This is an optimization exercise on Yosys and OpenROAD, whose aim is small area, not a production implementation.
At most, simulation tests tie the RTL to the original design; equivalence was not proved.
Not every run is shown, and edits may drop behaviour that the tests do not exercise.
Function not checked in runs 5, 6 and 11: the RTL went through the layout flow alone.
In runs 8 to 11 the design's own scripts or RTL, not TritonCTS, make the clock network.
The flow treats the clock pin as an ideal source. Dropping or thinning the clock tree relies on that and would not hold on a real chip.
Power is estimated from default activity; no workload was simulated.

[flow/run.sh]
#!/bin/bash
# synth_recipe.tcl (not shown) runs the flow's synth.tcl, then flattens the netlist and writes it again
# the make line also repeats each setting of config.mk as NAME=value (left out here)
make -C /OpenROAD-flow-scripts/flow DESIGN_CONFIG=/design/flow/config.mk WORK_HOME=/design/flow/orfs CLKGATE_MAP_FILE= SYNTH_SCRIPT=/design/flow/synth_recipe.tcl finish
[flow/config.mk]
export PLATFORM = sky130hd
export DESIGN_NAME = my_chip
export DESIGN_NICKNAME = my_chip
export VERILOG_FILES = /design/flow/design.v
export SDC_FILE = /design/flow/constraint.sdc
export NUM_CORES = 4
export LEC_CHECK = 0
export CAP_MARGIN = 20
export CORE_MARGIN = 2
export CORE_UTILIZATION = 40
export SLEW_MARGIN = 20
[flow/constraint.sdc]
create_clock -name core_clock -period 12.0 [get_ports {clock}]
set_input_delay 2.4000 -clock core_clock [delete_from_list [all_inputs] [get_ports {clock}]]
set_output_delay 2.4000 -clock core_clock [all_outputs]
set_load 0.01 [all_outputs]
[flow/design.v]
module huff_encoder (
	clk,
	reset,
	io_in,
	io_out
);
	input wire clk;
	input wire reset;
	input wire [11:0] io_in;
	output reg [11:0] io_out;
	reg [23:0] data_in;
	reg [8:0] freq_in;
	reg [1:0] count;
	reg [3:0] odd_idx;
	reg [3:0] even_idx;
	wire [56:0] initial_node;
	reg [2:0] state;
	reg [19:0] huff_tree [0:5];
	reg [56:0] in_huff_tree;
	reg [2:0] in_pad;
	wire [2:0] out_pad;
	wire [75:0] out_huff_tree;
	wire [18:0] merged_node;
	reg [8:0] encoded_value;
	reg [8:0] encoded_mask;
	reg done;
	reg [14:0] character;
	reg [2:0] encoded_value_h [0:5];
	reg [2:0] a;
	reg [2:0] b;
	reg [2:0] c;
	reg [2:0] encoded_value_l;
	reg [2:0] encoded_value_r;
	reg is_n_odd;
	freq_calc freq_calc_ins(
		.data_in(data_in),
		.freq_in(freq_in),
		.node(initial_node)
	);
	node_sorter node_sorter_ins(
		.clk(clk),
		.input_node(in_huff_tree[0+:57]),
		.input_pad(in_pad),
		.output_node(out_huff_tree[19+:57]),
		.output_pad(out_pad)
	);
	assign out_huff_tree[0+:19] = 19'b0;
	merge_nodes merge_nodes_ins(
		.min_node(out_huff_tree[57+:19]),
		.second_min_node(out_huff_tree[38+:19]),
		.merged_node(merged_node)
	);
	always @(posedge clk) begin : huffman_enc
		if (reset) begin
			state <= 3'b001;
			a <= 3'd0;
			b <= 3'b000;
			c <= 3'b000;
			done = 'b0;
			in_pad <= 3'b000;
			begin : sv2v_autoblock_1
				reg signed [31:0] i;
				for (i = 0; i < 3; i = i + 1)
					begin
						encoded_value[(2 - i) * 3+:3] = 'b0;
						encoded_mask[(2 - i) * 3+:3] = 'b0;
						in_huff_tree[((2 - i) * 19) + 18-:5] <= 'b0;
						in_huff_tree[((2 - i) * 19) + 13-:3] <= 'b0;
						in_huff_tree[((2 - i) * 19) + 10] <= 'b0;
						in_huff_tree[((2 - i) * 19) + 9-:5] <= 'b0;
						in_huff_tree[((2 - i) * 19) + 4-:5] <= 'b0;
						character[(2 - i) * 5+:5] = 'b0;
					end
			end
			begin : sv2v_autoblock_2
				reg signed [31:0] i;
				for (i = 0; i < 6; i = i + 1)
					begin
						encoded_value_h[i] = 'b0;
						huff_tree[i][19-:5] = 'b0;
						huff_tree[i][14] = 1'b0;
						huff_tree[i][3-:2] = 'b0;
						huff_tree[i][13-:5] = 'b0;
						huff_tree[i][8-:5] = 'b0;
						huff_tree[i][1-:2] = 'b0;
					end
			end
			encoded_value_l = 'b0;
			encoded_value_r = 'b0;
		end
		else
			case (state)
				3'b001: begin
					done = 'b0;
					io_out <= 'b0;
					a <= 'b0;
					b <= 'b0;
					if (io_in[11] == 1'b1) begin
						if (c < 3) begin
							data_in[(2 - c) * 8+:8] <= io_in[7:0];
							freq_in[(2 - c) * 3+:3] <= io_in[10:8];
						end
						c <= c + 1'b1;
					end
					state <= (c == 3 ? 3'b010 : 3'b001);
				end
				3'b010: begin
					count = 3;
					begin : sv2v_autoblock_3
						reg signed [31:0] i;
						for (i = 0; i < 3; i = i + 1)
							in_huff_tree[(2 - i) * 19+:19] <= initial_node[(2 - i) * 19+:19];
					end
					in_pad <= 3'b000;
					state <= 3'b011;
				end
				3'b011: state <= 3'b100;
				3'b100: begin
					in_huff_tree[38+:19] <= merged_node;
					in_huff_tree[0+:38] <= out_huff_tree[0+:38];
					in_pad <= {out_pad[2] | out_pad[1], out_pad[0], 1'b1};
					count = count - 1'b1;
					even_idx = count << 1'b1;
					odd_idx = even_idx + 1'b1;
					huff_tree[even_idx][19-:5] = out_huff_tree[75-:5];
					huff_tree[odd_idx][19-:5] = out_huff_tree[56-:5];
					huff_tree[even_idx][14] = out_huff_tree[67];
					huff_tree[odd_idx][14] = out_huff_tree[48];
					huff_tree[even_idx][13-:5] = out_huff_tree[66-:5];
					huff_tree[odd_idx][13-:5] = out_huff_tree[47-:5];
					huff_tree[even_idx][8-:5] = out_huff_tree[61-:5];
					huff_tree[odd_idx][8-:5] = out_huff_tree[42-:5];
					huff_tree[1][19-:5] = out_huff_tree[75-:5];
					huff_tree[1][14] = out_huff_tree[67];
					huff_tree[1][13-:5] = out_huff_tree[66-:5];
					huff_tree[1][8-:5] = out_huff_tree[61-:5];
					if (!(count[0] | count[1]))
						state <= 3'b101;
					else
						state <= 3'b011;
				end
				3'b101: begin
					begin : sv2v_autoblock_4
						reg signed [31:0] l;
						for (l = 5; l > 1; l = l - 1)
							begin : sv2v_autoblock_5
								reg signed [31:0] n;
								for (n = 1; n < 6; n = n + 1)
									if ((huff_tree[n][14] == 'b0) && ((huff_tree[n][13-:5] == huff_tree[l][19-:5]) || (huff_tree[n][8-:5] == huff_tree[l][19-:5])))
										huff_tree[l][3-:2] = n;
							end
					end
					begin : sv2v_autoblock_6
						reg signed [31:0] n;
						for (n = 2; n < 6; n = n + 1)
							huff_tree[n][1-:2] = huff_tree[huff_tree[n][3-:2]][1-:2] + 1'b1;
					end
					state <= 3'b110;
				end
				3'b110: begin
					begin : sv2v_autoblock_7
						reg signed [31:0] n;
						for (n = 2; n < 6; n = n + 1)
							begin
								encoded_value_l = encoded_value_h[huff_tree[n][3-:2]] << 1'b1;
								encoded_value_r = (encoded_value_h[huff_tree[n][3-:2]] << 1'b1) | 1'b1;
								is_n_odd = n[0];
								if (huff_tree[n][3-:2] != 1'b1)
									encoded_value_h[n] = (is_n_odd ? encoded_value_r : encoded_value_l);
								else if (huff_tree[n][3-:2] == 1'b1)
									encoded_value_h[n][0] = (is_n_odd ? 1'b1 : 1'b0);
							end
					end
					begin : sv2v_autoblock_8
						integer i;
						for (i = 0; i <= 2; i = i + 1)
							begin : sv2v_autoblock_9
								reg signed [31:0] n;
								for (n = 1; n < 6; n = n + 1)
									if ((huff_tree[n][19-:5] == data_in[((2 - i) * 8) + 3-:4]) && (huff_tree[n][14] == 'b1)) begin
										encoded_mask[(2 - i) * 3+:3] = (1'b1 << huff_tree[n][1-:2]) - 1'b1;
										encoded_value[(2 - i) * 3+:3] = encoded_value_h[n];
										character[(2 - i) * 5+:5] = huff_tree[n][19-:5];
									end
							end
					end
					state <= 3'b111;
				end
				3'b111: begin
					c <= 'b0;
					done = 1'b1;
					io_out[8:0] <= (b[0] == 1'b0 ? {done, 3'b011, (a > 2 ? 5'b00000 : character[(2 - a) * 5+:5])} : {done, 2'b00, encoded_mask[(2 - a) * 3+:3], encoded_value[(2 - a) * 3+:3]});
					b <= b + 1'b1;
					a <= (b[0] == 1'b1 ? a + 1 : a);
					state <= (a > 2 ? 3'b001 : 3'b111);
				end
				default: state <= 3'b001;
			endcase
	end
endmodule
module freq_calc (
	data_in,
	freq_in,
	node
);
	input wire [23:0] data_in;
	input wire [8:0] freq_in;
	output reg [56:0] node;
	always @(*) begin : sv2v_autoblock_1
		reg signed [31:0] i;
		for (i = 0; i < 3; i = i + 1)
			begin
				node[((2 - i) * 19) + 18-:5] = data_in[(2 - i) * 8+:8];
				node[((2 - i) * 19) + 13-:3] = freq_in[(2 - i) * 3+:3];
				node[((2 - i) * 19) + 9-:5] = 'b0;
				node[((2 - i) * 19) + 4-:5] = 'b0;
				node[((2 - i) * 19) + 10] = 1'b1;
			end
	end
endmodule
module node_sorter (
	clk,
	input_node,
	input_pad,
	output_node,
	output_pad
);
	input wire clk;
	input wire [56:0] input_node;
	input wire [2:0] input_pad;
	output reg [56:0] output_node;
	output reg [2:0] output_pad;
	reg [18:0] temp_node;
	reg [56:0] sort_tmp;
	reg [2:0] pad_tmp;
	always @(posedge clk) begin
		begin : sv2v_autoblock_1
			reg signed [31:0] i;
			for (i = 0; i < 3; i = i + 1)
				sort_tmp = input_node;
		end
		pad_tmp = input_pad;
		begin : sv2v_autoblock_2
			reg signed [31:0] j;
			for (j = 0; j < 2; j = j + 1)
				begin : sv2v_autoblock_3
					reg signed [31:0] k;
					for (k = 0; k < 2; k = k + 1)
						if (!(pad_tmp[2 - k] | pad_tmp[2 - (k + 1)]) && (((sort_tmp[((2 - k) * 19) + 13-:3] == sort_tmp[((2 - (k + 1)) * 19) + 13-:3]) && (sort_tmp[((2 - k) * 19) + 18-:5] > sort_tmp[((2 - (k + 1)) * 19) + 18-:5])) || (sort_tmp[((2 - k) * 19) + 13-:3] > sort_tmp[((2 - (k + 1)) * 19) + 13-:3]))) begin
							temp_node = sort_tmp[(2 - k) * 19+:19];
							sort_tmp[(2 - k) * 19+:19] = sort_tmp[(2 - (k + 1)) * 19+:19];
							sort_tmp[(2 - (k + 1)) * 19+:19] = temp_node;
							pad_tmp[2 - k] = 1'b0;
							pad_tmp[2 - (k + 1)] = 1'b0;
						end
				end
		end
		output_node <= sort_tmp;
		output_pad <= pad_tmp;
	end
endmodule
module merge_nodes (
	min_node,
	second_min_node,
	merged_node
);
	input wire [18:0] min_node;
	input wire [18:0] second_min_node;
	output wire [18:0] merged_node;
	assign merged_node[18-:5] = min_node[18-:5] + second_min_node[18-:5];
	assign merged_node[13-:3] = min_node[13-:3] + second_min_node[13-:3];
	assign merged_node[9-:5] = min_node[18-:5];
	assign merged_node[4-:5] = second_min_node[18-:5];
	assign merged_node[10] = 1'b0;
endmodule
`default_nettype none
module my_chip (
    input logic [11:0] io_in,  
    output logic [11:0] io_out,  
    input logic clock,
    input logic reset  
);
    huff_encoder DUT(.clk(clock), .reset(reset), .io_in(io_in), .io_out(io_out));  
endmodule
==> reports/qor.yml, run 1 <==
status: "finished clean"
grt_max_degree: 86
slew_violations: 0
synth-async-reset-ratio_pct: 0
drt-vias-per-instance: 5.78
timing.rr.start: "DUT.in_huff_tree[34]$_SDFFE_PP0N_"
fmax_ghz: 0.0965
cp_slowest_cell: "a21oi_1"
setup_viol_count_final: 0
cts_buffer_depth: 3
synthSimpleGateAreaFrac_pct: 17.0
synth_mux_area_share_pct: 8.89
synthToLayoutAreaGrowth_pct: 7.12
n_antenna_cell: 0
hpwl_um: 37700
hold_violations: 0
grt.overflow.total: 0
peakVddDrop_mv: 0.492
antenna_left: 0
drc_errors: 0
cpPeakStageDelay_ps: 790
ys_seq_area_share_pct: 32.5
clk_root_buffer_cell: "clkbuf_16"
finalSetupTns_ps: 0
crit_fanout: 31
cts_tree: "done"
design.die.area_mm2: 0.0493
grt_pass1_vias: 15500
power_leakage_nw: 8.34
vias: 16200
synth_top_family_by_area: "compound AO/OA/AOI/OAI gates"
ys_ff_latch: 292
crit_type: "reg -> reg"
cp.required_ps: 12470
cts_resized: 0
ys_types: 85
port_buffers: 18
place_ws_ps: 1660
ys.flop_type: "dfxtp_1"
grt_pass1_wl_um: 86600
rr_worst_depth: 38
cts_setup_buffers: 0
synth_area_per_cell_um2: 8.25
crit_start: "DUT.in_huff_tree[34]$_SDFFE_PP0N_"
drive_above_1_share_pct: 7.99
==> run 1: layout by cell type (no fill, tap or decap), types with 14 or more instances in the layout <==
cell type / count
dfxtp_1: 257
nor2_1: 197
o211ai_1: 17
nor2b_1: 26
o21ai_0: 47
ha_1: 67
xor2_1: 161
xnor2_1: 103
a22o_1: 20
a22oi_1: 34
nand3_1: 57
nor3_1: 71
clkdlybuf4s50_1: 17
nand2b_1: 16
a21oi_1: 179
clkbuf_16: 36
inv_1: 72
mux2_2: 46
buf_4: 36
o22ai_1: 67
edfxtp_1: 34
mux2i_1: 105
a31oi_1: 14
a211oi_1: 31
a221oi_1: 21
nand2_1: 263
==> run 1: flip-flops by register name, indices dropped and copies added (netlist names) <==
register / cells
DUT.node_sorter_ins.output_node: 57
DUT.in_huff_tree: 46
DUT.state: 3
DUT.freq_in: 9
DUT.b: 1
DUT.c: 3
DUT.io_out: 8
DUT.count: 2
DUT.a: 3
DUT.huff_tree: 96
DUT.in_pad: 3
DUT.character: 15
DUT.encoded_mask: 9
DUT.encoded_value_h: 10
DUT.node_sorter_ins.output_pad: 3
DUT.data_in: 15
DUT.encoded_value: 9
==> run 1: worst min path at each step <==
stage / startpoint / end / slack, ps / cells past startpoint
global placement: DUT.in_pad[2]$_SDFFE_PP0N_ / DUT.node_sorter_ins.output_pad[2]$_SDFF_PP0_ / 400 / 0
floorplan: DUT.in_pad[0]$_SDFFE_PP0N_ / DUT.node_sorter_ins.output_pad[0]$_SDFF_PP0_ / 420 / 1
global route: DUT.in_pad[0]$_SDFFE_PP0N_ / DUT.node_sorter_ins.output_pad[0]$_SDFF_PP0_ / 420 / 0
finish: DUT.in_pad[2]$_SDFFE_PP0N_ / DUT.node_sorter_ins.output_pad[2]$_SDFF_PP0_ / 410 / 0
CTS: DUT.in_pad[2]$_SDFFE_PP0N_ / DUT.node_sorter_ins.output_pad[2]$_SDFF_PP0_ / 400 / 0
detailed placement: DUT.in_pad[2]$_SDFFE_PP0N_ / DUT.node_sorter_ins.output_pad[2]$_SDFF_PP0_ / 400 / 0
==> run 1: worst max-delay path, delay by kind of cell (launching register included) <==
family                   cells  cell delay (ps)
AO/OA/AOI/OAI               23             6110
adder cells (fa/ha/maj)      4             1150
buffers and inverters        4              960
flip-flops                   1              320
multiplexers                 3             1160
AND/OR/NAND/NOR              4              540
==> run 1: metrics by stage <==
stage          power [mW]  cell area, µm²  utilization [%]  hold WS (ps)
2_1_floorplan        2.87           19000                -           421
3_5_place_dp         3.36           19200             41.1           398
4_1_cts              4.41           20300             43.5           403
3_3_place_gp         3.33           19200             41.1           399
6_report             4.39           20400             43.5           411
5_1_grt              4.67           20400             43.5           417
==> run 1: per-layer routing <==
layer	part of all wire [%]	up-vias	track usage, %
met1	45	7769	29.8
li1	-	7769	-
met3	6.1	117	2.39
met4	3.0	0	8.04
met2	46	569	35.4
met5	0	-	0
==> run 1: final cells by class <==
type	count	area share, %
inverters	75	1.38
clock inverters	9	0.338
multi-input cells	1718	56.7
well taps	607	3.73
repair buffers	55	2.29
flip-flops and latches	292	30.4
clock buffers	53	5.13
==> run 1: synth_stat cells, types with 12 or more instances <==
master / instances / share of area, %
clkbuf_1: 120 / 2.4
a221oi_1: 21 / 0.97
mux2i_1: 105 / 5.5
o211ai_1: 17 / 0.67
buf_1: 22 / 0.43
inv_1: 72 / 1.4
nand3_1: 57 / 1.5
nand2_1: 265 / 5.2
buf_4: 16 / 0.63
xor2_1: 161 / 7.4
nand2b_1: 16 / 0.53
nor3_1: 73 / 1.9
a211oi_1: 31 / 1.2
a22oi_1: 34 / 1.3
o22ai_1: 67 / 2.2
a31oi_1: 14 / 0.46
o21ai_0: 47 / 1.2
nor2_1: 199 / 3.9
dfxtp_1: 258 / 27
xnor2_1: 103 / 4.7
a21oi_1: 179 / 4.7
ha_1: 67 / 4.4
nand4_1: 12 / 0.39
o21a_1: 12 / 0.47
buf_2: 53 / 1.4
edfxtp_1: 34 / 5.4
mux2_2: 46 / 2.7
a22o_1: 20 / 0.92
nor2b_1: 26 / 0.86
==> run 1: where the power goes <==
group / total, mW / internal (mW) / switching [mW] / leakage, nW
clock network: 1.03 / 0.605 / 0.430 / 0.554
registers: 1.24 / 1.12 / 0.129 / 2.40
logic: 2.11 / 0.806 / 1.31 / 5.38
total: 4.39 / 2.53 / 1.87 / 8.34
run_1/gate_families.png
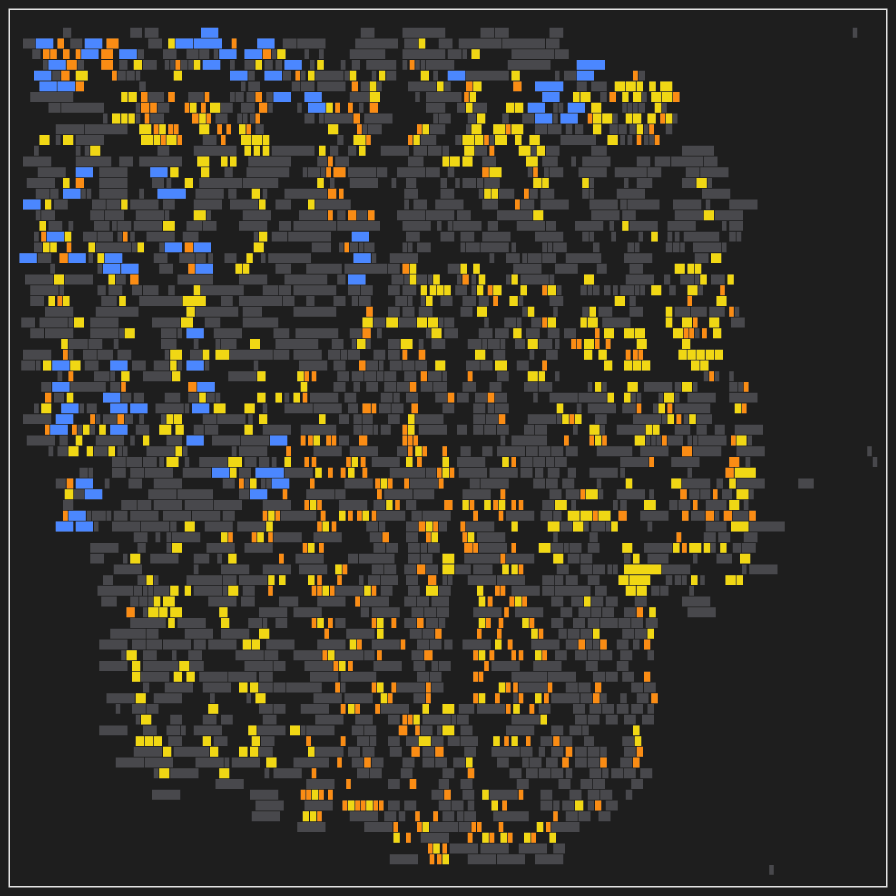
| family | colour | cells |
|---|---|---|
| inverting AOI/OAI gates | yellow | 448 |
| adder and majority cells | blue | 72 |
| NAND gates | orange | 357 |
commonest non-fill, non-tap cell in the layout: nand2_1
non-filler cells, final: 2809
multi-input gate share of total cell area: 56.7%

run_1/zoom.png
Scale bar: 10 µm. Region (146, 146) to (186, 186) µm. Cells in grey, sequential cells in the stronger grey; small squares are vias.
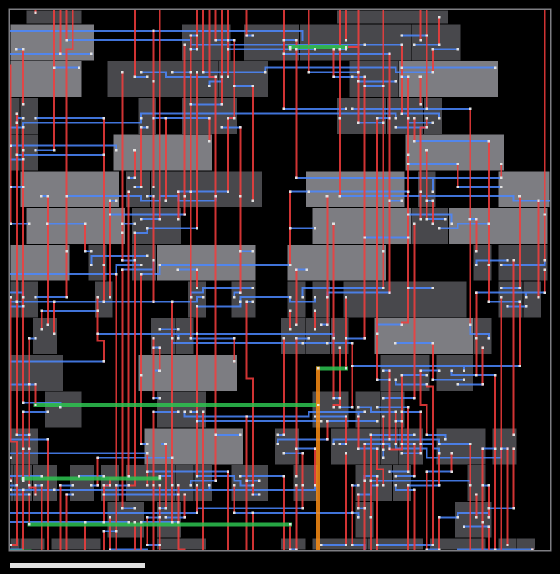
| layer | colour |
|---|---|
| met2 | red |
| met4 | orange |
| met3 | green |
| met1 | blue |
sequential cells in the window: 17
netlist names of flops here include: `DUT.encoded_mask` (9), `DUT.encoded_value` (8)
cells with their middle in the window: 86
most frequent: nor2_1 (22), dfxtp_1 (17), nor3_1 (11)

run_1/final_placement.png
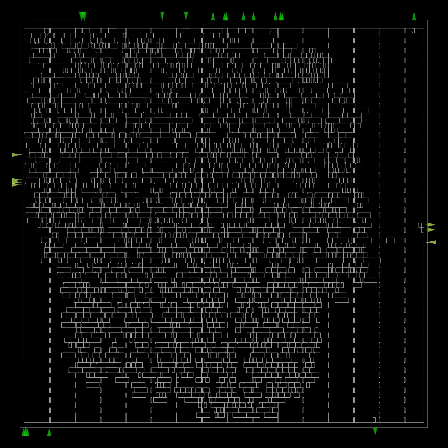
# rows: 79
Layout fillers: 4512
Seq/total area: 30.4%

run_1/final_all.png
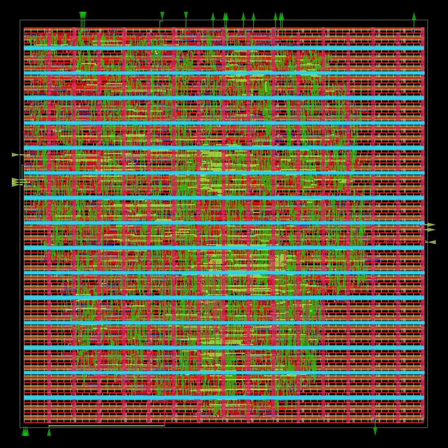
# IOs: 26
Die X: 222 µm
Final Util: 43.5%

--- run 2 (diff from run 1) ---
==> flow/design.v (replaced) <==
module huff_encoder (
	clk,
	reset,
	io_in,
	io_out
);
	input wire clk;
	input wire reset;
	input wire [11:0] io_in;
	output wire [11:0] io_out;
	reg [5:0] s0, s1, s2;    
	reg [4:0] cnt;           
	reg nsw;                 
	reg c2a;                 
	reg [1:0] lvl;           
	wire en = io_in[11];
	wire collect = (cnt < 5'd3) | (cnt == 5'd20);
	wire load = collect & en;
	wire rot = (cnt == 5'd3) | (cnt == 5'd4) | (cnt == 5'd5) | (cnt == 5'd15) | (cnt == 5'd17);
	always @(posedge clk)
		if (load | rot) begin
			s0 <= s1;
			s1 <= s2;
			s2 <= load ? {io_in[9:8], io_in[3:0]} : s0;
		end
	always @(posedge clk)
		if (reset)
			cnt <= 5'd0;
		else if (cnt == 5'd20)
			cnt <= {4'd0, en};
		else if (cnt < 5'd3)
			cnt <= cnt + {4'd0, en};
		else
			cnt <= cnt + 5'd1;
	wire [1:0] f0 = s0[5:4], f1 = s1[5:4], f2 = s2[5:4];
	wire [3:0] x0 = s0[3:0], x1 = s1[3:0], x2 = s2[3:0];
	wire eq1 = x0 == x1;
	wire eq2 = x0 == x2;
	wire xg1 = x0 > x1;
	wire xg2 = x0 > x2;
	wire gt1 = (f0 > f1) | ((f0 == f1) & xg1);
	wire gt2 = (f0 > f2) | ((f0 == f2) & xg2);
	wire c2 = gt1 & gt2 & ~eq1 & ~eq2;
	wire c12 = (f1 > f2) | ((f1 == f2) & (eq1 ? xg2 : ~xg1));
	wire med = eq1 ? (eq2 | ~(gt2 ^ c12)) : (eq2 ? (gt1 ^ c12) : (gt1 ^ gt2));
	wire [2:0] fs = f1 + f2;
	wire [4:0] xs = x1 + x2;
	wire term = ({1'b0, f0} > fs) | (({1'b0, f0} == fs) & (xs <= {1'b0, x0}));
	always @(posedge clk) begin
		if (cnt == 5'd3) begin
			nsw <= term;
			c2a <= c2;
		end else if ((cnt == 5'd4) | (cnt == 5'd5)) begin
			nsw <= nsw | term;
			c2a <= c2a | c2;
		end
	end
	wire dup = ~c2a;
	wire a1 = lvl[1];
	wire b2 = lvl[1] & lvl[0];
	always @(posedge clk)
		if (reset)
			lvl <= 2'd0;
		else if (cnt == 5'd19)
			case (lvl)
				2'd0: lvl <= 2'd1;
				2'd1: lvl <= (~nsw & dup) ? 2'd2 : 2'd1;
				2'd2: lvl <= (nsw & dup) ? 2'd3 : 2'd2;
				default: lvl <= 2'd3;
			endcase
	wire active = (cnt >= 5'd14) & (cnt <= 5'd20);
	wire charw = active & ~cnt[0];
	wire maskw = active & cnt[0];
	wire showc = charw & (cnt != 5'd20);
	wire [2:0] value = {nsw & (c2 ? b2 : a1), ~nsw & (~c2 | a1), c2 ? nsw : med};
	assign io_out[11:9] = 3'b000;
	assign io_out[8] = active;
	assign io_out[7] = 1'b0;
	assign io_out[6] = charw;
	assign io_out[5] = charw;
	assign io_out[4] = maskw & ~c2;
	assign io_out[3] = (showc & x0[3]) | maskw;
	assign io_out[2:0] = showc ? x0[2:0] : (maskw ? value : 3'b000);
endmodule
`default_nettype none
module my_chip (
    input logic [11:0] io_in,  
    output logic [11:0] io_out,  
    input logic clock,
    input logic reset  
);
    huff_encoder DUT(.clk(clock), .reset(reset), .io_in(io_in), .io_out(io_out));
endmodule
run_2/cell_classes.png
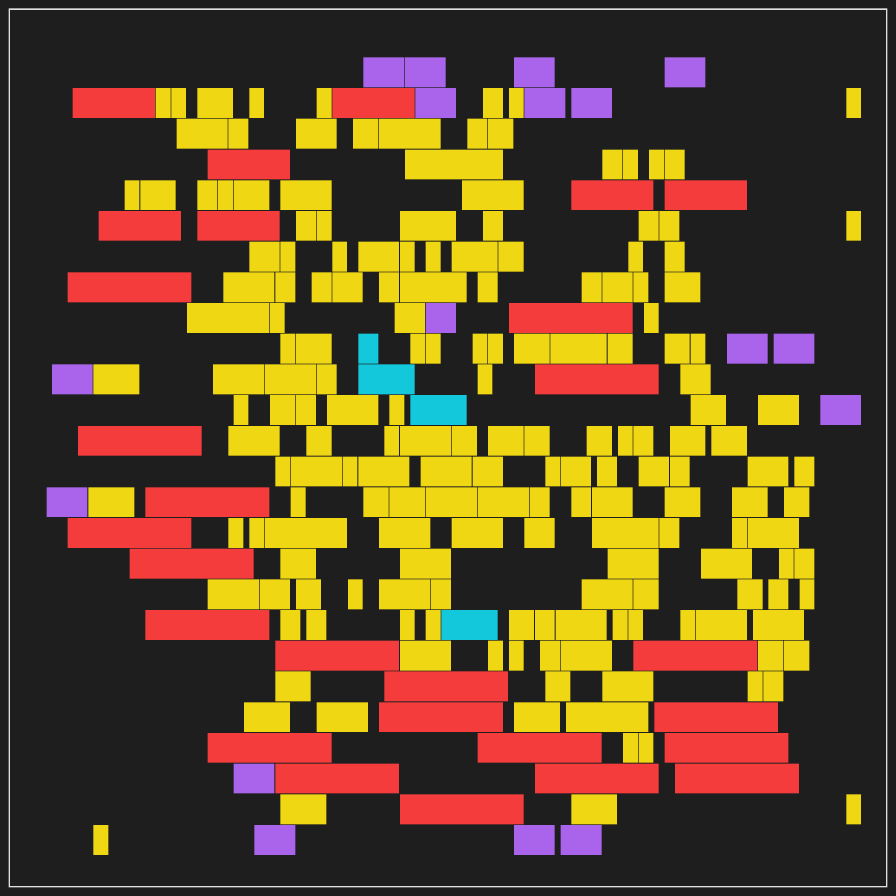
| class | colour | cells |
|---|---|---|
| all other logic | yellow | 181 |
| other buffers and delay cells | purple | 17 |
| clock drivers and dummy loads | cyan | 4 |
| flip-flops | red | 27 |
Seq/total area: 30.9%
core box area: 0.00517 mm²
Final Instance Area: 0.00240 mm²
# rows: 26

run_2/wire_density.png
The die is cut into 16 by 16 equal tiles; dark purple is low, yellow is high, scaled to the fullest tile. Values are wire area over tile area, all layers added.
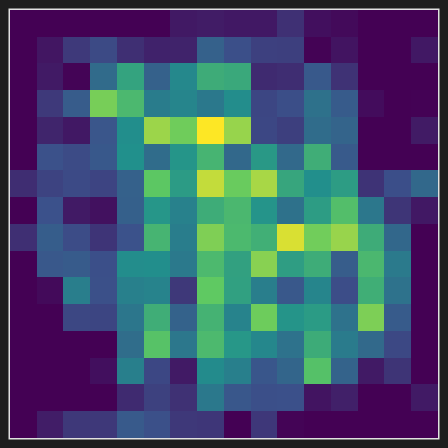
mean over tiles: 0.10
emptiest ninth of the die: north-east
densest ninth of the die: centre
DR vias: 1546
DR WL/cell: 13.6 µm
drt total wl: 4070 µm

==> run 2 against run 1 <==
Net effect:
- first-iteration DRC count is 93% lower
- sequential cell count is 265 lower
- register-to-register slack better by 8000 ps
- die area is 88% lower
- final area is 88% lower
- worst hold slack better by 88 ps
- clock power is 95% lower
- largest power group is now registers
- highest routed layer unchanged
==> reports/qor.yml, run 2 <==
status: "finished clean"
hold_violations: 0
grt_max_degree: 19
final_common_cell: "ha_1"
setup_viol_count_final: 0
port_buffers: 16
fin_util_pct: 46.3
grt_pass1_wl_um: 7180
drt-vias-per-instance: 5.17
hold_path.startpoint: "DUT.s1[2]$_DFFE_PP_"
rr_worst_depth: 11
synth_common_cells: "ha_1, inv_1, edfxtp_1"
synth_area_leaders: "edfxtp_1, ha_1, dfxtp_1"
tightest_slew_ps: 549
nets: 273
synth_area_per_cell_um2: 9.99
peakVddDrop_mv: 0.0508
cts_resized: 0
ys.flop_type: "edfxtp_1"
yosysMostFrequentCell: "ha_1"
grt.overflow.total: 0
stdcell_count: 299
synth-async-reset-ratio_pct: 0
ios: 26
ys_seq_area_share_pct: 34.2
fmax_ghz: 0.195
ys_ff_latch: 27
placed_cell_area_mm2: 0.00235
finalSetupTns_ps: 0
timing.rr.start: "DUT.s1[0]$_DFFE_PP_"
cts_setup_buffers: 0
cp.required_ps: 9600
synthToLayoutAreaGrowth_pct: 10.6
clk_root_buffer_cell: "clkbuf_8"
synth.top_cell.area_share_pct: 27.7
ys_types: 53
slew_violations: 0
n_antenna_cell: 0
cts_buffer_depth: 2
die_w_um: 77.6
drive_above_1_share_pct: 8.30
design.die.area_mm2: 0.00602
crit_type: "reg -> out"
synth_largest_area_cell: "edfxtp_1"
grt_pass1_vias: 1516
hold_end: "DUT.s0[2]$_DFFE_PP_"
antenna_left: 0
crit_fanout: 5
-- run 2: changes by cell type after synthesis, moves of 52 or more --
cell      delta
nand2_1    -257
dfxtp_1    -251
nor2_1     -184
a21oi_1    -164
xor2_1     -159
clkbuf_1   -120
mux2i_1    -102
xnor2_1    -100
nor3_1      -69
o22ai_1     -67
nand3_1     -52
-- run 2: worst max-delay path, stage by stage, from the launching register on --
cell	delay [ps]
edfxtp_1	520
ha_1	380
a21oi_1	140
a41oi_2	240
nand4_1	220
o31ai_1	280
a31o_1	140
clkdlybuf4s50_1	530
-- run 2: layout make-up --
class | count | area, µm² | area share (%)
inverter | 26 | 97.6 | 4.07
tap | 70 | 87.6 | 3.65
multi-input combinational | 155 | 1260 | 52.5
timing repair buffer | 17 | 168 | 6.99
clock inverter | 1 | 5.00 | 0.209
clock buffer | 3 | 41.3 | 1.72
sequential | 27 | 741 | 30.9
-- run 2: worst max path at each step --
stage,from,end,slack [ps]
2_1_floorplan,DUT.s2[5]$_DFFE_PP_,io_out[0],7880
3_3_place_gp,DUT.s0[1]$_DFFE_PP_,io_out[0],7200
3_5_place_dp,DUT.s0[3]$_DFFE_PP_,io_out[0],7170
4_1_cts,DUT.s0[1]$_DFFE_PP_,io_out[0],6870
5_1_grt,DUT.s0[1]$_DFFE_PP_,io_out[0],6630
6_report,DUT.s0[3]$_DFFE_PP_,io_out[0],6870
-- run 2: logic make-up after synthesis --
| family | after synthesis | share of synthesized area, % |
|---|---|---|
| AO/OA/AOI/OAI | 46 | 15.0 |
| adder cells (fa/ha/maj) | 29 | 17.4 |
| other | 1 | 0.173 |
| buffers and inverters | 38 | 8.66 |
| AND/OR/NAND/NOR | 61 | 17.5 |
| XOR/XNOR | 5 | 2.02 |
| flip-flops | 27 | 34.2 |
| multiplexers | 10 | 5.02 |
-- run 2: metal layers --
metal | vias to the layer above | GRT usage (%) | wire, µm
li1 | 796 | - | -
met1 | 719 | 21.5 | 2100
met2 | 27 | 23.1 | 1810
met3 | 4 | 1.86 | 106
met4 | 0 | 4.82 | 59
met5 | - | 0 | 0
-- run 2: through the flow --
step / hold WS (ps) / worst slack [ps]
after floorplan: 454 / 7880
after global placement: 478 / 7200
after detailed placement: 477 / 7170
after CTS: 501 / 6870
after global routing: 526 / 6630
final: 499 / 6870
-- run 2: report_power, final --
part	internal [mW]	leakage [nW]	total [mW]	switching, mW
registers	0.111	0.251	0.121	0.0107
logic	0.0402	0.762	0.0880	0.0478
clock network	0.0233	0.0255	0.0531	0.0298
total	0.174	1.04	0.263	0.0883
## Run 3: files that changed since run 2, shown whole
removed: flow/run.sh
==> flow/design.v <==
module huff_encoder (
	clk,
	reset,
	io_in,
	io_out
);
	input wire clk;
	input wire reset;
	input wire [11:0] io_in;
	output wire [11:0] io_out;
	reg [5:0] s0, s1, s2;    
	reg [4:0] cnt;           
	reg nsw;                 
	reg c2a;                 
	reg [1:0] lvl;           
	wire en = io_in[11];
	wire collect = (cnt < 5'd3) | (cnt == 5'd20);
	wire load = collect & en;
	wire rot = ((cnt >= 5'd8) & (cnt <= 5'd13)) | (cnt == 5'd15) | (cnt == 5'd17);
	always @(posedge clk)
		if (load | rot) begin
			s0 <= s1;
			s1 <= s2;
			s2 <= load ? {io_in[9:8], io_in[3:0]} : s0;
		end
	always @(posedge clk)
		if (reset)
			cnt <= 5'd0;
		else
			case (cnt)
				5'd0: cnt <= en ? 5'd1 : 5'd0;
				5'd1: cnt <= en ? 5'd2 : 5'd1;
				5'd2: cnt <= en ? 5'd3 : 5'd2;
				5'd3: cnt <= 5'd4;
				5'd4: cnt <= 5'd5;
				5'd5: cnt <= 5'd6;
				5'd6: cnt <= 5'd7;
				5'd7: cnt <= 5'd8;
				5'd8: cnt <= 5'd9;
				5'd9: cnt <= 5'd10;
				5'd10: cnt <= 5'd11;
				5'd11: cnt <= 5'd12;
				5'd12: cnt <= 5'd13;
				5'd13: cnt <= 5'd14;
				5'd14: cnt <= 5'd15;
				5'd15: cnt <= 5'd16;
				5'd16: cnt <= 5'd17;
				5'd17: cnt <= 5'd18;
				5'd18: cnt <= 5'd19;
				5'd19: cnt <= 5'd20;
				5'd20: cnt <= en ? 5'd1 : 5'd0;
				default: cnt <= 5'd0;
			endcase
	wire [1:0] f0 = s0[5:4], f1 = s1[5:4], f2 = s2[5:4];
	wire [3:0] x0 = s0[3:0], x1 = s1[3:0], x2 = s2[3:0];
	function gt4(input [3:0] a, input [3:0] b);
		gt4 = (a[3] & ~b[3]) | ((a[3] | ~b[3]) & ((a[2] & ~b[2]) | ((a[2] | ~b[2]) &
		      ((a[1] & ~b[1]) | ((a[1] | ~b[1]) & a[0] & ~b[0])))));
	endfunction
	function gt2(input [1:0] a, input [1:0] b);
		gt2 = (a[1] & ~b[1]) | ((a[1] | ~b[1]) & a[0] & ~b[0]);
	endfunction
	wire xg1 = gt4(x0, x1), xl1 = gt4(x1, x0);
	wire xg2 = gt4(x0, x2), xl2 = gt4(x2, x0);
	wire eq1 = ~xg1 & ~xl1;
	wire eq2 = ~xg2 & ~xl2;
	wire fg1 = gt2(f0, f1), fl1 = gt2(f1, f0);
	wire fg2 = gt2(f0, f2), fl2 = gt2(f2, f0);
	wire fg12 = gt2(f1, f2), fl12 = gt2(f2, f1);
	wire gt1 = fg1 | (~fl1 & xg1);
	wire gt2_ = fg2 | (~fl2 & xg2);
	wire c2 = gt1 & gt2_ & ~eq1 & ~eq2;
	wire c12 = fg12 | (~fl12 & (eq1 ? xg2 : xl1));
	wire med = eq1 ? (eq2 | ~(gt2_ ^ c12)) : (eq2 ? (gt1 ^ c12) : (gt1 ^ gt2_));
	wire f11 = (f1 == 2'd1) & (f2 == 2'd1);
	wire fsum = (f0 == 2'd3) ? (((f1 == 2'd1) & (f2 == 2'd2)) | ((f1 == 2'd2) & (f2 == 2'd1))) : ((f0 == 2'd2) & f11);
	wire [4:0] xs = x1 + x2;
	wire term = ((f0 == 2'd3) & f11) | (fsum & (xs <= {1'b0, x0}));
	always @(posedge clk) begin
		nsw <= ~collect & (nsw | term);
		c2a <= ~collect & (c2a | c2);
	end
	wire dup = ~c2a;
	wire a1 = lvl[1];
	wire b2 = lvl[1] & lvl[0];
	always @(posedge clk)
		if (reset)
			lvl <= 2'd0;
		else if (cnt == 5'd19)
			case (lvl)
				2'd0: lvl <= 2'd1;
				2'd1: lvl <= (~nsw & dup) ? 2'd2 : 2'd1;
				2'd2: lvl <= (nsw & dup) ? 2'd3 : 2'd2;
				default: lvl <= 2'd3;
			endcase
	wire active = (cnt >= 5'd14) & (cnt <= 5'd20);
	wire charw = active & ~cnt[0];
	wire maskw = active & cnt[0];
	wire showc = charw & (cnt != 5'd20);
	wire [2:0] value = {nsw & (c2 ? b2 : a1), ~nsw & (~c2 | a1), c2 ? nsw : med};
	assign io_out[11:9] = 3'b000;
	assign io_out[8] = active;
	assign io_out[7] = 1'b0;
	assign io_out[6] = charw;
	assign io_out[5] = charw;
	assign io_out[4] = maskw & ~c2;
	assign io_out[3] = (showc & x0[3]) | maskw;
	assign io_out[2:0] = showc ? x0[2:0] : (maskw ? value : 3'b000);
endmodule
`default_nettype none
module my_chip (
    input logic [11:0] io_in,  
    output logic [11:0] io_out,  
    input logic clock,
    input logic reset  
);
    huff_encoder DUT(.clk(clock), .reset(reset), .io_in(io_in), .io_out(io_out));
endmodule
==> flow/flow/run.sh <==
#!/bin/bash
# Standard ORFS layout with two changes:
#  - synthesis maps the logic with an area-oriented ABC script (flow/abc_area.script)
#    and without the adder extraction pass; registers are mapped as in the standard flow;
#  - ports are buffered with the smallest buffer cell.
set -euo pipefail
HERE=$(pwd)
cp -r "$FLOW_HOME/scripts" "$HERE/scripts_mod"
cp "$HERE/flow/abc_area.script" "$HERE/scripts_mod/abc_area.script"
bash standard.sh SCRIPTS_DIR="$HERE/scripts_mod" ABC_AREA=1 ADDER_MAP_FILE= synth > "$HERE/synth.log" 2>&1
bash standard.sh "BUFFER_PORTS_ARGS=-buffer_cell sky130_fd_sc_hd__buf_1" CTS_BUF_LIST=sky130_fd_sc_hd__clkbuf_16 CTS_CLUSTER_SIZE=30 CTS_CLUSTER_DIAMETER=200 finish > "$HERE/finish.log" 2>&1
==> flow/flow/abc_area.script <==
strash
&get -n
&deepsyn -T 60
&put
dch -f
map -a
strash
dch -f
map -a
topo
==> flow/standard.sh <==
#!/bin/bash
# synth_recipe.tcl (not shown) runs the flow's synth.tcl, then flattens the netlist and writes it again
# the make line also repeats each setting of config.mk as NAME=value (left out here)
make -C /OpenROAD-flow-scripts/flow DESIGN_CONFIG=/design/flow/config.mk WORK_HOME=/design/flow/orfs CLKGATE_MAP_FILE= SYNTH_SCRIPT=/design/flow/synth_recipe.tcl "${@:-finish}"
run_3/gate_families.png
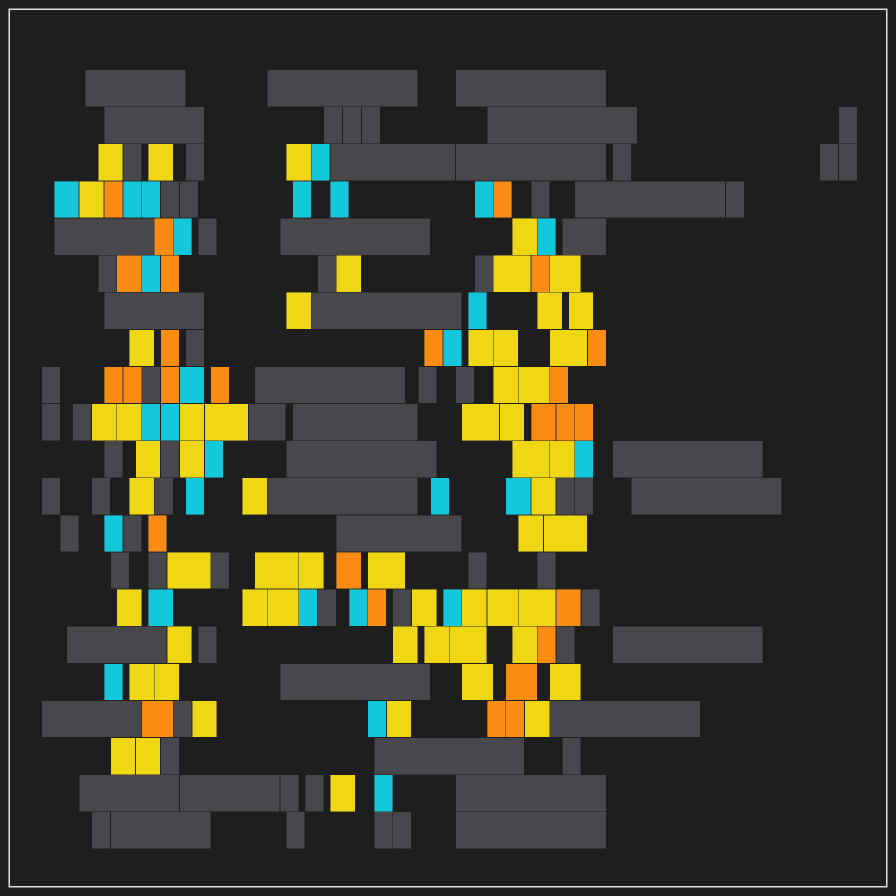
| family | colour | cells |
|---|---|---|
| NAND gates | orange | 26 |
| NOR gates | cyan | 28 |
| inverting AOI/OAI gates | yellow | 58 |
non-filler cells, final: 242
commonest non-fill, non-tap cell in the layout: clkinv_1
multi-input gate share of total cell area: 35.5%

run_3/cell_classes.png
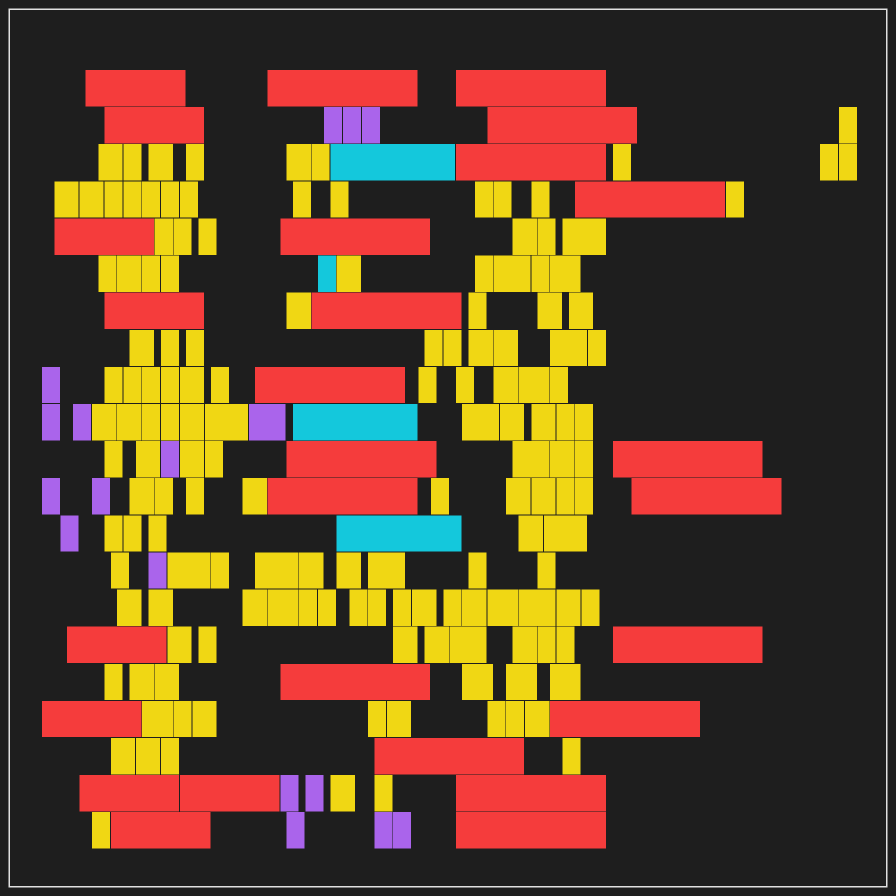
| class | colour | cells |
|---|---|---|
| other buffers and delay cells | purple | 17 |
| flip-flops | red | 27 |
| all other logic | yellow | 148 |
| clock drivers and dummy loads | cyan | 4 |
# rows: 21
Final Instance Area: 0.00161 mm²
core box area: 0.00342 mm²
Final Util: 47.2%

==> run 3 against run 2 <==
Net effect:
- non-clock buffer count unchanged
- final area fell by 33%
- largest power group unchanged
- sequential share of layout area increased by 14 points
==> reports/qor.yml, run 3 <==
status: "finished clean"
cts_tree: "done"
port_buffers: 16
drt-wirelength-per-cell_um: 12.3
crit_type: "reg -> out"
cp.required_ps: 9600
clk_root_buffer_cell: "clkbuf_16"
routed_wl_um: 2980
slew_violations: 0
n_antenna_cell: 0
grt_pass1_vias: 1143
grt_pass1_wl_um: 4890
hold_violations: 0
ys_types: 22
ys_ff_latch: 27
setup_viol_count_final: 0
endpoint: "io_out[0]"
synth.top_cell.area_share_pct: 37.3
vias: 1241
grt.overflow.total: 0
whs_ps: 460
grt_max_degree: 19
fmax_ghz: 0.191
synth_common_cells: "clkinv_1, a21oi_1, nor2_1"
timing.rr.start: "DUT.s0[2]$_DFFE_PP_"
nets: 211
cts_buffer_depth: 2
cts_setup_buffers: 0
drt-vias-per-instance: 5.13
finalSetupTns_ps: 0
die_w_um: 64.2
synth_area_leaders: "edfxtp_1, dfxtp_1, a21oi_1"
fillers: 339
antenna_left: 0
synth_area_per_cell_um2: 8.10
yosysMostFrequentCell: "clkinv_1"
ys.flop_type: "edfxtp_1"
cts_resized: 0
hpwl_um: 2290
design.die.area_mm2: 0.00412
drive_above_1_share_pct: 2.04
-- run 3: changes by cell type after synthesis, sizes merged, moves of 7 or more --
cell    previous run  this run
nand2              8        20
nand2b             8         0
inv               26         0
clkinv             0        31
a21oi             16        26
mux2               7         0
ha                27         0
nor2              15        24
-- run 3: report_power, final --
part / internal (mW) / switching [mW] / leakage, nW
Clock: 0.0446 / 0.0301 / 0.0423
Combinational: 0.0150 / 0.0298 / 0.264
Sequential: 0.110 / 0.00665 / 0.246
Total: 0.170 / 0.0666 / 0.553
-- run 3: area by class of cell --
cell class	instances	area [µm²]	share of cell area [%]
Timing Repair Buffer	17	67.6	4.19
Clock buffer	3	75.1	4.65
Multi-Input combinational cell	117	572	35.5
Clock inverter	1	3.75	0.233
Inverter	31	116	7.21
Tap cell	46	57.6	3.57
Sequential cell	27	721	44.7
-- run 3: critical path: stages, from the launching register on --
cell,delay [ps]
edfxtp_1,330
clkinv_1,190
nand2_1,120
clkinv_1,90
a211oi_1,260
o21ai_0,150
o211ai_1,130
a21oi_1,60
o21bai_1,210
nor2_1,160
a21oi_1,50
o21ai_0,140
nor2_1,100
clkinv_1,80
o21ai_0,70
o32ai_1,260
buf_1,190
-- run 3: metrics by stage --
step / instance area, µm² / total power [mW] / setup slack, ps / utilization [%] / instances
floorplan: 1460 / 0.153 / 7510 / - / 182
global placement: 1530 / 0.162 / 7030 / 44.9 / 238
detailed placement: 1530 / 0.163 / 7030 / 44.9 / 238
CTS: 1610 / 0.238 / 6730 / 47.2 / 242
global route: 1610 / 0.251 / 6450 / 47.2 / 242
finish: 1610 / 0.236 / 6770 / 47.2 / 242
-- run 3: routing by layer --
layer,part of all wire [%],vias to the layer above,GRT usage [%]
met4,1.5,0,6.38
met1,44,561,18.9
met3,3.1,4,2.11
met2,51,30,27.2
li1,-,646,-
met5,0,-,0
-- run 3: worst min path at each step --
stage / endpoint / from / depth (start not counted) / slack [ps]
floorplan: DUT.c2a$_DFF_P_ / DUT.c2a$_DFF_P_ / 2 / 430
global placement: DUT.s0[0]$_DFFE_PP_ / DUT.s1[0]$_DFFE_PP_ / 0 / 450
detailed placement: DUT.c2a$_DFF_P_ / DUT.c2a$_DFF_P_ / 2 / 450
CTS: DUT.c2a$_DFF_P_ / DUT.c2a$_DFF_P_ / 2 / 460
global route: DUT.c2a$_DFF_P_ / DUT.c2a$_DFF_P_ / 2 / 490
finish: DUT.c2a$_DFF_P_ / DUT.c2a$_DFF_P_ / 2 / 460
-- run 3: kinds of logic (layout without fill, tap and decap cells) --
logic type                after synthesis  in the layout  synth area share, %
and+or+nand+nor                        54             54                 15.0
AOI/OAI and AO/OA                      58             58                 22.8
xor gates and xnor gates                1              1                0.604
DFF                                    27             27                 49.7
other                                   1              4                0.259
buffers and inverters                  38             52                 11.6
--- run 4 (diff from run 3) ---
--- a/flow/flow/run.sh
+++ b/flow/flow/run.sh
@@ -8,4 +8,4 @@
 cp -r "$FLOW_HOME/scripts" "$HERE/scripts_mod"
 cp "$HERE/flow/abc_area.script" "$HERE/scripts_mod/abc_area.script"
 bash standard.sh SCRIPTS_DIR="$HERE/scripts_mod" ABC_AREA=1 ADDER_MAP_FILE= synth > "$HERE/synth.log" 2>&1
-bash standard.sh "BUFFER_PORTS_ARGS=-buffer_cell sky130_fd_sc_hd__buf_1" CTS_BUF_LIST=sky130_fd_sc_hd__clkbuf_16 CTS_CLUSTER_SIZE=30 CTS_CLUSTER_DIAMETER=200 finish > "$HERE/finish.log" 2>&1
+bash standard.sh "BUFFER_PORTS_ARGS=-buffer_cell sky130_fd_sc_hd__buf_1" CTS_BUF_LIST=sky130_fd_sc_hd__clkbuf_8 finish > "$HERE/finish.log" 2>&1
run_4/final_placement.png
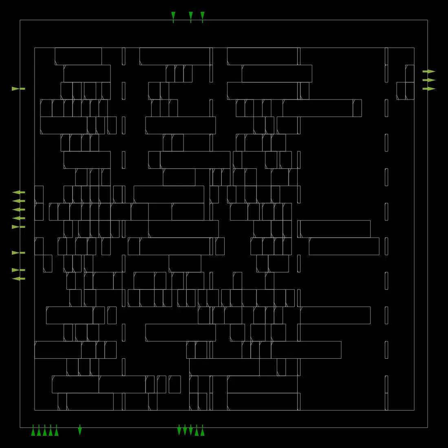
Layout fillers: 347
number of well taps: 46
Seq/total area: 45.6%
num sequential: 27
Final Util: 46.2%

run_4/gate_families.png
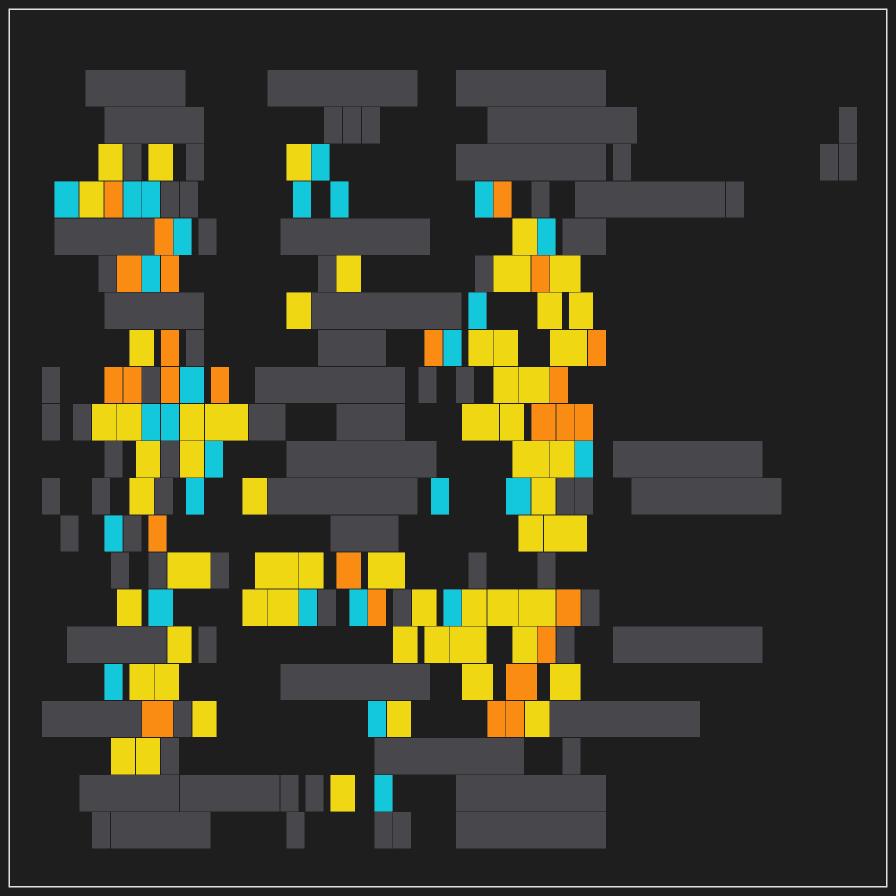
| family | colour | cells |
|---|---|---|
| NOR gates | cyan | 28 |
| inverting AOI/OAI gates | yellow | 58 |
| NAND gates | orange | 26 |
multi-input gate share of total cell area: 36.2%

==> run 4 against run 3 <==
Net effect:
- highest routed layer unchanged
- cell count is the same
- sequential cell count is the same
- final area shrank 2.1%
- largest cell class unchanged
==> reports/qor.yml, run 4 <==
vias: 1234
placed_cell_area_mm2: 0.00153
ios: 26
hold_violations: 0
hold-path-cell-count: 2
finalSetupTns_ps: 0
design_area_mm2: 0.00158
die_w_um: 64.2
clk_root_buffer_cell: "clkbuf_8"
cts_resized: 0
peakVddDrop_mv: 0.0501
synth_common_cells: "clkinv_1, a21oi_1, nor2_1"
ys_ff_latch: 27
synthToLayoutAreaGrowth_pct: 8.89
yosysMostFrequentCell: "clkinv_1"
drt-wirelength-per-cell_um: 12.1
synth-async-reset-ratio_pct: 0
synth_largest_area_cell: "edfxtp_1"
hold_path.startpoint: "DUT.c2a$_DFF_P_"
n_antenna_cell: 0
ys_types: 22
cpPeakStageDelay_ps: 340
grt_max_degree: 19
core_mm2: 0.00342
synth.top_cell.area_share_pct: 37.3
design.die.area_mm2: 0.00412
cp_cell_sequence: "clkinv_1 > nand2_1 > clkinv_1 > a211oi_1 > o21ai_0 > o211ai_1 > a21oi_1 > o21bai_1 > nor2_1 > a21oi_1 > o21ai_0 > nor2_1 > clkinv_1 > o21ai_0 > o32ai_1 > buf_1"
status: "finished clean"
timing.rr.start: "DUT.s0[2]$_DFFE_PP_"
antenna_left: 0
cp.required_ps: 9600
run 4: worst max path at each step:
stage,startpoint,end,slack [ps],cells past startpoint
final,DUT.s0[2]$_DFFE_PP_,io_out[0],6750,16
after global routing,DUT.s0[2]$_DFFE_PP_,io_out[0],6420,16
after CTS,DUT.s0[2]$_DFFE_PP_,io_out[0],6710,16
after detailed placement,DUT.s0[2]$_DFFE_PP_,io_out[0],7030,16
after global placement,DUT.s0[2]$_DFFE_PP_,io_out[0],7030,16
after floorplan,DUT.s0[2]$_DFFE_PP_,io_out[2],7510,15
run 4: layer usage:
metal	track usage (%)	routed length [µm]	up-vias
met1	19.0	1300	559
met5	0	0	-
met3	2.11	82	2
li1	-	-	647
met4	3.99	19	0
met2	27.1	1540	26
run 4: layout make-up:
class / instances / area share [%]
inverter: 31 / 7.37
clock buffer: 3 / 2.61
timing repair buffer: 17 / 4.28
clock inverter: 1 / 0.238
multi-input combinational: 117 / 36.2
tap: 46 / 3.65
sequential: 27 / 45.6
run 4: metrics by stage:
stage	std cells	worst slack, ps	util, %	power (mW)
final	242	6750	46.2	0.211
after global routing	242	6420	46.2	0.226
after CTS	242	6710	46.2	0.214
after detailed placement	238	7030	44.9	0.163
after global placement	238	7030	44.9	0.162
after floorplan	182	7510	-	0.153
run 4: critical path, delay by kind of cell (launching register included):
kind / cells / cell delay (ps)
buffers and inverters: 4 / 560
AO/OA/AOI/OAI: 9 / 1330
AND/OR/NAND/NOR: 3 / 380
flip-flops: 1 / 340
run 4: cells by family after synthesis:
family / synth area share [%]
other cells: 0.259
simple gates: 15.0
compound gates: 22.8
flops: 49.7
xor+xnor: 0.604
buf+inv: 11.6
run 4: report_power, final:
part | leakage, nW | switching, mW | internal (mW)
sequential | 0.246 | 0.00661 | 0.110
clock | 0.0269 | 0.0268 | 0.0229
combinational | 0.264 | 0.0298 | 0.0150
--- run 5 (diff from run 4) ---
--- a/flow/design.v
+++ b/flow/design.v
@@ -9,14 +9,20 @@
 	input wire [11:0] io_in;
 	output wire [11:0] io_out;
 	reg [5:0] s0, s1, s2;    
-	reg [4:0] cnt;           
+	reg [4:0] cnt;
 	reg nsw;                 
 	reg c2a;                 
 	reg [1:0] lvl;           
 	wire en = io_in[11];
-	wire collect = (cnt < 5'd3) | (cnt == 5'd20);
+	wire c012 = ~cnt[4] & ~(cnt[2] & (cnt[1] | cnt[0]));
+	wire w7 = cnt[4] & cnt[3] & cnt[2] & cnt[1];
+	wire collect = c012 | w7;
 	wire load = collect & en;
-	wire rot = ((cnt >= 5'd8) & (cnt <= 5'd13)) | (cnt == 5'd15) | (cnt == 5'd17);
+	wire active = cnt[4] & cnt[3];
+	wire charw = active & ~cnt[0];
+	wire maskw = active & cnt[0];
+	wire showc = charw & ~(cnt[2] & cnt[1]);
+	wire rot = maskw | (cnt[4] & ~cnt[3] & ~(cnt[2] & cnt[1]));
 	always @(posedge clk)
 		if (load | rot) begin
 			s0 <= s1;
@@ -25,32 +31,11 @@
 		end
 	always @(posedge clk)
 		if (reset)
-			cnt <= 5'd0;
+			cnt <= 5'd10;
+		else if (w7)
+			cnt <= {4'b0101, en};
 		else
-			case (cnt)
-				5'd0: cnt <= en ? 5'd1 : 5'd0;
-				5'd1: cnt <= en ? 5'd2 : 5'd1;
-				5'd2: cnt <= en ? 5'd3 : 5'd2;
-				5'd3: cnt <= 5'd4;
-				5'd4: cnt <= 5'd5;
-				5'd5: cnt <= 5'd6;
-				5'd6: cnt <= 5'd7;
-				5'd7: cnt <= 5'd8;
-				5'd8: cnt <= 5'd9;
-				5'd9: cnt <= 5'd10;
-				5'd10: cnt <= 5'd11;
-				5'd11: cnt <= 5'd12;
-				5'd12: cnt <= 5'd13;
-				5'd13: cnt <= 5'd14;
-				5'd14: cnt <= 5'd15;
-				5'd15: cnt <= 5'd16;
-				5'd16: cnt <= 5'd17;
-				5'd17: cnt <= 5'd18;
-				5'd18: cnt <= 5'd19;
-				5'd19: cnt <= 5'd20;
-				5'd20: cnt <= en ? 5'd1 : 5'd0;
-				default: cnt <= 5'd0;
-			endcase
+			cnt <= cnt + {4'd0, ~(c012 & ~en)};
 	wire [1:0] f0 = s0[5:4], f1 = s1[5:4], f2 = s2[5:4];
 	wire [3:0] x0 = s0[3:0], x1 = s1[3:0], x2 = s2[3:0];
 	function gt4(input [3:0] a, input [3:0] b);
@@ -71,7 +56,7 @@
 	wire gt2_ = fg2 | (~fl2 & xg2);
 	wire c2 = gt1 & gt2_ & ~eq1 & ~eq2;
 	wire c12 = fg12 | (~fl12 & (eq1 ? xg2 : xl1));
-	wire med = eq1 ? (eq2 | ~(gt2_ ^ c12)) : (eq2 ? (gt1 ^ c12) : (gt1 ^ gt2_));
+	wire med = (gt1 ^ gt2_) | (eq1 & ~(gt1 ^ c12)) | (eq2 & (gt2_ ^ c12));
 	wire f11 = (f1 == 2'd1) & (f2 == 2'd1);
 	wire fsum = (f0 == 2'd3) ? (((f1 == 2'd1) & (f2 == 2'd2)) | ((f1 == 2'd2) & (f2 == 2'd1))) : ((f0 == 2'd2) & f11);
 	wire [4:0] xs = x1 + x2;
@@ -86,17 +71,13 @@
 	always @(posedge clk)
 		if (reset)
 			lvl <= 2'd0;
-		else if (cnt == 5'd19)
+		else if (w7)
 			case (lvl)
 				2'd0: lvl <= 2'd1;
 				2'd1: lvl <= (~nsw & dup) ? 2'd2 : 2'd1;
 				2'd2: lvl <= (nsw & dup) ? 2'd3 : 2'd2;
 				default: lvl <= 2'd3;
 			endcase
-	wire active = (cnt >= 5'd14) & (cnt <= 5'd20);
-	wire charw = active & ~cnt[0];
-	wire maskw = active & cnt[0];
-	wire showc = charw & (cnt != 5'd20);
 	wire [2:0] value = {nsw & (c2 ? b2 : a1), ~nsw & (~c2 | a1), c2 ? nsw : med};
 	assign io_out[11:9] = 3'b000;
 	assign io_out[8] = active;
==> flow/flow/run.sh (replaced) <==
#!/bin/bash
# Standard ORFS layout with these changes:
#  - synthesis maps the logic with an area-oriented ABC script (flow/abc_area.script)
#    and without the adder extraction pass; registers are mapped as in the standard flow;
#  - ports are buffered with the smallest buffer cell;
#  - clock tree built from small clock buffers.
set -euo pipefail
HERE=$(pwd)
CTS="-repair_clock_nets -root_buf sky130_fd_sc_hd__clkbuf_16 -buf_list sky130_fd_sc_hd__clkbuf_16 -dont_use_dummy_load"
cp -r "$FLOW_HOME/scripts" "$HERE/scripts_mod"
cp "$HERE/flow/abc_area.script" "$HERE/scripts_mod/abc_area.script"
bash standard.sh SCRIPTS_DIR="$HERE/scripts_mod" ABC_AREA=1 ADDER_MAP_FILE= synth > "$HERE/synth.log" 2>&1
bash standard.sh "BUFFER_PORTS_ARGS=-buffer_cell sky130_fd_sc_hd__buf_1" "CTS_ARGS=$CTS" finish > "$HERE/finish.log" 2>&1
run_5/gate_families.png
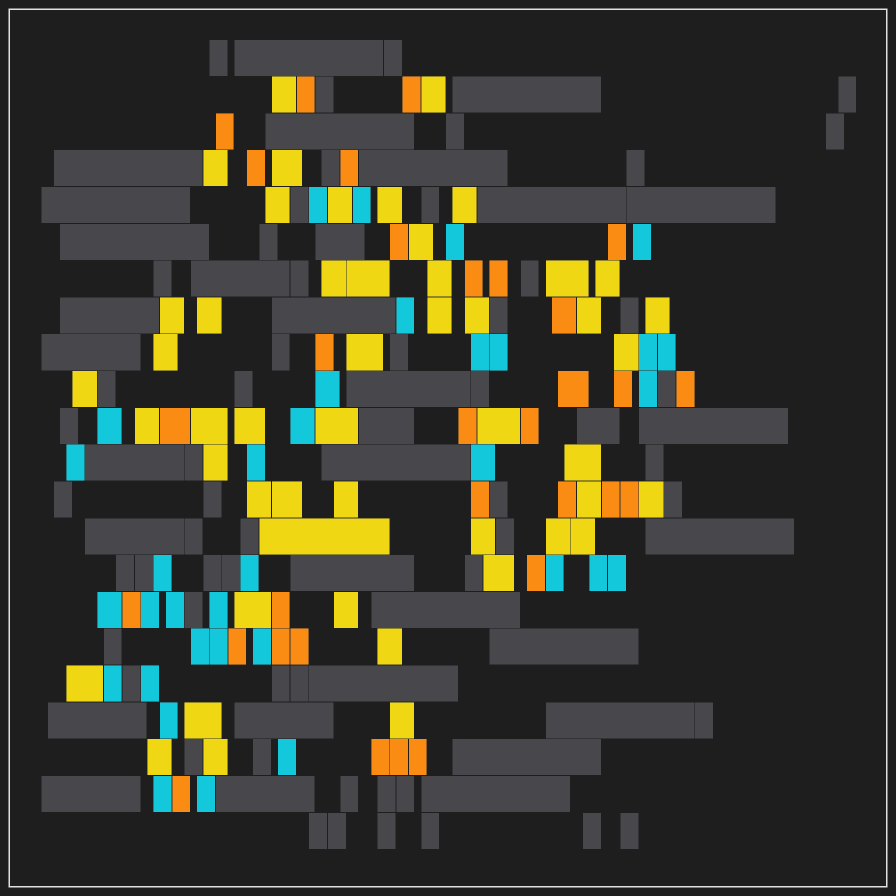
| family | colour | cells |
|---|---|---|
| inverting AOI/OAI gates | yellow | 49 |
| NOR gates | cyan | 34 |
| NAND gates | orange | 31 |
non-filler cells, final: 249
multi-input gate share of total cell area: 36.6%

run_5/cell_classes.png
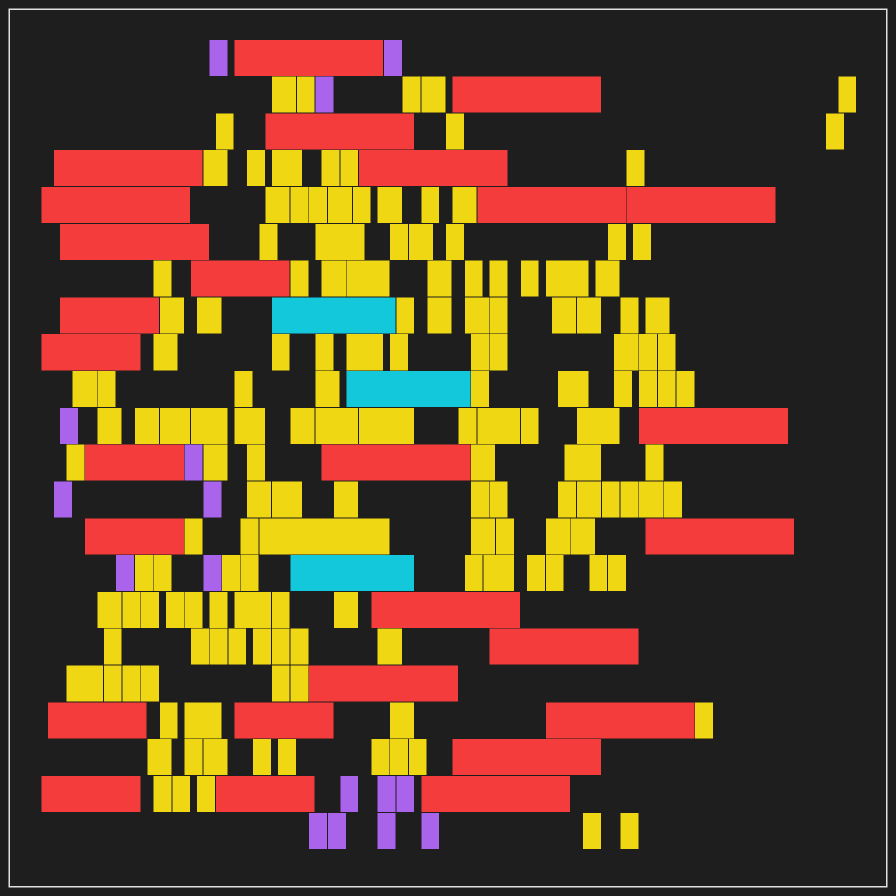
| class | colour | cells |
|---|---|---|
| cells driving clock nets | cyan | 3 |
| flip-flops | red | 27 |
| all other logic | yellow | 155 |
| other buffers and delay cells | purple | 16 |
core box area: 0.00361 mm²
# rows: 22
Final Util: 45.7%
Seq/total area: 43.8%
Final Instance Area: 0.00165 mm²

==> run 5 against run 4 <==
Net effect:
- via count barely moved
- maximum frequency increased by 1.6%
- sequential power rose by 4%
- global-route usage rose by 0.14 points
- die area rose by 1.6%
- sequential share of layout area shrank 1.9 points
- highest routed layer unchanged
- clock skew barely moved
- worst setup slack improved by 81 ps
==> reports/qor.yml, run 5 <==
port_buffers: 16
die_w_um: 64.7
layout_setup_ws_ps: 6830
status: "finished clean"
vias: 1235
place_ws_ps: 7110
design.die.area_mm2: 0.00419
peakVddDrop_mv: 0.0803
hold_path.startpoint: "DUT.c2a$_DFF_P_"
synthSimpleGateAreaFrac_pct: 17.4
synth_compound_area_share_pct: 19.3
yosysMostFrequentCell: "clkinv_1"
hpwl_um: 2200
synth_area_per_cell_um2: 7.93
crit_fanout: 5
final_common_cell: "clkinv_1"
multi_input_area_um2: 603
grt_pass1_wl_um: 4910
hold_violations: 0
synth_common_cells: "clkinv_1, nor2_1, nand2_1"
whs_ps: 459
final_cell_mix: "clkinv_1, nor2_1, nand2_1"
timing.rr.start: "DUT.s0[2]$_DFFE_PP_"
finalPower_mw: 0.252
drt-vias-per-instance: 4.96
cp.required_ps: 9600
synth_largest_area_cell: "edfxtp_1"
cts_tree: "done"
setup_viol_count_final: 0
power_leakage_nw: 0.573
drive_above_1_share_pct: 2.49
hold-path-cell-count: 2
synth_mux_area_share_pct: 0.763
ys.flop_type: "edfxtp_1"
fillers: 361
ios: 26
## run 5: cell families (layout without fill, tap and decap cells)
family                   after synthesis  in the layout
multiplexers                           1              1
XOR/XNOR                               1              1
AO/OA/AOI/OAI                         49             49
flip-flops                            27             27
adder cells (fa/ha/maj)                1              1
other                                  1              4
AND/OR/NAND/NOR                       65             65
buffers and inverters                 41             53
## run 5: through the flow
| step | util (%) | cell area [µm²] |
|---|---|---|
| 2_1_floorplan | - | 1490 |
| 3_3_place_gp | 43.3 | 1560 |
| 3_5_place_dp | 43.3 | 1560 |
| 4_1_cts | 45.4 | 1640 |
| 5_1_grt | 45.7 | 1650 |
| 6_report | 45.7 | 1650 |
## run 5: worst max-delay path, stage by stage (launching register included)
cell,delay (ps)
edfxtp_1,350
clkinv_1,170
nand2_1,130
clkinv_1,60
nor2_1,180
nand2_1,70
o21ai_0,290
nand2_1,90
a21oi_1,150
o21ai_0,110
clkinv_1,70
nand2_1,60
nor3_1,220
clkinv_1,150
o211ai_1,170
o22ai_1,100
buf_1,130
## run 5: worst max path at each step
stage,from,to,slack (ps)
6_report,DUT.s0[2]$_DFFE_PP_,io_out[2],6830
3_3_place_gp,DUT.s2[2]$_DFFE_PP_,io_out[0],7070
4_1_cts,DUT.s2[2]$_DFFE_PP_,io_out[0],6810
5_1_grt,DUT.s2[2]$_DFFE_PP_,io_out[0],6440
3_5_place_dp,DUT.s2[2]$_DFFE_PP_,io_out[0],7110
2_1_floorplan,DUT.s2[2]$_DFFE_PP_,io_out[1],7440
## run 5: layout make-up
class	instances	area share, %
Tap cell	48	3.65
Timing Repair Buffer	16	3.65
Clock buffer	3	4.56
Sequential cell	27	43.8
Inverter	34	7.75
Multi-Input combinational cell	121	36.6
## run 5: metal layers
metal,vias to the layer above,share of wire (%),global-route usage [%]
li1,649,-,-
met1,560,49,20.8
met2,21,45,24.0
met3,5,4.4,3.65
met4,0,1.2,4.79
met5,-,0,0
## run 5: power by group
group          internal [mW]  switching [mW]
sequential             0.113         0.00847
combinational         0.0185          0.0370
clock                 0.0442          0.0303
total                  0.176          0.0757
--- run 6 (diff from run 5) ---
--- a/flow/flow/run.sh
+++ b/flow/flow/run.sh
@@ -6,7 +6,7 @@
 #  - clock tree built from small clock buffers.
 set -euo pipefail
 HERE=$(pwd)
-CTS="-repair_clock_nets -root_buf sky130_fd_sc_hd__clkbuf_16 -buf_list sky130_fd_sc_hd__clkbuf_16 -dont_use_dummy_load"
+CTS="-sink_clustering_enable -repair_clock_nets -root_buf sky130_fd_sc_hd__clkbuf_8 -buf_list sky130_fd_sc_hd__clkbuf_8 -sink_clustering_size 30 -sink_clustering_max_diameter 500 -dont_use_dummy_load"
 cp -r "$FLOW_HOME/scripts" "$HERE/scripts_mod"
 cp "$HERE/flow/abc_area.script" "$HERE/scripts_mod/abc_area.script"
 bash standard.sh SCRIPTS_DIR="$HERE/scripts_mod" ABC_AREA=1 ADDER_MAP_FILE= synth > "$HERE/synth.log" 2>&1
run_6/zoom.png
Scale bar: 10 µm. Region (25, 25) to (65, 65) µm. Cells in grey, sequential cells in the stronger grey; small squares are vias.
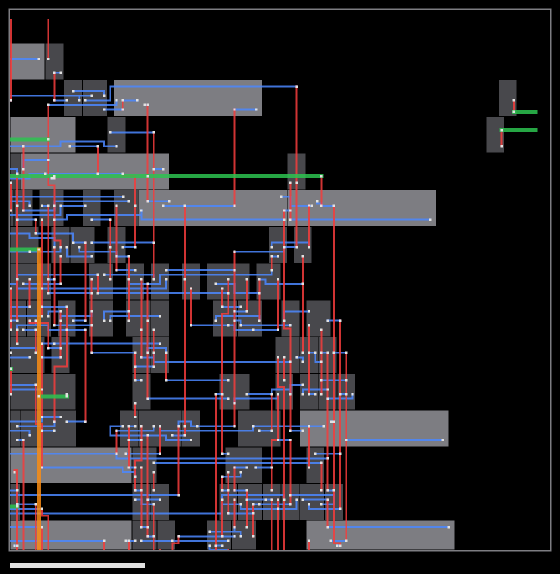
| layer | colour |
|---|---|
| met4 | orange |
| met2 | red |
| met1 | blue |
| met3 | green |
netlist names of flops here include: `DUT.s0` (4), `DUT.s1` (2), `DUT.s2` (2)
cells with their middle in the window: 75
most frequent: nand2_1 (14), clkinv_1 (13)
sequential cells in the window: 8

run_6/final_placement.png
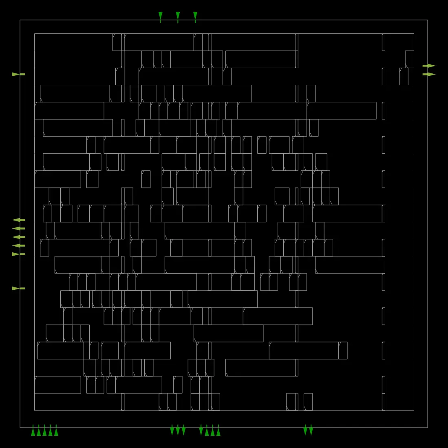
Final Util: 44.7%
number of well taps: 48
Layout fillers: 364

==> run 6 against run 5 <==
Net effect:
- core utilization is 0.94 points lower
- cell count stayed put
- count of clock-buffer cells in the layout stayed put
- still clean on timing, DRC and antenna
- largest cell class unchanged
- critical path type unchanged
- wire length is 3.0% lower
==> reports/qor.yml, run 6 <==
drc_errors: 0
cts_tree: "done"
nets: 217
grt_pass1_vias: 1096
core_mm2: 0.00361
port_buffers: 16
power_leakage_nw: 0.558
m1WireLength_um: 1380
n_antenna_cell: 0
setup_viol_count_final: 0
drt-vias-per-instance: 4.87
synth.top_cell.area_share_pct: 36.6
crit_fanout: 4
rr_worst_depth: 14
grt.overflow.total: 0
cts_buffer_depth: 2
routed.top_layer: "met4"
routed_wl_um: 2850
synth-async-reset-ratio_pct: 0
cts_setup_buffers: 0
synth_area_per_cell_um2: 7.93
drt-wirelength-per-cell_um: 11.4
rows: 22
slew_violations: 0
tightest_slew_ps: 686
ys_seq_area_share_pct: 48.9
grt_pass1_wl_um: 4850
vias: 1213
peakVddDrop_mv: 0.0807
synthToLayoutAreaGrowth_pct: 9.33
drive_above_1_share_pct: 2.49
status: "finished clean"
clk_root_buffer_cell: "clkbuf_8"
cts_resized: 0
placed_cells: 246
ios: 26
grt_max_degree: 19
final_common_cell: "clkinv_1"
hpwl_um: 2200
finalSetupTns_ps: 0
synth_area_leaders: "edfxtp_1, dfxtp_1, clkinv_1"
ys.flop_type: "edfxtp_1"
wl_met3_um: 124
synth_common_cells: "clkinv_1, nor2_1, nand2_1"
crit_start: "DUT.s2[2]$_DFFE_PP_"
hold_violations: 0
## run 6: kinds of logic after synthesis
family	Yosys count	share of synthesized area [%]
AO/OA/AOI/OAI	49	19.3
AND/OR/NAND/NOR	65	17.4
adder cells (fa/ha/maj)	1	0.679
multiplexers	1	0.763
other	1	0.254
flip-flops	27	48.9
XOR/XNOR	1	0.594
buffers and inverters	41	12.2
## run 6: worst min path at each step
| stage | from | end | slack (ps) |
|---|---|---|---|
| 4_1_cts | DUT.c2a$_DFF_P_ | DUT.c2a$_DFF_P_ | 470 |
| 5_1_grt | DUT.c2a$_DFF_P_ | DUT.c2a$_DFF_P_ | 500 |
| 6_report | DUT.c2a$_DFF_P_ | DUT.c2a$_DFF_P_ | 460 |
| 2_1_floorplan | DUT.c2a$_DFF_P_ | DUT.c2a$_DFF_P_ | 430 |
| 3_3_place_gp | DUT.c2a$_DFF_P_ | DUT.c2a$_DFF_P_ | 460 |
| 3_5_place_dp | DUT.c2a$_DFF_P_ | DUT.c2a$_DFF_P_ | 460 |
## run 6: where the power goes
group	total (mW)	switching [mW]	internal, mW
Clock	0.0495	0.0270	0.0225
Combinational	0.0551	0.0366	0.0185
Sequential	0.121	0.00831	0.113
## run 6: layout make-up
| class | count | area, µm² | share of cell area, % |
|---|---|---|---|
| sequential | 27 | 721 | 44.7 |
| inverter | 34 | 128 | 7.91 |
| clock buffer | 3 | 41.3 | 2.56 |
| tap | 48 | 60.1 | 3.72 |
| multi-input combinational | 121 | 603 | 37.4 |
| timing repair buffer | 16 | 60.1 | 3.72 |
## run 6: worst max-delay path, stage by stage, from the launching register on
cell and delay [ps]:
edfxtp_1 420, clkinv_1 110, o21ai_0 270, clkinv_1 100, nand2_1 70, o221ai_1 120
nand2_1 90, clkinv_1 70, a21oi_1 140, a21oi_1 60, maj3_1 350, a211oi_1 170
o21ai_0 130, o311ai_0 110, o21ai_0 160, buf_1 150
## run 6: metrics by stage
stage / worst slack, ps / power [mW] / cell area [µm²]
floorplan: 7440 / 0.165 / 1490
global placement: 7070 / 0.178 / 1560
detailed placement: 7110 / 0.178 / 1560
CTS: 6790 / 0.227 / 1600
global route: 6410 / 0.242 / 1610
finish: 6810 / 0.226 / 1610
## run 6: per-layer routing
layer,GRT usage (%),vias to the layer above
met2,23.5,20
met1,20.7,542
li1,-,646
met3,3.13,5
met4,4.79,0
met5,0,-
--- run 7 (diff from run 6) ---
--- a/flow/design.v
+++ b/flow/design.v
@@ -43,7 +43,7 @@
 		      ((a[1] & ~b[1]) | ((a[1] | ~b[1]) & a[0] & ~b[0])))));
 	endfunction
 	function gt2(input [1:0] a, input [1:0] b);
-		gt2 = (a[1] & ~b[1]) | ((a[1] | ~b[1]) & a[0] & ~b[0]);
+		gt2 = a[1] & (~b[1] | (a[0] & ~b[0]));
 	endfunction
 	wire xg1 = gt4(x0, x1), xl1 = gt4(x1, x0);
 	wire xg2 = gt4(x0, x2), xl2 = gt4(x2, x0);
@@ -57,10 +57,10 @@
 	wire c2 = gt1 & gt2_ & ~eq1 & ~eq2;
 	wire c12 = fg12 | (~fl12 & (eq1 ? xg2 : xl1));
 	wire med = (gt1 ^ gt2_) | (eq1 & ~(gt1 ^ c12)) | (eq2 & (gt2_ ^ c12));
-	wire f11 = (f1 == 2'd1) & (f2 == 2'd1);
-	wire fsum = (f0 == 2'd3) ? (((f1 == 2'd1) & (f2 == 2'd2)) | ((f1 == 2'd2) & (f2 == 2'd1))) : ((f0 == 2'd2) & f11);
+	wire f11 = ~f1[1] & ~f2[1];
+	wire fsum = f0[1] & (f0[0] ? ((~f1[1] & f2[1] & ~f2[0]) | (f1[1] & ~f1[0] & ~f2[1])) : f11);
 	wire [4:0] xs = x1 + x2;
-	wire term = ((f0 == 2'd3) & f11) | (fsum & (xs <= {1'b0, x0}));
+	wire term = (f0[1] & f0[0] & f11) | (fsum & (xs <= {1'b0, x0}));
 	always @(posedge clk) begin
 		nsw <= ~collect & (nsw | term);
 		c2a <= ~collect & (c2a | c2);
==> flow/flow/run.sh (replaced) <==
#!/bin/bash
# Standard ORFS layout (bash standard.sh) with these changes:
#  - synthesis: the ORFS synthesis script unchanged except for the logic
#    mapping step, which runs ABC with several area-oriented scripts
#    (flow/abc_multi.tcl) and keeps the smallest result, and with the adder
#    extraction pass skipped.  Flip-flops are mapped before that step, as in
#    the standard flow, so the registers are the standard synthesis's;
#  - ports are buffered with the smallest buffer cell;
#  - the clock tree is built from clkbuf_8 cells.
# Each tool's output goes to its own log in this folder.
set -euo pipefail
HERE=$(pwd)
CTS="-sink_clustering_enable -repair_clock_nets -buf_list sky130_fd_sc_hd__clkbuf_8"
cp -r "$FLOW_HOME/scripts" "$HERE/scripts_mod"
python3 - "$HERE/scripts_mod/synth.tcl" <<'PY'
import sys
p = sys.argv[1]
s = open(p).read()
old = "  log_cmd abc {*}$abc_args\n"
assert s.count(old) == 1
s = s.replace(old, "  source $::env(ABC_MULTI_TCL)\n")
open(p, "w").write(s)
PY
mkdir -p "$HERE/abc_multi"
for s in $(seq 1 16); do
  printf 'strash\n&get -n\n&deepsyn -T 10 -S %d\n&put\ndch -f\nmap -a\nstrash\ndch -f\nmap -a\n' "$s" > "$HERE/abc_multi/d10_$(printf %02d $s).abc"
done
for s in 1 2 3 4; do
  printf 'strash\n&get -n\n&deepsyn -T 30 -S %d\n&put\ndch -f\nmap -a\nstrash\ndch -f\nmap -a\n' "$s" > "$HERE/abc_multi/d30_$s.abc"
done
printf 'strash\nifraig\ndc2\ndch -f\nmap -a\nstrash\ndch -f\nmap -a\n' > "$HERE/abc_multi/m9.abc"
export ABC_MULTI_TCL="$HERE/flow/abc_multi.tcl"
export ABC_MULTI_DIR="$HERE/abc_multi"
bash standard.sh SCRIPTS_DIR="$HERE/scripts_mod" ABC_AREA=1 ADDER_MAP_FILE= synth > "$HERE/synth.log" 2>&1
bash standard.sh "BUFFER_PORTS_ARGS=-buffer_cell sky130_fd_sc_hd__buf_1" "CTS_ARGS=$CTS" finish > "$HERE/finish.log" 2>&1
==> flow/flow/abc_multi.tcl (new file) <==
# Multi-start logic mapping: run ABC once per script in $ABC_MULTI_DIR and
# keep the mapping with the smallest cell area.  Flip-flops are already
# mapped at this point and are not touched by ABC.
set my_abc_rest [lrange $abc_args 2 end]
design -save my_preabc
set my_best_area 1e30
set my_best_scr ""
foreach my_scr [lsort [glob $::env(ABC_MULTI_DIR)/*.abc]] {
  design -load my_preabc
  abc -script $my_scr {*}$my_abc_rest
  set my_f $::env(RESULTS_DIR)/abc_try.txt
  tee -q -o $my_f stat {*}$lib_args
  set my_fh [open $my_f r]
  set my_txt [read $my_fh]
  close $my_fh
  set my_a 1e30
  regexp {Chip area for module '[^']*': ([0-9.]+)} $my_txt -> my_a
  puts "ABC try [file tail $my_scr]: $my_a"
  if { $my_a < $my_best_area } {
    set my_best_area $my_a
    set my_best_scr $my_scr
    design -save my_best
  }
}
design -load my_best
puts "ABC best [file tail $my_best_scr]: $my_best_area"
removed: flow/flow/abc_area.script
run_7/wire_density.png
The die is cut into 13 by 13 equal tiles; dark purple is low, yellow is high, scaled to the fullest tile. Values are wire area over tile area, all layers added.
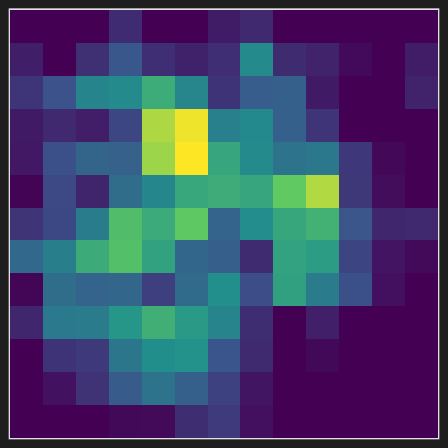
emptiest ninth of the die: south-east
nearly empty tiles: 27%
mean over tiles: 0.12
densest ninth of the die: centre
fullest tile: 0.50
gr usage total: 16.4%
drt total wl: 3010 µm
DR vias: 1241
DR WL/cell: 12.6 µm

run_7/cell_classes.png
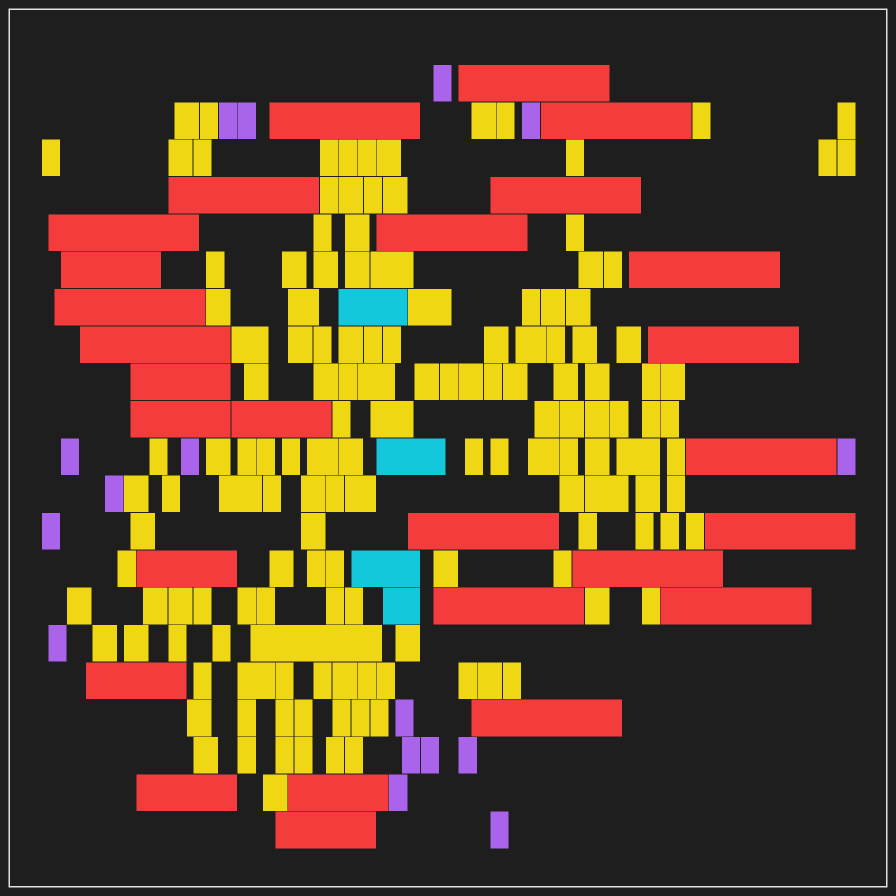
| class | colour | cells |
|---|---|---|
| other buffers and delay cells | purple | 16 |
| clock drivers and dummy loads | cyan | 4 |
| all other logic | yellow | 145 |
| flip-flops | red | 27 |
core box area: 0.00339 mm²
# rows: 21

==> run 7 against run 6 <==
Net effect:
- register-to-register slack better by 150 ps
- clock skew is 1.2 ps higher
- worst hold slack better by 2.9 ps
- count of clock-buffer cells in the layout stayed put
- wire length is 5.5% higher
- largest cell class unchanged
- clock power is 7.5% higher
- via count is 2.3% higher
- global-route usage is 1.4 points higher
- sequential share of layout area is 1.1 points higher
- sequential cell count stayed put
- maximum frequency is 3.2% higher
- synthesized area is 3.0% lower
==> reports/qor.yml, run 7 <==
setup_viol_count_final: 0
synth.top_cell.area_share_pct: 37.8
peakVddDrop_mv: 0.0782
final_cell_mix: "clkinv_1, a21oi_1, nand2_1"
grt_max_degree: 20
drc_errors: 0
grt.overflow.total: 0
hold_path.startpoint: "DUT.s1[2]$_DFFE_PP_"
status: "finished clean"
fmax_ghz: 0.199
ys_seq_area_share_pct: 50.3
timing.rr.start: "DUT.cnt[3]$_SDFF_PP1_"
endpoint: "io_out[0]"
port_buffers: 16
ys.flop_type: "edfxtp_1"
yosys.area_share.xor_xnor_pct: 0
cp_cell_sequence: "nand2_1 > o21ai_0 > a21oi_1 > clkinv_1 > a21oi_1 > a21oi_1 > a21oi_1 > o22ai_1 > nand2_1 > clkinv_1 > a21oi_1 > o311ai_0 > o21ai_0 > buf_1"
power_leakage_nw: 0.518
yosysMostFrequentCell: "clkinv_1"
clk_root_buffer_cell: "clkbuf_8"
cts_setup_buffers: 0
wl_met2_um: 1410
drt-vias-per-instance: 5.21
hpwl_um: 2250
synth_compound_area_share_pct: 21.9
synth_common_cells: "clkinv_1, a21oi_1, nand2_1"
crit_top_cell: "a21oi_1"
antenna_left: 0
synth_mux_area_share_pct: 0
drive_above_1_share_pct: 2.60
die_w_um: 63.8
cp.required_ps: 9600
cp_slowest_cell: "edfxtp_1"
cpPeakStageDelay_ps: 430
finalPower_mw: 0.256
synth_top_family_by_area: "compound AO/OA/AOI/OAI gates"
cts_resized: 0
tightest_slew_ps: 774
grt_pass1_wl_um: 5300
n_antenna_cell: 0
wl_met3_um: 146
grt_pass1_vias: 1218
synth-async-reset-ratio_pct: 0
design.die.area_mm2: 0.00407
final_common_cell: "clkinv_1"
synthToLayoutAreaGrowth_pct: 9.97
finalSetupTns_ps: 0
crit_start: "DUT.s0[2]$_DFFE_PP_"
routed.top_layer: "met4"
synth_area_per_cell_um2: 8.13
ys_types: 19
rr_worst_depth: 7
synthAdderAreaFrac_pct: 0
ys_ff_latch: 27
slew_violations: 0
nets: 207
==> run 7: cell count changes in the layout (fill, tap and decap cells not counted), moves of 2 or more <==
| cell | change |
|---|---|
| a211oi_1 | -2 |
| a21oi_1 | +9 |
| a32oi_1 | +2 |
| clkinv_1 | -4 |
| nand2_1 | -6 |
| nand3_1 | +5 |
| nand4_1 | -2 |
| nor2_1 | -8 |
| o21ai_0 | -2 |
==> run 7: worst min path at each step <==
stage | to | slack [ps] | depth (start not counted)
final | DUT.s0[2]$_DFFE_PP_ | 460 | 0
after global routing | DUT.s0[2]$_DFFE_PP_ | 470 | 0
after CTS | DUT.s0[2]$_DFFE_PP_ | 470 | 0
after detailed placement | DUT.s0[2]$_DFFE_PP_ | 440 | 0
after global placement | DUT.s0[2]$_DFFE_PP_ | 450 | 0
after floorplan | DUT.s0[2]$_DFFE_PP_ | 430 | 0
==> run 7: critical path: cells and delay by family, from the launching register on <==
family | cells | cell delay (ps)
flip-flops | 1 | 430
AO/OA/AOI/OAI | 9 | 1310
AND/OR/NAND/NOR | 2 | 270
buffers and inverters | 3 | 360
==> run 7: layout make-up <==
cell class,count,area (µm²)
clock buffer,3,41.3
clock inverter,1,7.51
fill,350,1820
inverter,30,113
multi-input combinational,115,574
sequential,27,721
tap,46,57.6
timing repair buffer,16,60.1
==> run 7: cell families after synthesis <==
kind of cell	after synthesis
compound gates	55
buf+inv	37
flops	27
other cells	1
simple gates	56
==> run 7: routing by layer <==
layer  track usage, %  up-vias
met2             27.1       38
met4             5.43        0
li1                 -      635
met1             22.0      563
met3             2.29        5
met5                0        -
==> run 7: stage by stage <==
stage               util (%)  hold slack, ps  instances  setup WS, ps  instance area (µm²)
finish                  46.4             464        238          6970                 1570
global placement        44.7             445        234          7420                 1510
floorplan                  -             435        179          7820                 1440
global route            46.4             471        238          6750                 1570
CTS                     46.1             467        238          6970                 1560
detailed placement      44.7             442        234          7320                 1510
==> run 7: where the power goes <==
| part | internal, mW | switching (mW) |
|---|---|---|
| Combinational | 0.0227 | 0.0486 |
| Sequential | 0.119 | 0.0128 |
| Clock | 0.0236 | 0.0297 |
| Total | 0.165 | 0.0911 |
--- run 8 (diff from run 7) ---
--- a/flow/flow/run.sh
+++ b/flow/flow/run.sh
@@ -6,11 +6,14 @@
 #    extraction pass skipped.  Flip-flops are mapped before that step, as in
 #    the standard flow, so the registers are the standard synthesis's;
 #  - ports are buffered with the smallest buffer cell;
-#  - the clock tree is built from clkbuf_8 cells.
+#  - the clock tree: after CTS, the root buffer alone, resized, drives every
+#    flip-flop (flow/clock1.tcl), so all registers see the same clock arrival;
+#  - repair aims at the library's slew and capacitance limits (no extra margin).
 # Each tool's output goes to its own log in this folder.
 set -euo pipefail
 HERE=$(pwd)
-CTS="-sink_clustering_enable -repair_clock_nets -buf_list sky130_fd_sc_hd__clkbuf_8"
+CTS="-sink_clustering_enable -repair_clock_nets -buf_list sky130_fd_sc_hd__clkbuf_8 -dont_use_dummy_load"
+MARGINS="SLEW_MARGIN=0 CAP_MARGIN=0"
 cp -r "$FLOW_HOME/scripts" "$HERE/scripts_mod"
 python3 - "$HERE/scripts_mod/synth.tcl" <<'PY'
 import sys
@@ -32,4 +35,7 @@
 export ABC_MULTI_TCL="$HERE/flow/abc_multi.tcl"
 export ABC_MULTI_DIR="$HERE/abc_multi"
 bash standard.sh SCRIPTS_DIR="$HERE/scripts_mod" ABC_AREA=1 ADDER_MAP_FILE= synth > "$HERE/synth.log" 2>&1
-bash standard.sh "BUFFER_PORTS_ARGS=-buffer_cell sky130_fd_sc_hd__buf_1" "CTS_ARGS=$CTS" finish > "$HERE/finish.log" 2>&1
+bash standard.sh $MARGINS "BUFFER_PORTS_ARGS=-buffer_cell sky130_fd_sc_hd__buf_1" "CTS_ARGS=$CTS" cts > "$HERE/cts.log" 2>&1
+RESULTS="$HERE/orfs/results/sky130hd/my_chip/base" CLOCK_ROOT_CELL=sky130_fd_sc_hd__buf_12 \
+  openroad -no_init -exit "$HERE/flow/clock1.tcl" > "$HERE/clock1.log" 2>&1
+bash standard.sh $MARGINS "BUFFER_PORTS_ARGS=-buffer_cell sky130_fd_sc_hd__buf_1" "CTS_ARGS=$CTS" finish > "$HERE/finish.log" 2>&1
==> flow/flow/clock1.tcl (new file) <==
# Replace the clock tree TritonCTS built (a root buffer and two leaf buffers)
# with the root buffer alone, resized to $CLOCK_ROOT_CELL, driving every
# flip-flop clock pin.  All registers keep the same clock arrival.
set plat $::env(FLOW_HOME)/platforms/sky130hd
read_lef $plat/lef/sky130_fd_sc_hd.tlef
read_lef $plat/lef/sky130_fd_sc_hd_merged.lef
read_liberty $plat/lib/sky130_fd_sc_hd__tt_025C_1v80.lib
set res $::env(RESULTS)
read_db $res/4_cts.odb
read_sdc $res/4_cts.sdc
source $plat/setRC.tcl
set block [ord::get_db_block]
set root [$block findInst clkbuf_0_clock]
if { $root == "NULL" } { error "no clock root buffer" }
set rootnet [[$root findITerm X] getNet]
foreach inst [$block getInsts] {
  set n [$inst getName]
  if { [string match clkbuf_* $n] && $inst != $root } {
    set onet [[$inst findITerm X] getNet]
    foreach it [$onet getITerms] {
      if { [$it getInst] != $inst } {
        $it disconnect
        $it connect $rootnet
      }
    }
    foreach it [$inst getITerms] { $it disconnect }
    odb::dbInst_destroy $inst
    odb::dbNet_destroy $onet
    puts "removed clock buffer $n"
  } elseif { [string match clkload* $n] } {
    foreach it [$inst getITerms] { $it disconnect }
    odb::dbInst_destroy $inst
    puts "removed dummy clock load $n"
  }
}
$root swapMaster [[ord::get_db] findMaster $::env(CLOCK_ROOT_CELL)]
detailed_placement
check_placement
set_propagated_clock [all_clocks]
estimate_parasitics -placement
set mx 0
foreach p [get_pins -hier */CLK] {
  set s [get_property $p slew_max]
  if { $s > $mx } { set mx $s }
}
puts "max clock pin slew (placement estimate): $mx"
report_clock_skew
report_worst_slack -max
report_worst_slack -min
write_db $res/4_cts.odb
run_8/zoom.png
Scale bar: 10 µm. Region (24, 24) to (64, 64) µm. Cells in grey, sequential cells in the stronger grey; small squares are vias.
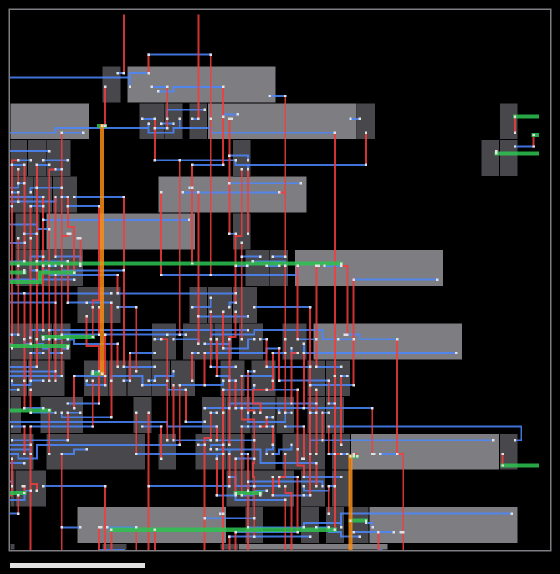
| layer | colour |
|---|---|
| met1 | blue |
| met2 | red |
| met3 | green |
| met4 | orange |
most frequent: a21oi_1 (14), clkinv_1 (13), nand2_1 (11)
netlist names of flops here include: `DUT.s0` (4), `DUT.s1` (3), `DUT.s2` (3)
sequential cells in the window: 10
cells with their middle in the window: 81

run_8/wire_density.png
The die is cut into 13 by 13 equal tiles; dark purple is low, yellow is high, scaled to the fullest tile. Values are wire area over tile area, all layers added.
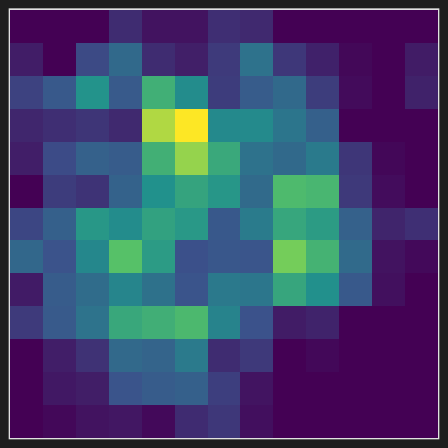
emptiest ninth of the die: south-east
mean over tiles: 0.12
tiles over half the peak: 14%
DR WL/cell: 12.9 µm
DR vias: 1276
drt total wl: 3020 µm
gr usage total: 18.5%

==> run 8 against run 7 <==
Net effect:
- largest power group unchanged
- critical endpoint unchanged
- clock skew hardly changed
- sequential cell count unchanged
- register-to-register slack got worse by 90 ps
- core utilization is 1.2 points lower
- still clean on timing, DRC and antenna
- highest routed layer unchanged
==> reports/qor.yml, run 8 <==
status: "finished clean"
rsz0062_at_grt: "no"
cp-start-kind: "flop"
hold_violations: 0
crit_fanout: 4
fin_crit_sh_pct: 41.1
cts_resized: 0
yosysMostFrequentCell: "clkinv_1"
synth-async-reset-ratio_pct: 0
fillers: 351
grt.overflow.total: 0
synth.top_cell.area_share_pct: 37.8
antenna_left: 0
cp.required_ps: 9600
drt_iter0_markers: 162
synthToLayoutAreaGrowth_pct: 7.17
port_buffers: 16
ys_ff_latch: 27
synth_area_leaders: "edfxtp_1, dfxtp_1, a21oi_1"
gp_congestion: 0.858
grt_max_degree: 28
setup_viol_count_final: 0
multi_input_area_um2: 563
cts_setup_buffers: 0
ys.flop_type: "edfxtp_1"
placed_cell_area_mm2: 0.00151
synth_common_cells: "clkinv_1, a21oi_1, nand2_1"
design.die.area_mm2: 0.00407
synth_area_per_cell_um2: 8.13
grt_pass1_wl_um: 5230
peakVddDrop_mv: 0.0646
power_leakage_nw: 0.503
synth_largest_area_cell: "edfxtp_1"
finalSetupTns_ps: 0
final_common_cell: "clkinv_1"
worstPathArrival_ps: 2530
design_area_mm2: 0.00153
crit_type: "reg -> out"
rows: 21
tightest_slew_ps: 1090
grt_pass1_vias: 1201
ys_seq_area_share_pct: 50.3
drt-vias-per-instance: 5.43
die_w_um: 63.8
nets: 205
fmax_ghz: 0.203
ys_types: 19
clkTransAtPathRegs_ps: 110
finalPower_mw: 0.239
core_mm2: 0.00339
final_cell_mix: "clkinv_1, a21oi_1, nand2_1"
slew_violations: 0
hpwl_um: 2250
drive_above_1_share_pct: 1.06
register_area_um2: 721
drc_errors: 0
ios: 26
n_antenna_cell: 0
[run 8: cell count changes in the layout (fill, tap and decap cells not counted), sizes merged]
| cell | before | now |
|---|---|---|
| clkbuf | 3 | 0 |
| buf | 16 | 17 |
| clkinvlp | 1 | 0 |
[run 8: worst paths after layout]
check,to,start,depth (start not counted)
setup / recovery,io_out[0],DUT.s0[2]$_DFFE_PP_,14
hold / removal,DUT.s0[2]$_DFFE_PP_,DUT.s1[2]$_DFFE_PP_,0
setup reg to reg,DUT.s0[1]$_DFFE_PP_,DUT.cnt[3]$_SDFF_PP1_,6
hold reg to reg,DUT.s0[2]$_DFFE_PP_,DUT.s1[2]$_DFFE_PP_,0
[run 8: cells by family after synthesis]
logic type,after synthesis,synth area share (%)
buf+inv,37,11.5
flops,27,50.3
other cells,1,0.262
simple gates,56,16.0
compound gates,55,21.9
[run 8: report_power, final]
part / internal (mW) / switching [mW] / leakage, nW
sequential: 0.119 / 0.0127 / 0.249
combinational: 0.0222 / 0.0481 / 0.244
clock: 0.0136 / 0.0232 / 0.00940
total: 0.155 / 0.0841 / 0.503
[run 8: final cells by class]
| type | count | share of cell area (%) |
|---|---|---|
| sequential | 27 | 47.0 |
| inverter | 30 | 7.34 |
| timing repair buffer | 16 | 3.92 |
| tap | 46 | 3.75 |
| multi-input combinational | 115 | 36.7 |
| clock buffer | 1 | 1.31 |
[run 8: per-stage QoR]
stage          setup WS, ps  cells  utilization (%)  hold WS, ps
6_report               7070    235             45.3          467
5_1_grt                6870    235             45.3          476
4_1_cts                6980    237             45.9          463
3_5_place_dp           7320    234             44.7          442
3_3_place_gp           7420    234             44.7          445
2_1_floorplan          7820    179                -          435
[run 8: metal layers]
metal	up-vias	GRT usage [%]	wire, µm
met5	-	0	0
met3	7	1.76	207
met2	47	30.2	1380
li1	633	-	-
met1	589	26.2	1390
met4	0	4.62	46
[run 8: critical path: stages (launching register included)]
cell and delay [ps]:
edfxtp_1 440, nand2_1 140, o21ai_0 100, a21oi_1 130, clkinv_1 70, a21oi_1 300, a21oi_1 100, a21oi_1 170
o22ai_1 130, nand2_1 130, clkinv_1 110, a21oi_1 140, o311ai_0 130, o21ai_0 140, buf_1 180
--- run 9 (diff from run 8) ---
--- a/flow/flow/run.sh
+++ b/flow/flow/run.sh
@@ -13,7 +13,7 @@
 set -euo pipefail
 HERE=$(pwd)
 CTS="-sink_clustering_enable -repair_clock_nets -buf_list sky130_fd_sc_hd__clkbuf_8 -dont_use_dummy_load"
-MARGINS="SLEW_MARGIN=0 CAP_MARGIN=0"
+MARGINS="SLEW_MARGIN=0 CAP_MARGIN=0 SKIP_REPAIR_TIE_FANOUT=1"
 cp -r "$FLOW_HOME/scripts" "$HERE/scripts_mod"
 python3 - "$HERE/scripts_mod/synth.tcl" <<'PY'
 import sys
run_9/gate_families.png
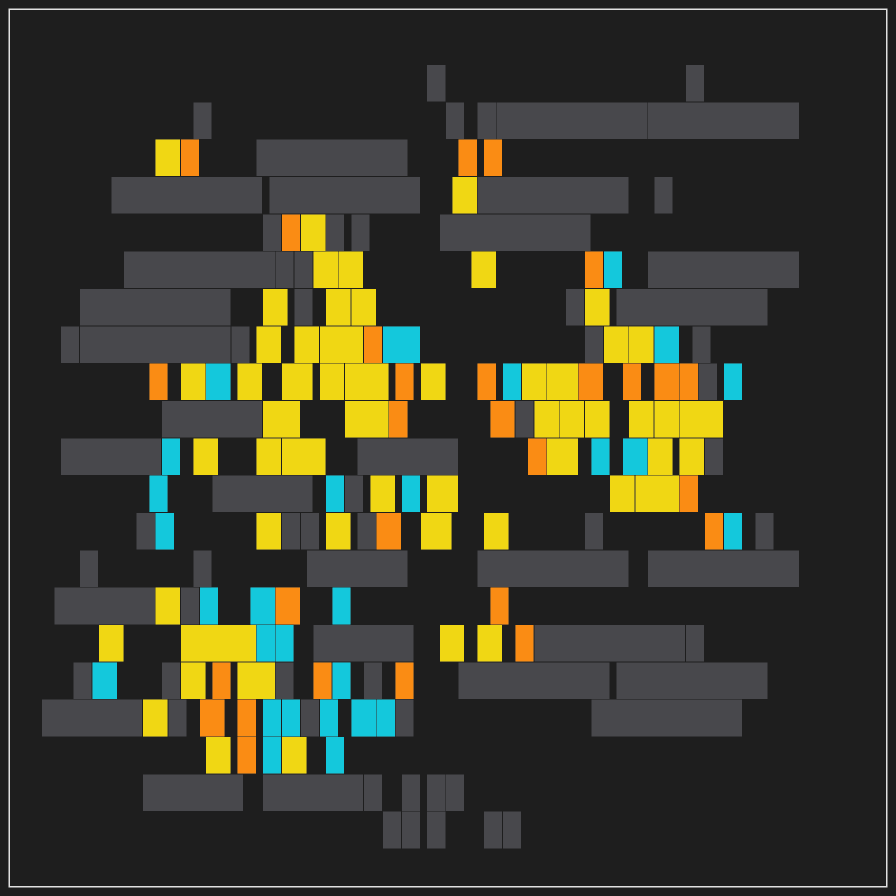
| family | colour | cells |
|---|---|---|
| inverting AOI/OAI gates | yellow | 55 |
| NOR gates | cyan | 28 |
| NAND gates | orange | 28 |
non-filler cells, final: 232
multi-input gate share of total cell area: 36.2%

run_9/zoom.png
Scale bar: 10 µm. Region (24, 24) to (64, 64) µm. Cells in grey, sequential cells in the stronger grey; small squares are vias.
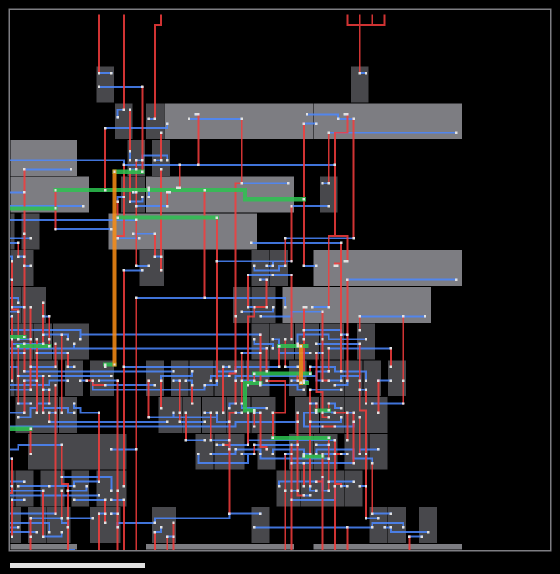
| layer | colour |
|---|---|
| met4 | orange |
| met1 | blue |
| met2 | red |
| met3 | green |
sequential cells in the window: 7
most frequent: clkinv_1 (12), nand2_1 (12), a21oi_1 (10)
cells with their middle in the window: 77
netlist names of flops here include: `DUT.s0` (3), `DUT.s1` (2), `DUT.s2` (2)

==> run 9 against run 8 <==
Net effect:
- critical path type unchanged
- wire length shrank 4.4%
- via count fell by 2.6%
- largest power group unchanged
- synthesized cell count is the same
- still clean on timing, DRC and antenna
- critical path depth stayed put
- die area unchanged
==> reports/qor.yml, run 9 <==
n_antenna_cell: 0
status: "finished clean"
grt_use_total_pct: 16.5
ys_types: 19
vias: 1243
drc_errors: 0
die_w_um: 63.8
design.die.area_mm2: 0.00407
cp-start-kind: "flop"
grt_pass1_vias: 1044
gp_congestion: 0.804
synth.top_cell.area_share_pct: 37.8
ys_ff_latch: 27
layout_setup_ws_ps: 7170
ys.flop_type: "edfxtp_1"
fin_crit_sh_pct: 40.3
placed_cells: 231
crit_type: "reg -> out"
fin_util_pct: 44.9
hpwl_um: 2140
port_buffers: 16
cp_slowest_cell: "edfxtp_1"
drt-wirelength-per-cell_um: 12.5
ys_seq_area_share_pct: 50.3
grt_pass1_wl_um: 4600
crit_buf_inv: 4
register_area_um2: 721
cpPeakStageDelay_ps: 430
multi_input_area_um2: 552
hold_violations: 0
synthSimpleGateAreaFrac_pct: 16.0
place_ws_ps: 7380
==> run 9: cell counts after synthesis <==
Identical to the previous run, type by type.
==> run 9: worst paths after layout <==
check | startpoint | to | cells past startpoint
max reg2reg | DUT.cnt[3]$_SDFF_PP1_ | DUT.s0[1]$_DFFE_PP_ | 6
min reg2reg | DUT.s1[2]$_DFFE_PP_ | DUT.s0[2]$_DFFE_PP_ | 0
min | DUT.s1[2]$_DFFE_PP_ | DUT.s0[2]$_DFFE_PP_ | 0
max | DUT.s0[1]$_DFFE_PP_ | io_out[0] | 14
==> run 9: cells by family (layout without fill, tap and decap cells) <==
| group | Yosys count | in the layout |
|---|---|---|
| compound gates | 55 | 55 |
| buf+inv | 37 | 47 |
| flops | 27 | 27 |
| other cells | 1 | 1 |
| simple gates | 56 | 56 |
==> run 9: per-layer routing <==
metal | routed length (µm) | GRT usage (%) | vias to the layer above
li1 | - | - | 632
met1 | 1360 | 24.7 | 559
met2 | 1350 | 26.0 | 46
met3 | 142 | 1.58 | 6
met4 | 37 | 2.72 | 0
met5 | 0 | 0 | -
==> run 9: cell type report <==
type                       count  area share, %
sequential                    27           47.3
timing repair buffer          16           3.94
clock buffer                   1           1.31
inverter                      30           7.40
tap                           46           3.78
multi-input combinational    112           36.2
==> run 9: stage by stage <==
stage          instance area [µm²]  hold slack [ps]
2_1_floorplan                 1430              435
3_3_place_gp                  1500              447
3_5_place_dp                  1500              464
4_1_cts                       1540              498
5_1_grt                       1520              522
6_report                      1520              497
==> run 9: power breakdown <==
part / switching (mW) / total [mW] / internal [mW]
sequential: 0.0127 / 0.132 / 0.119
combinational: 0.0464 / 0.0686 / 0.0222
clock: 0.0235 / 0.0371 / 0.0136
--- run 10 (diff from run 9) ---
--- a/flow/flow/run.sh
+++ b/flow/flow/run.sh
@@ -25,10 +25,10 @@
 open(p, "w").write(s)
 PY
 mkdir -p "$HERE/abc_multi"
-for s in $(seq 1 16); do
+for s in $(seq 1 32); do
   printf 'strash\n&get -n\n&deepsyn -T 10 -S %d\n&put\ndch -f\nmap -a\nstrash\ndch -f\nmap -a\n' "$s" > "$HERE/abc_multi/d10_$(printf %02d $s).abc"
 done
-for s in 1 2 3 4; do
+for s in 1 2 3 4 5 6; do
   printf 'strash\n&get -n\n&deepsyn -T 30 -S %d\n&put\ndch -f\nmap -a\nstrash\ndch -f\nmap -a\n' "$s" > "$HERE/abc_multi/d30_$s.abc"
 done
 printf 'strash\nifraig\ndc2\ndch -f\nmap -a\nstrash\ndch -f\nmap -a\n' > "$HERE/abc_multi/m9.abc"
run_10/final_all.png
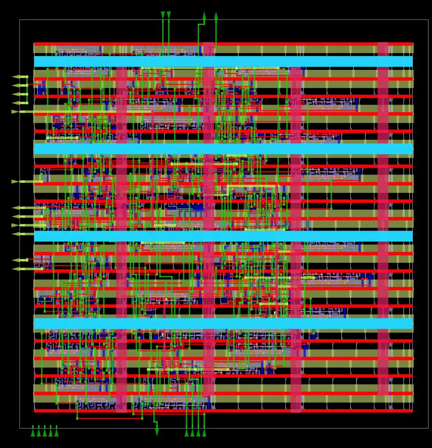
Die X: 63.6 µm
Final Util: 44.8%
die height: 63.6 µm

run_10/final_placement.png
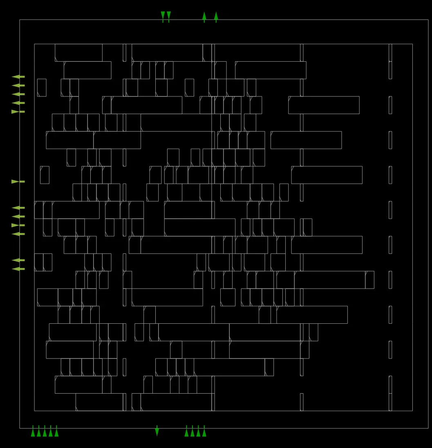
number of well taps: 46
Seq/total area: 47.8%
non-filler cells, final: 227
Layout fillers: 381
core box area: 0.00336 mm²

==> run 10 against run 9 <==
Net effect:
- still clean
- global-route usage rose by 0.37 points
- first-iteration DRC count is 43% lower
- worst setup slack gained 290 ps
- highest routed layer unchanged
==> reports/qor.yml, run 10 <==
power_leakage_nw: 0.494
placed_cells: 226
cts_resized: 0
port_buffers: 16
drive_above_1_share_pct: 1.66
whs_ps: 491
peakVddDrop_mv: 0.0767
synth_common_cells: "nand2_1, clkinv_1, o21ai_0"
synth-async-reset-ratio_pct: 0
yosysMostFrequentCell: "nand2_1"
crit_buf_inv: 3
cp-start-kind: "flop"
synth_area_per_cell_um2: 8.32
ys_types: 24
wl_met2_um: 1460
gp_congestion: 0.870
hpwl_um: 2190
final_common_cell: "nand2_1"
design_area_mm2: 0.00151
grt.overflow.total: 0
fmax_ghz: 0.220
cts_setup_buffers: 0
fin_crit_sh_pct: 37.9
grt_use_total_pct: 16.8
n_antenna_cell: 0
grt_pass1_wl_um: 4770
cp_top_family: "compound AO/OA/AOI/OAI gates"
drt_iter0_markers: 55
final_cell_mix: "nand2_1, clkinv_1, o21ai_0"
worstPathArrival_ps: 2140
drc_errors: 0
wl_met3_um: 154
status: "finished clean"
synth_largest_area_cell: "edfxtp_1"
ys_ff_latch: 27
placed_cell_area_mm2: 0.00149
multi_input_area_um2: 559
hold_violations: 0
crit_type: "reg -> out"
routed.top_layer: "met4"
tightest_slew_ps: 777
synth_area_leaders: "edfxtp_1, dfxtp_1, o21ai_0"
vias: 1236
cp_slowest_cell: "o21ai_0"
m1WireLength_um: 1190
rows: 21
crit_fanout: 6
synth.top_cell.area_share_pct: 38.0
nets: 197
routed_wl_um: 2860
cp_cell_sequence: "clkinv_1 > nor2_1 > nor2_1 > o2111ai_1 > clkinv_1 > o21ai_0 > a41oi_1 > a21oi_1 > o21ai_0 > o22ai_1 > buf_1"
cp.required_ps: 9600
grt_max_degree: 28
clkTransAtPathRegs_ps: 110
[run 10: final timing paths]
check / slack (ps) / from / cells after the start / endpoint
hold reg to reg: 490 / DUT.c2a$_DFF_P_ / 2 / DUT.c2a$_DFF_P_
setup / recovery: 7460 / DUT.s0[2]$_DFFE_PP_ / 11 / io_out[0]
setup reg to reg: 9140 / DUT.cnt[4]$_SDFF_PP0_ / 8 / DUT.s0[5]$_DFFE_PP_
hold / removal: 490 / DUT.c2a$_DFF_P_ / 2 / DUT.c2a$_DFF_P_
[run 10: stage by stage]
| stage | utilization, % | worst slack (ps) | power, mW |
|---|---|---|---|
| final | 44.8 | 7460 | 0.229 |
| after global routing | 44.8 | 7210 | 0.244 |
| after CTS | 45.5 | 7310 | 0.242 |
| after detailed placement | 44.2 | 7620 | 0.194 |
| after global placement | 44.2 | 7640 | 0.192 |
| after floorplan | - | 8020 | 0.178 |
[run 10: kinds of logic (layout without fill, tap and decap cells)]
group / Yosys count / after routing / share of synthesized area, %
buffers and inverters: 31 / 41 / 10.0
other: 1 / 1 / 0.264
and+or+nand+nor: 57 / 57 / 16.5
AOI/OAI and AO/OA: 53 / 53 / 21.3
DFF: 27 / 27 / 50.7
xor gates and xnor gates: 2 / 2 / 1.23
[run 10: area by class of cell]
class | instances | share of cell area, %
clock buffers | 1 | 1.33
inverters | 24 | 5.98
multi-input cells | 113 | 37.1
flip-flops and latches | 27 | 47.8
well taps | 46 | 3.82
repair buffers | 16 | 3.98
[run 10: tightest hold or removal path: stages (launching register included)]
cell and delay [ps]:
dfxtp_1 330, clkinv_1 60, a21oi_1 70
[run 10: power by group]
part / switching [mW] / internal (mW) / leakage (nW)
Combinational: 0.0423 / 0.0213 / 0.236
Sequential: 0.0109 / 0.117 / 0.248
Clock: 0.0236 / 0.0136 / 0.00940
[run 10: per-layer routing]
layer,vias to the layer above,global-route usage (%)
li1,610,-
met1,577,21.8
met2,40,30.3
met3,9,1.96
met4,0,3.26
met5,-,0
--- run 11 (diff from run 10) ---
--- a/flow/design.v
+++ b/flow/design.v
@@ -9,7 +9,8 @@
 	input wire [11:0] io_in;
 	output wire [11:0] io_out;
 	reg [5:0] s0, s1, s2;    
-	reg [4:0] cnt;
+	reg [4:0] cq;
+	wire [4:0] cnt = ~cq;    
 	reg nsw;                 
 	reg c2a;                 
 	reg [1:0] lvl;           
@@ -27,16 +28,16 @@
 		if (load | rot) begin
 			s0 <= s1;
 			s1 <= s2;
-			s2 <= load ? {io_in[9:8], io_in[3:0]} : s0;
+			s2 <= load ? {~io_in[9:8], io_in[3:0]} : s0;
 		end
 	always @(posedge clk)
 		if (reset)
-			cnt <= 5'd10;
+			cq <= ~5'd10;
 		else if (w7)
-			cnt <= {4'b0101, en};
+			cq <= ~{4'b0101, en};
 		else
-			cnt <= cnt + {4'd0, ~(c012 & ~en)};
-	wire [1:0] f0 = s0[5:4], f1 = s1[5:4], f2 = s2[5:4];
+			cq <= ~(cnt + {4'd0, ~(c012 & ~en)});
+	wire [1:0] f0 = ~s0[5:4], f1 = ~s1[5:4], f2 = ~s2[5:4];
 	wire [3:0] x0 = s0[3:0], x1 = s1[3:0], x2 = s2[3:0];
 	function gt4(input [3:0] a, input [3:0] b);
 		gt4 = (a[3] & ~b[3]) | ((a[3] | ~b[3]) & ((a[2] & ~b[2]) | ((a[2] | ~b[2]) &
--- a/flow/flow/run.sh
+++ b/flow/flow/run.sh
@@ -25,10 +25,10 @@
 open(p, "w").write(s)
 PY
 mkdir -p "$HERE/abc_multi"
-for s in $(seq 1 32); do
+for s in $(seq 1 24); do
   printf 'strash\n&get -n\n&deepsyn -T 10 -S %d\n&put\ndch -f\nmap -a\nstrash\ndch -f\nmap -a\n' "$s" > "$HERE/abc_multi/d10_$(printf %02d $s).abc"
 done
-for s in 1 2 3 4 5 6; do
+for s in 1 2 3 4; do
   printf 'strash\n&get -n\n&deepsyn -T 30 -S %d\n&put\ndch -f\nmap -a\nstrash\ndch -f\nmap -a\n' "$s" > "$HERE/abc_multi/d30_$s.abc"
 done
 printf 'strash\nifraig\ndc2\ndch -f\nmap -a\nstrash\ndch -f\nmap -a\n' > "$HERE/abc_multi/m9.abc"
run_11/gate_families.png
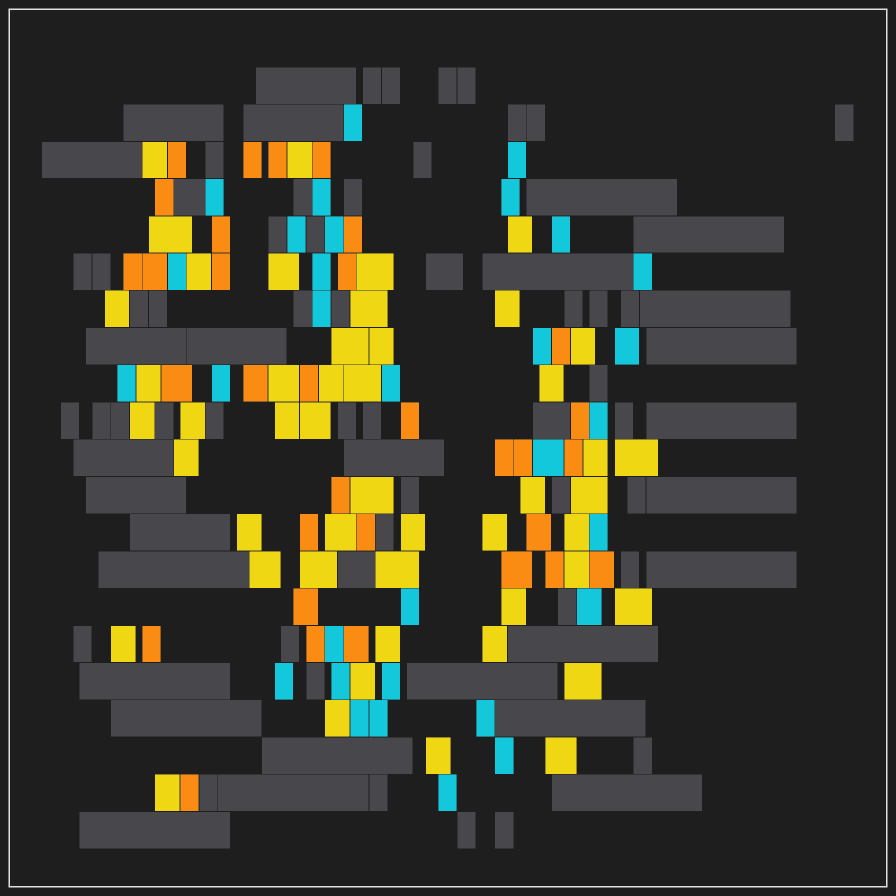
| family | colour | cells |
|---|---|---|
| NAND gates | orange | 32 |
| inverting AOI/OAI gates | yellow | 48 |
| NOR gates | cyan | 31 |
non-filler cells, final: 234
multi-input gate share of total cell area: 36.7%

run_11/wire_density.png
The die is cut into 13 by 13 equal tiles; dark purple is low, yellow is high, scaled to the fullest tile. Values are wire area over tile area, all layers added.
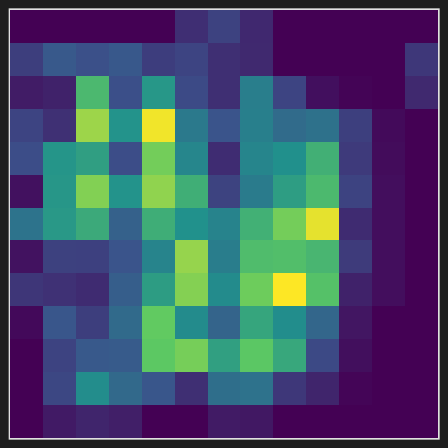
mean over tiles: 0.12
densest ninth of the die: centre
nearly empty tiles: 23%
emptiest ninth of the die: north-east
tiles over half the peak: 23%
fullest tile: 0.44
DR vias: 1261
DR WL/cell: 13.1 µm
gr usage total: 17.7%
drt total wl: 3070 µm

==> run 11 against run 10 <==
Net effect:
- maximum frequency fell by 11%
- cell count up 3.1%
- combinational power fell by 31%
- clock power is 3% lower
- global-route usage is 0.84 points higher
- core utilization grew 0.39 points
- count of clock-buffer cells in the layout stayed put
- wire length is 7.5% higher
- synthesized area grew 1.2%
- synthesized cell count grew 3.5%
- highest routed layer unchanged
==> reports/qor.yml, run 11 <==
status: "finished clean"
power_switching_share_pct: 30.1
hpwl_um: 2300
n_antenna_cell: 0
power.internal_mw: 0.138
port_buffers: 16
layout_setup_ws_ps: 6870
drive_above_1_share_pct: 1.60
crit_buf_inv: 2
fmax_ghz: 0.195
pwr-share-seq_pct: 59.8
grt_max_degree: 28
synth-async-reset-ratio_pct: 0
fin_crit_sh_pct: 42.7
ys_seq_area_share_pct: 50.0
synth_area_per_cell_um2: 8.14
clkPwrFrac_pct: 18.2
grt_pass1_vias: 1156
power_leakage_nw: 0.518
tightest_slew_ps: 561
hold_violations: 0
cp-start-kind: "flop"
design_area_mm2: 0.00153
cp.required_ps: 9600
place_ws_ps: 7070
ios: 26
wl_met3_um: 167
clkTransAtPathRegs_ps: 100
crit_type: "reg -> out"
cp_top_family: "compound AO/OA/AOI/OAI gates"
cp_slowest_cell: "nor4_1"
synth_common_cells: "clkinv_1, nor2_1, nand2_1"
m1WireLength_um: 1360
rsz0062_at_grt: "no"
placed_cell_area_mm2: 0.00151
wl_met2_um: 1480
grt_pass1_wl_um: 5040
synth_area_leaders: "edfxtp_1, dfxtp_1, clkinv_1"
cp_cell_sequence: "clkinv_1 > nor2_1 > nor3_1 > a221oi_1 > o22ai_1 > nor4_1 > nor2_1 > a22oi_1 > o211ai_1 > o311ai_0 > o21ai_0 > buf_1"
design.die.area_mm2: 0.00410
whs_ps: 466
drc_errors: 0
setup_viol_count_final: 0
routed.top_layer: "met4"
rows: 21
## run 11: changes by cell type after synthesis, moves of 4 or more
cell and change:
o21ai_0 -8, clkinv_1 +4, nor2_1 +10, nor3_1 -6
## run 11: worst paths after layout
path,end,depth (start not counted),startpoint
max reg2reg,DUT.s1[4]$_DFFE_PP_,8,DUT.cq[1]$_SDFF_PP0_
min,DUT.c2a$_DFF_P_,2,DUT.c2a$_DFF_P_
min reg2reg,DUT.c2a$_DFF_P_,2,DUT.c2a$_DFF_P_
max,io_out[0],12,DUT.s2[1]$_DFFE_PP_
## run 11: cells by family after synthesis
family | count (synthesis) | share of synthesized area [%]
simple gates | 64 | 18.1
compound gates | 50 | 20.7
buf+inv | 35 | 10.9
flops | 27 | 50.0
other cells | 1 | 0.260
## run 11: routing by layer
layer	track usage [%]	up-vias
met4	4.89	0
met1	23.5	578
li1	-	625
met5	0	-
met3	2.11	11
met2	30.2	47
## run 11: power groups by stage
stage	combinational (mW)	sequential, mW	clock [mW]
after floorplan	0.0344	0.118	0
after global placement	0.0414	0.120	0
after detailed placement	0.0430	0.121	0
after CTS	0.0435	0.118	0.0505
after global routing	0.0496	0.120	0.0406
final	0.0437	0.118	0.0360
## run 11: cell type report
| cell class | instances | area [µm²] | area share, % |
|---|---|---|---|
| Sequential cell | 27 | 721 | 47.0 |
| Inverter | 28 | 105 | 6.86 |
| Timing Repair Buffer | 17 | 67.6 | 4.41 |
| Clock buffer | 1 | 20.0 | 1.31 |
| Tap cell | 46 | 57.6 | 3.76 |
| Multi-Input combinational cell | 115 | 562 | 36.7 |
## run 11: tightest hold or removal path, cell delays in order (launching register included)
cell	delay [ps]
dfxtp_1	320
clkinv_1	50
a21oi_1	50

## re-timing with driven ports
The results above use ideal ports. As a check the final layouts listed here were re-extracted and re-timed, cells and wires unchanged. Step 1 (the two cells are an assumption about what drives the block):
set clk [get_ports {clock}]
set_driving_cell -lib_cell sky130_fd_sc_hd__clkbuf_16 $clk
set_driving_cell -lib_cell sky130_fd_sc_hd__buf_2 [delete_from_list [all_inputs] $clk]
Step 2, shift: input delay + t, output delay - t, t = (earliest + latest rising clock arrival at the registers) / 2. This alone moves slack from input paths to output paths. a / b / c = ideal ports / drivers / drivers and shift; a / b = the first two.
run | t, ns | setup WS [ns] | hold slack, ns
run 1 | 0.591 | 1.640 / 1.640 / 1.640 | 0.411 / 0.411 / 0.411
run 2 | 0.299 | 6.872 / 6.845 / 7.144 | 0.499 / 0.499 / 0.499
run 3 | 0.288 | 6.770 / 6.740 / 7.028 | 0.460 / 0.460 / 0.460
run 4 | 0.287 | 6.748 / 6.724 / 7.011 | 0.463 / 0.463 / 0.463
run 5 | 0.286 | 6.829 / 6.800 / 7.087 | 0.459 / 0.459 / 0.459
run 6 | 0.292 | 6.808 / 6.785 / 7.078 | 0.461 / 0.461 / 0.461
run 7 | 0.297 | 6.968 / 6.942 / 7.239 | 0.464 / 0.464 / 0.464
run 8 | 0.170 | 7.073 / 7.041 / 7.211 | 0.467 / 0.466 / 0.466
run 9 | 0.170 | 7.166 / 7.134 / 7.304 | 0.497 / 0.497 / 0.497
run 10 | 0.169 | 7.456 / 7.425 / 7.594 | 0.491 / 0.491 / 0.491
run 11 | 0.168 | 6.871 / 6.838 / 7.006 | 0.466 / 0.466 / 0.466
After both steps setup and hold are still met in every run listed.
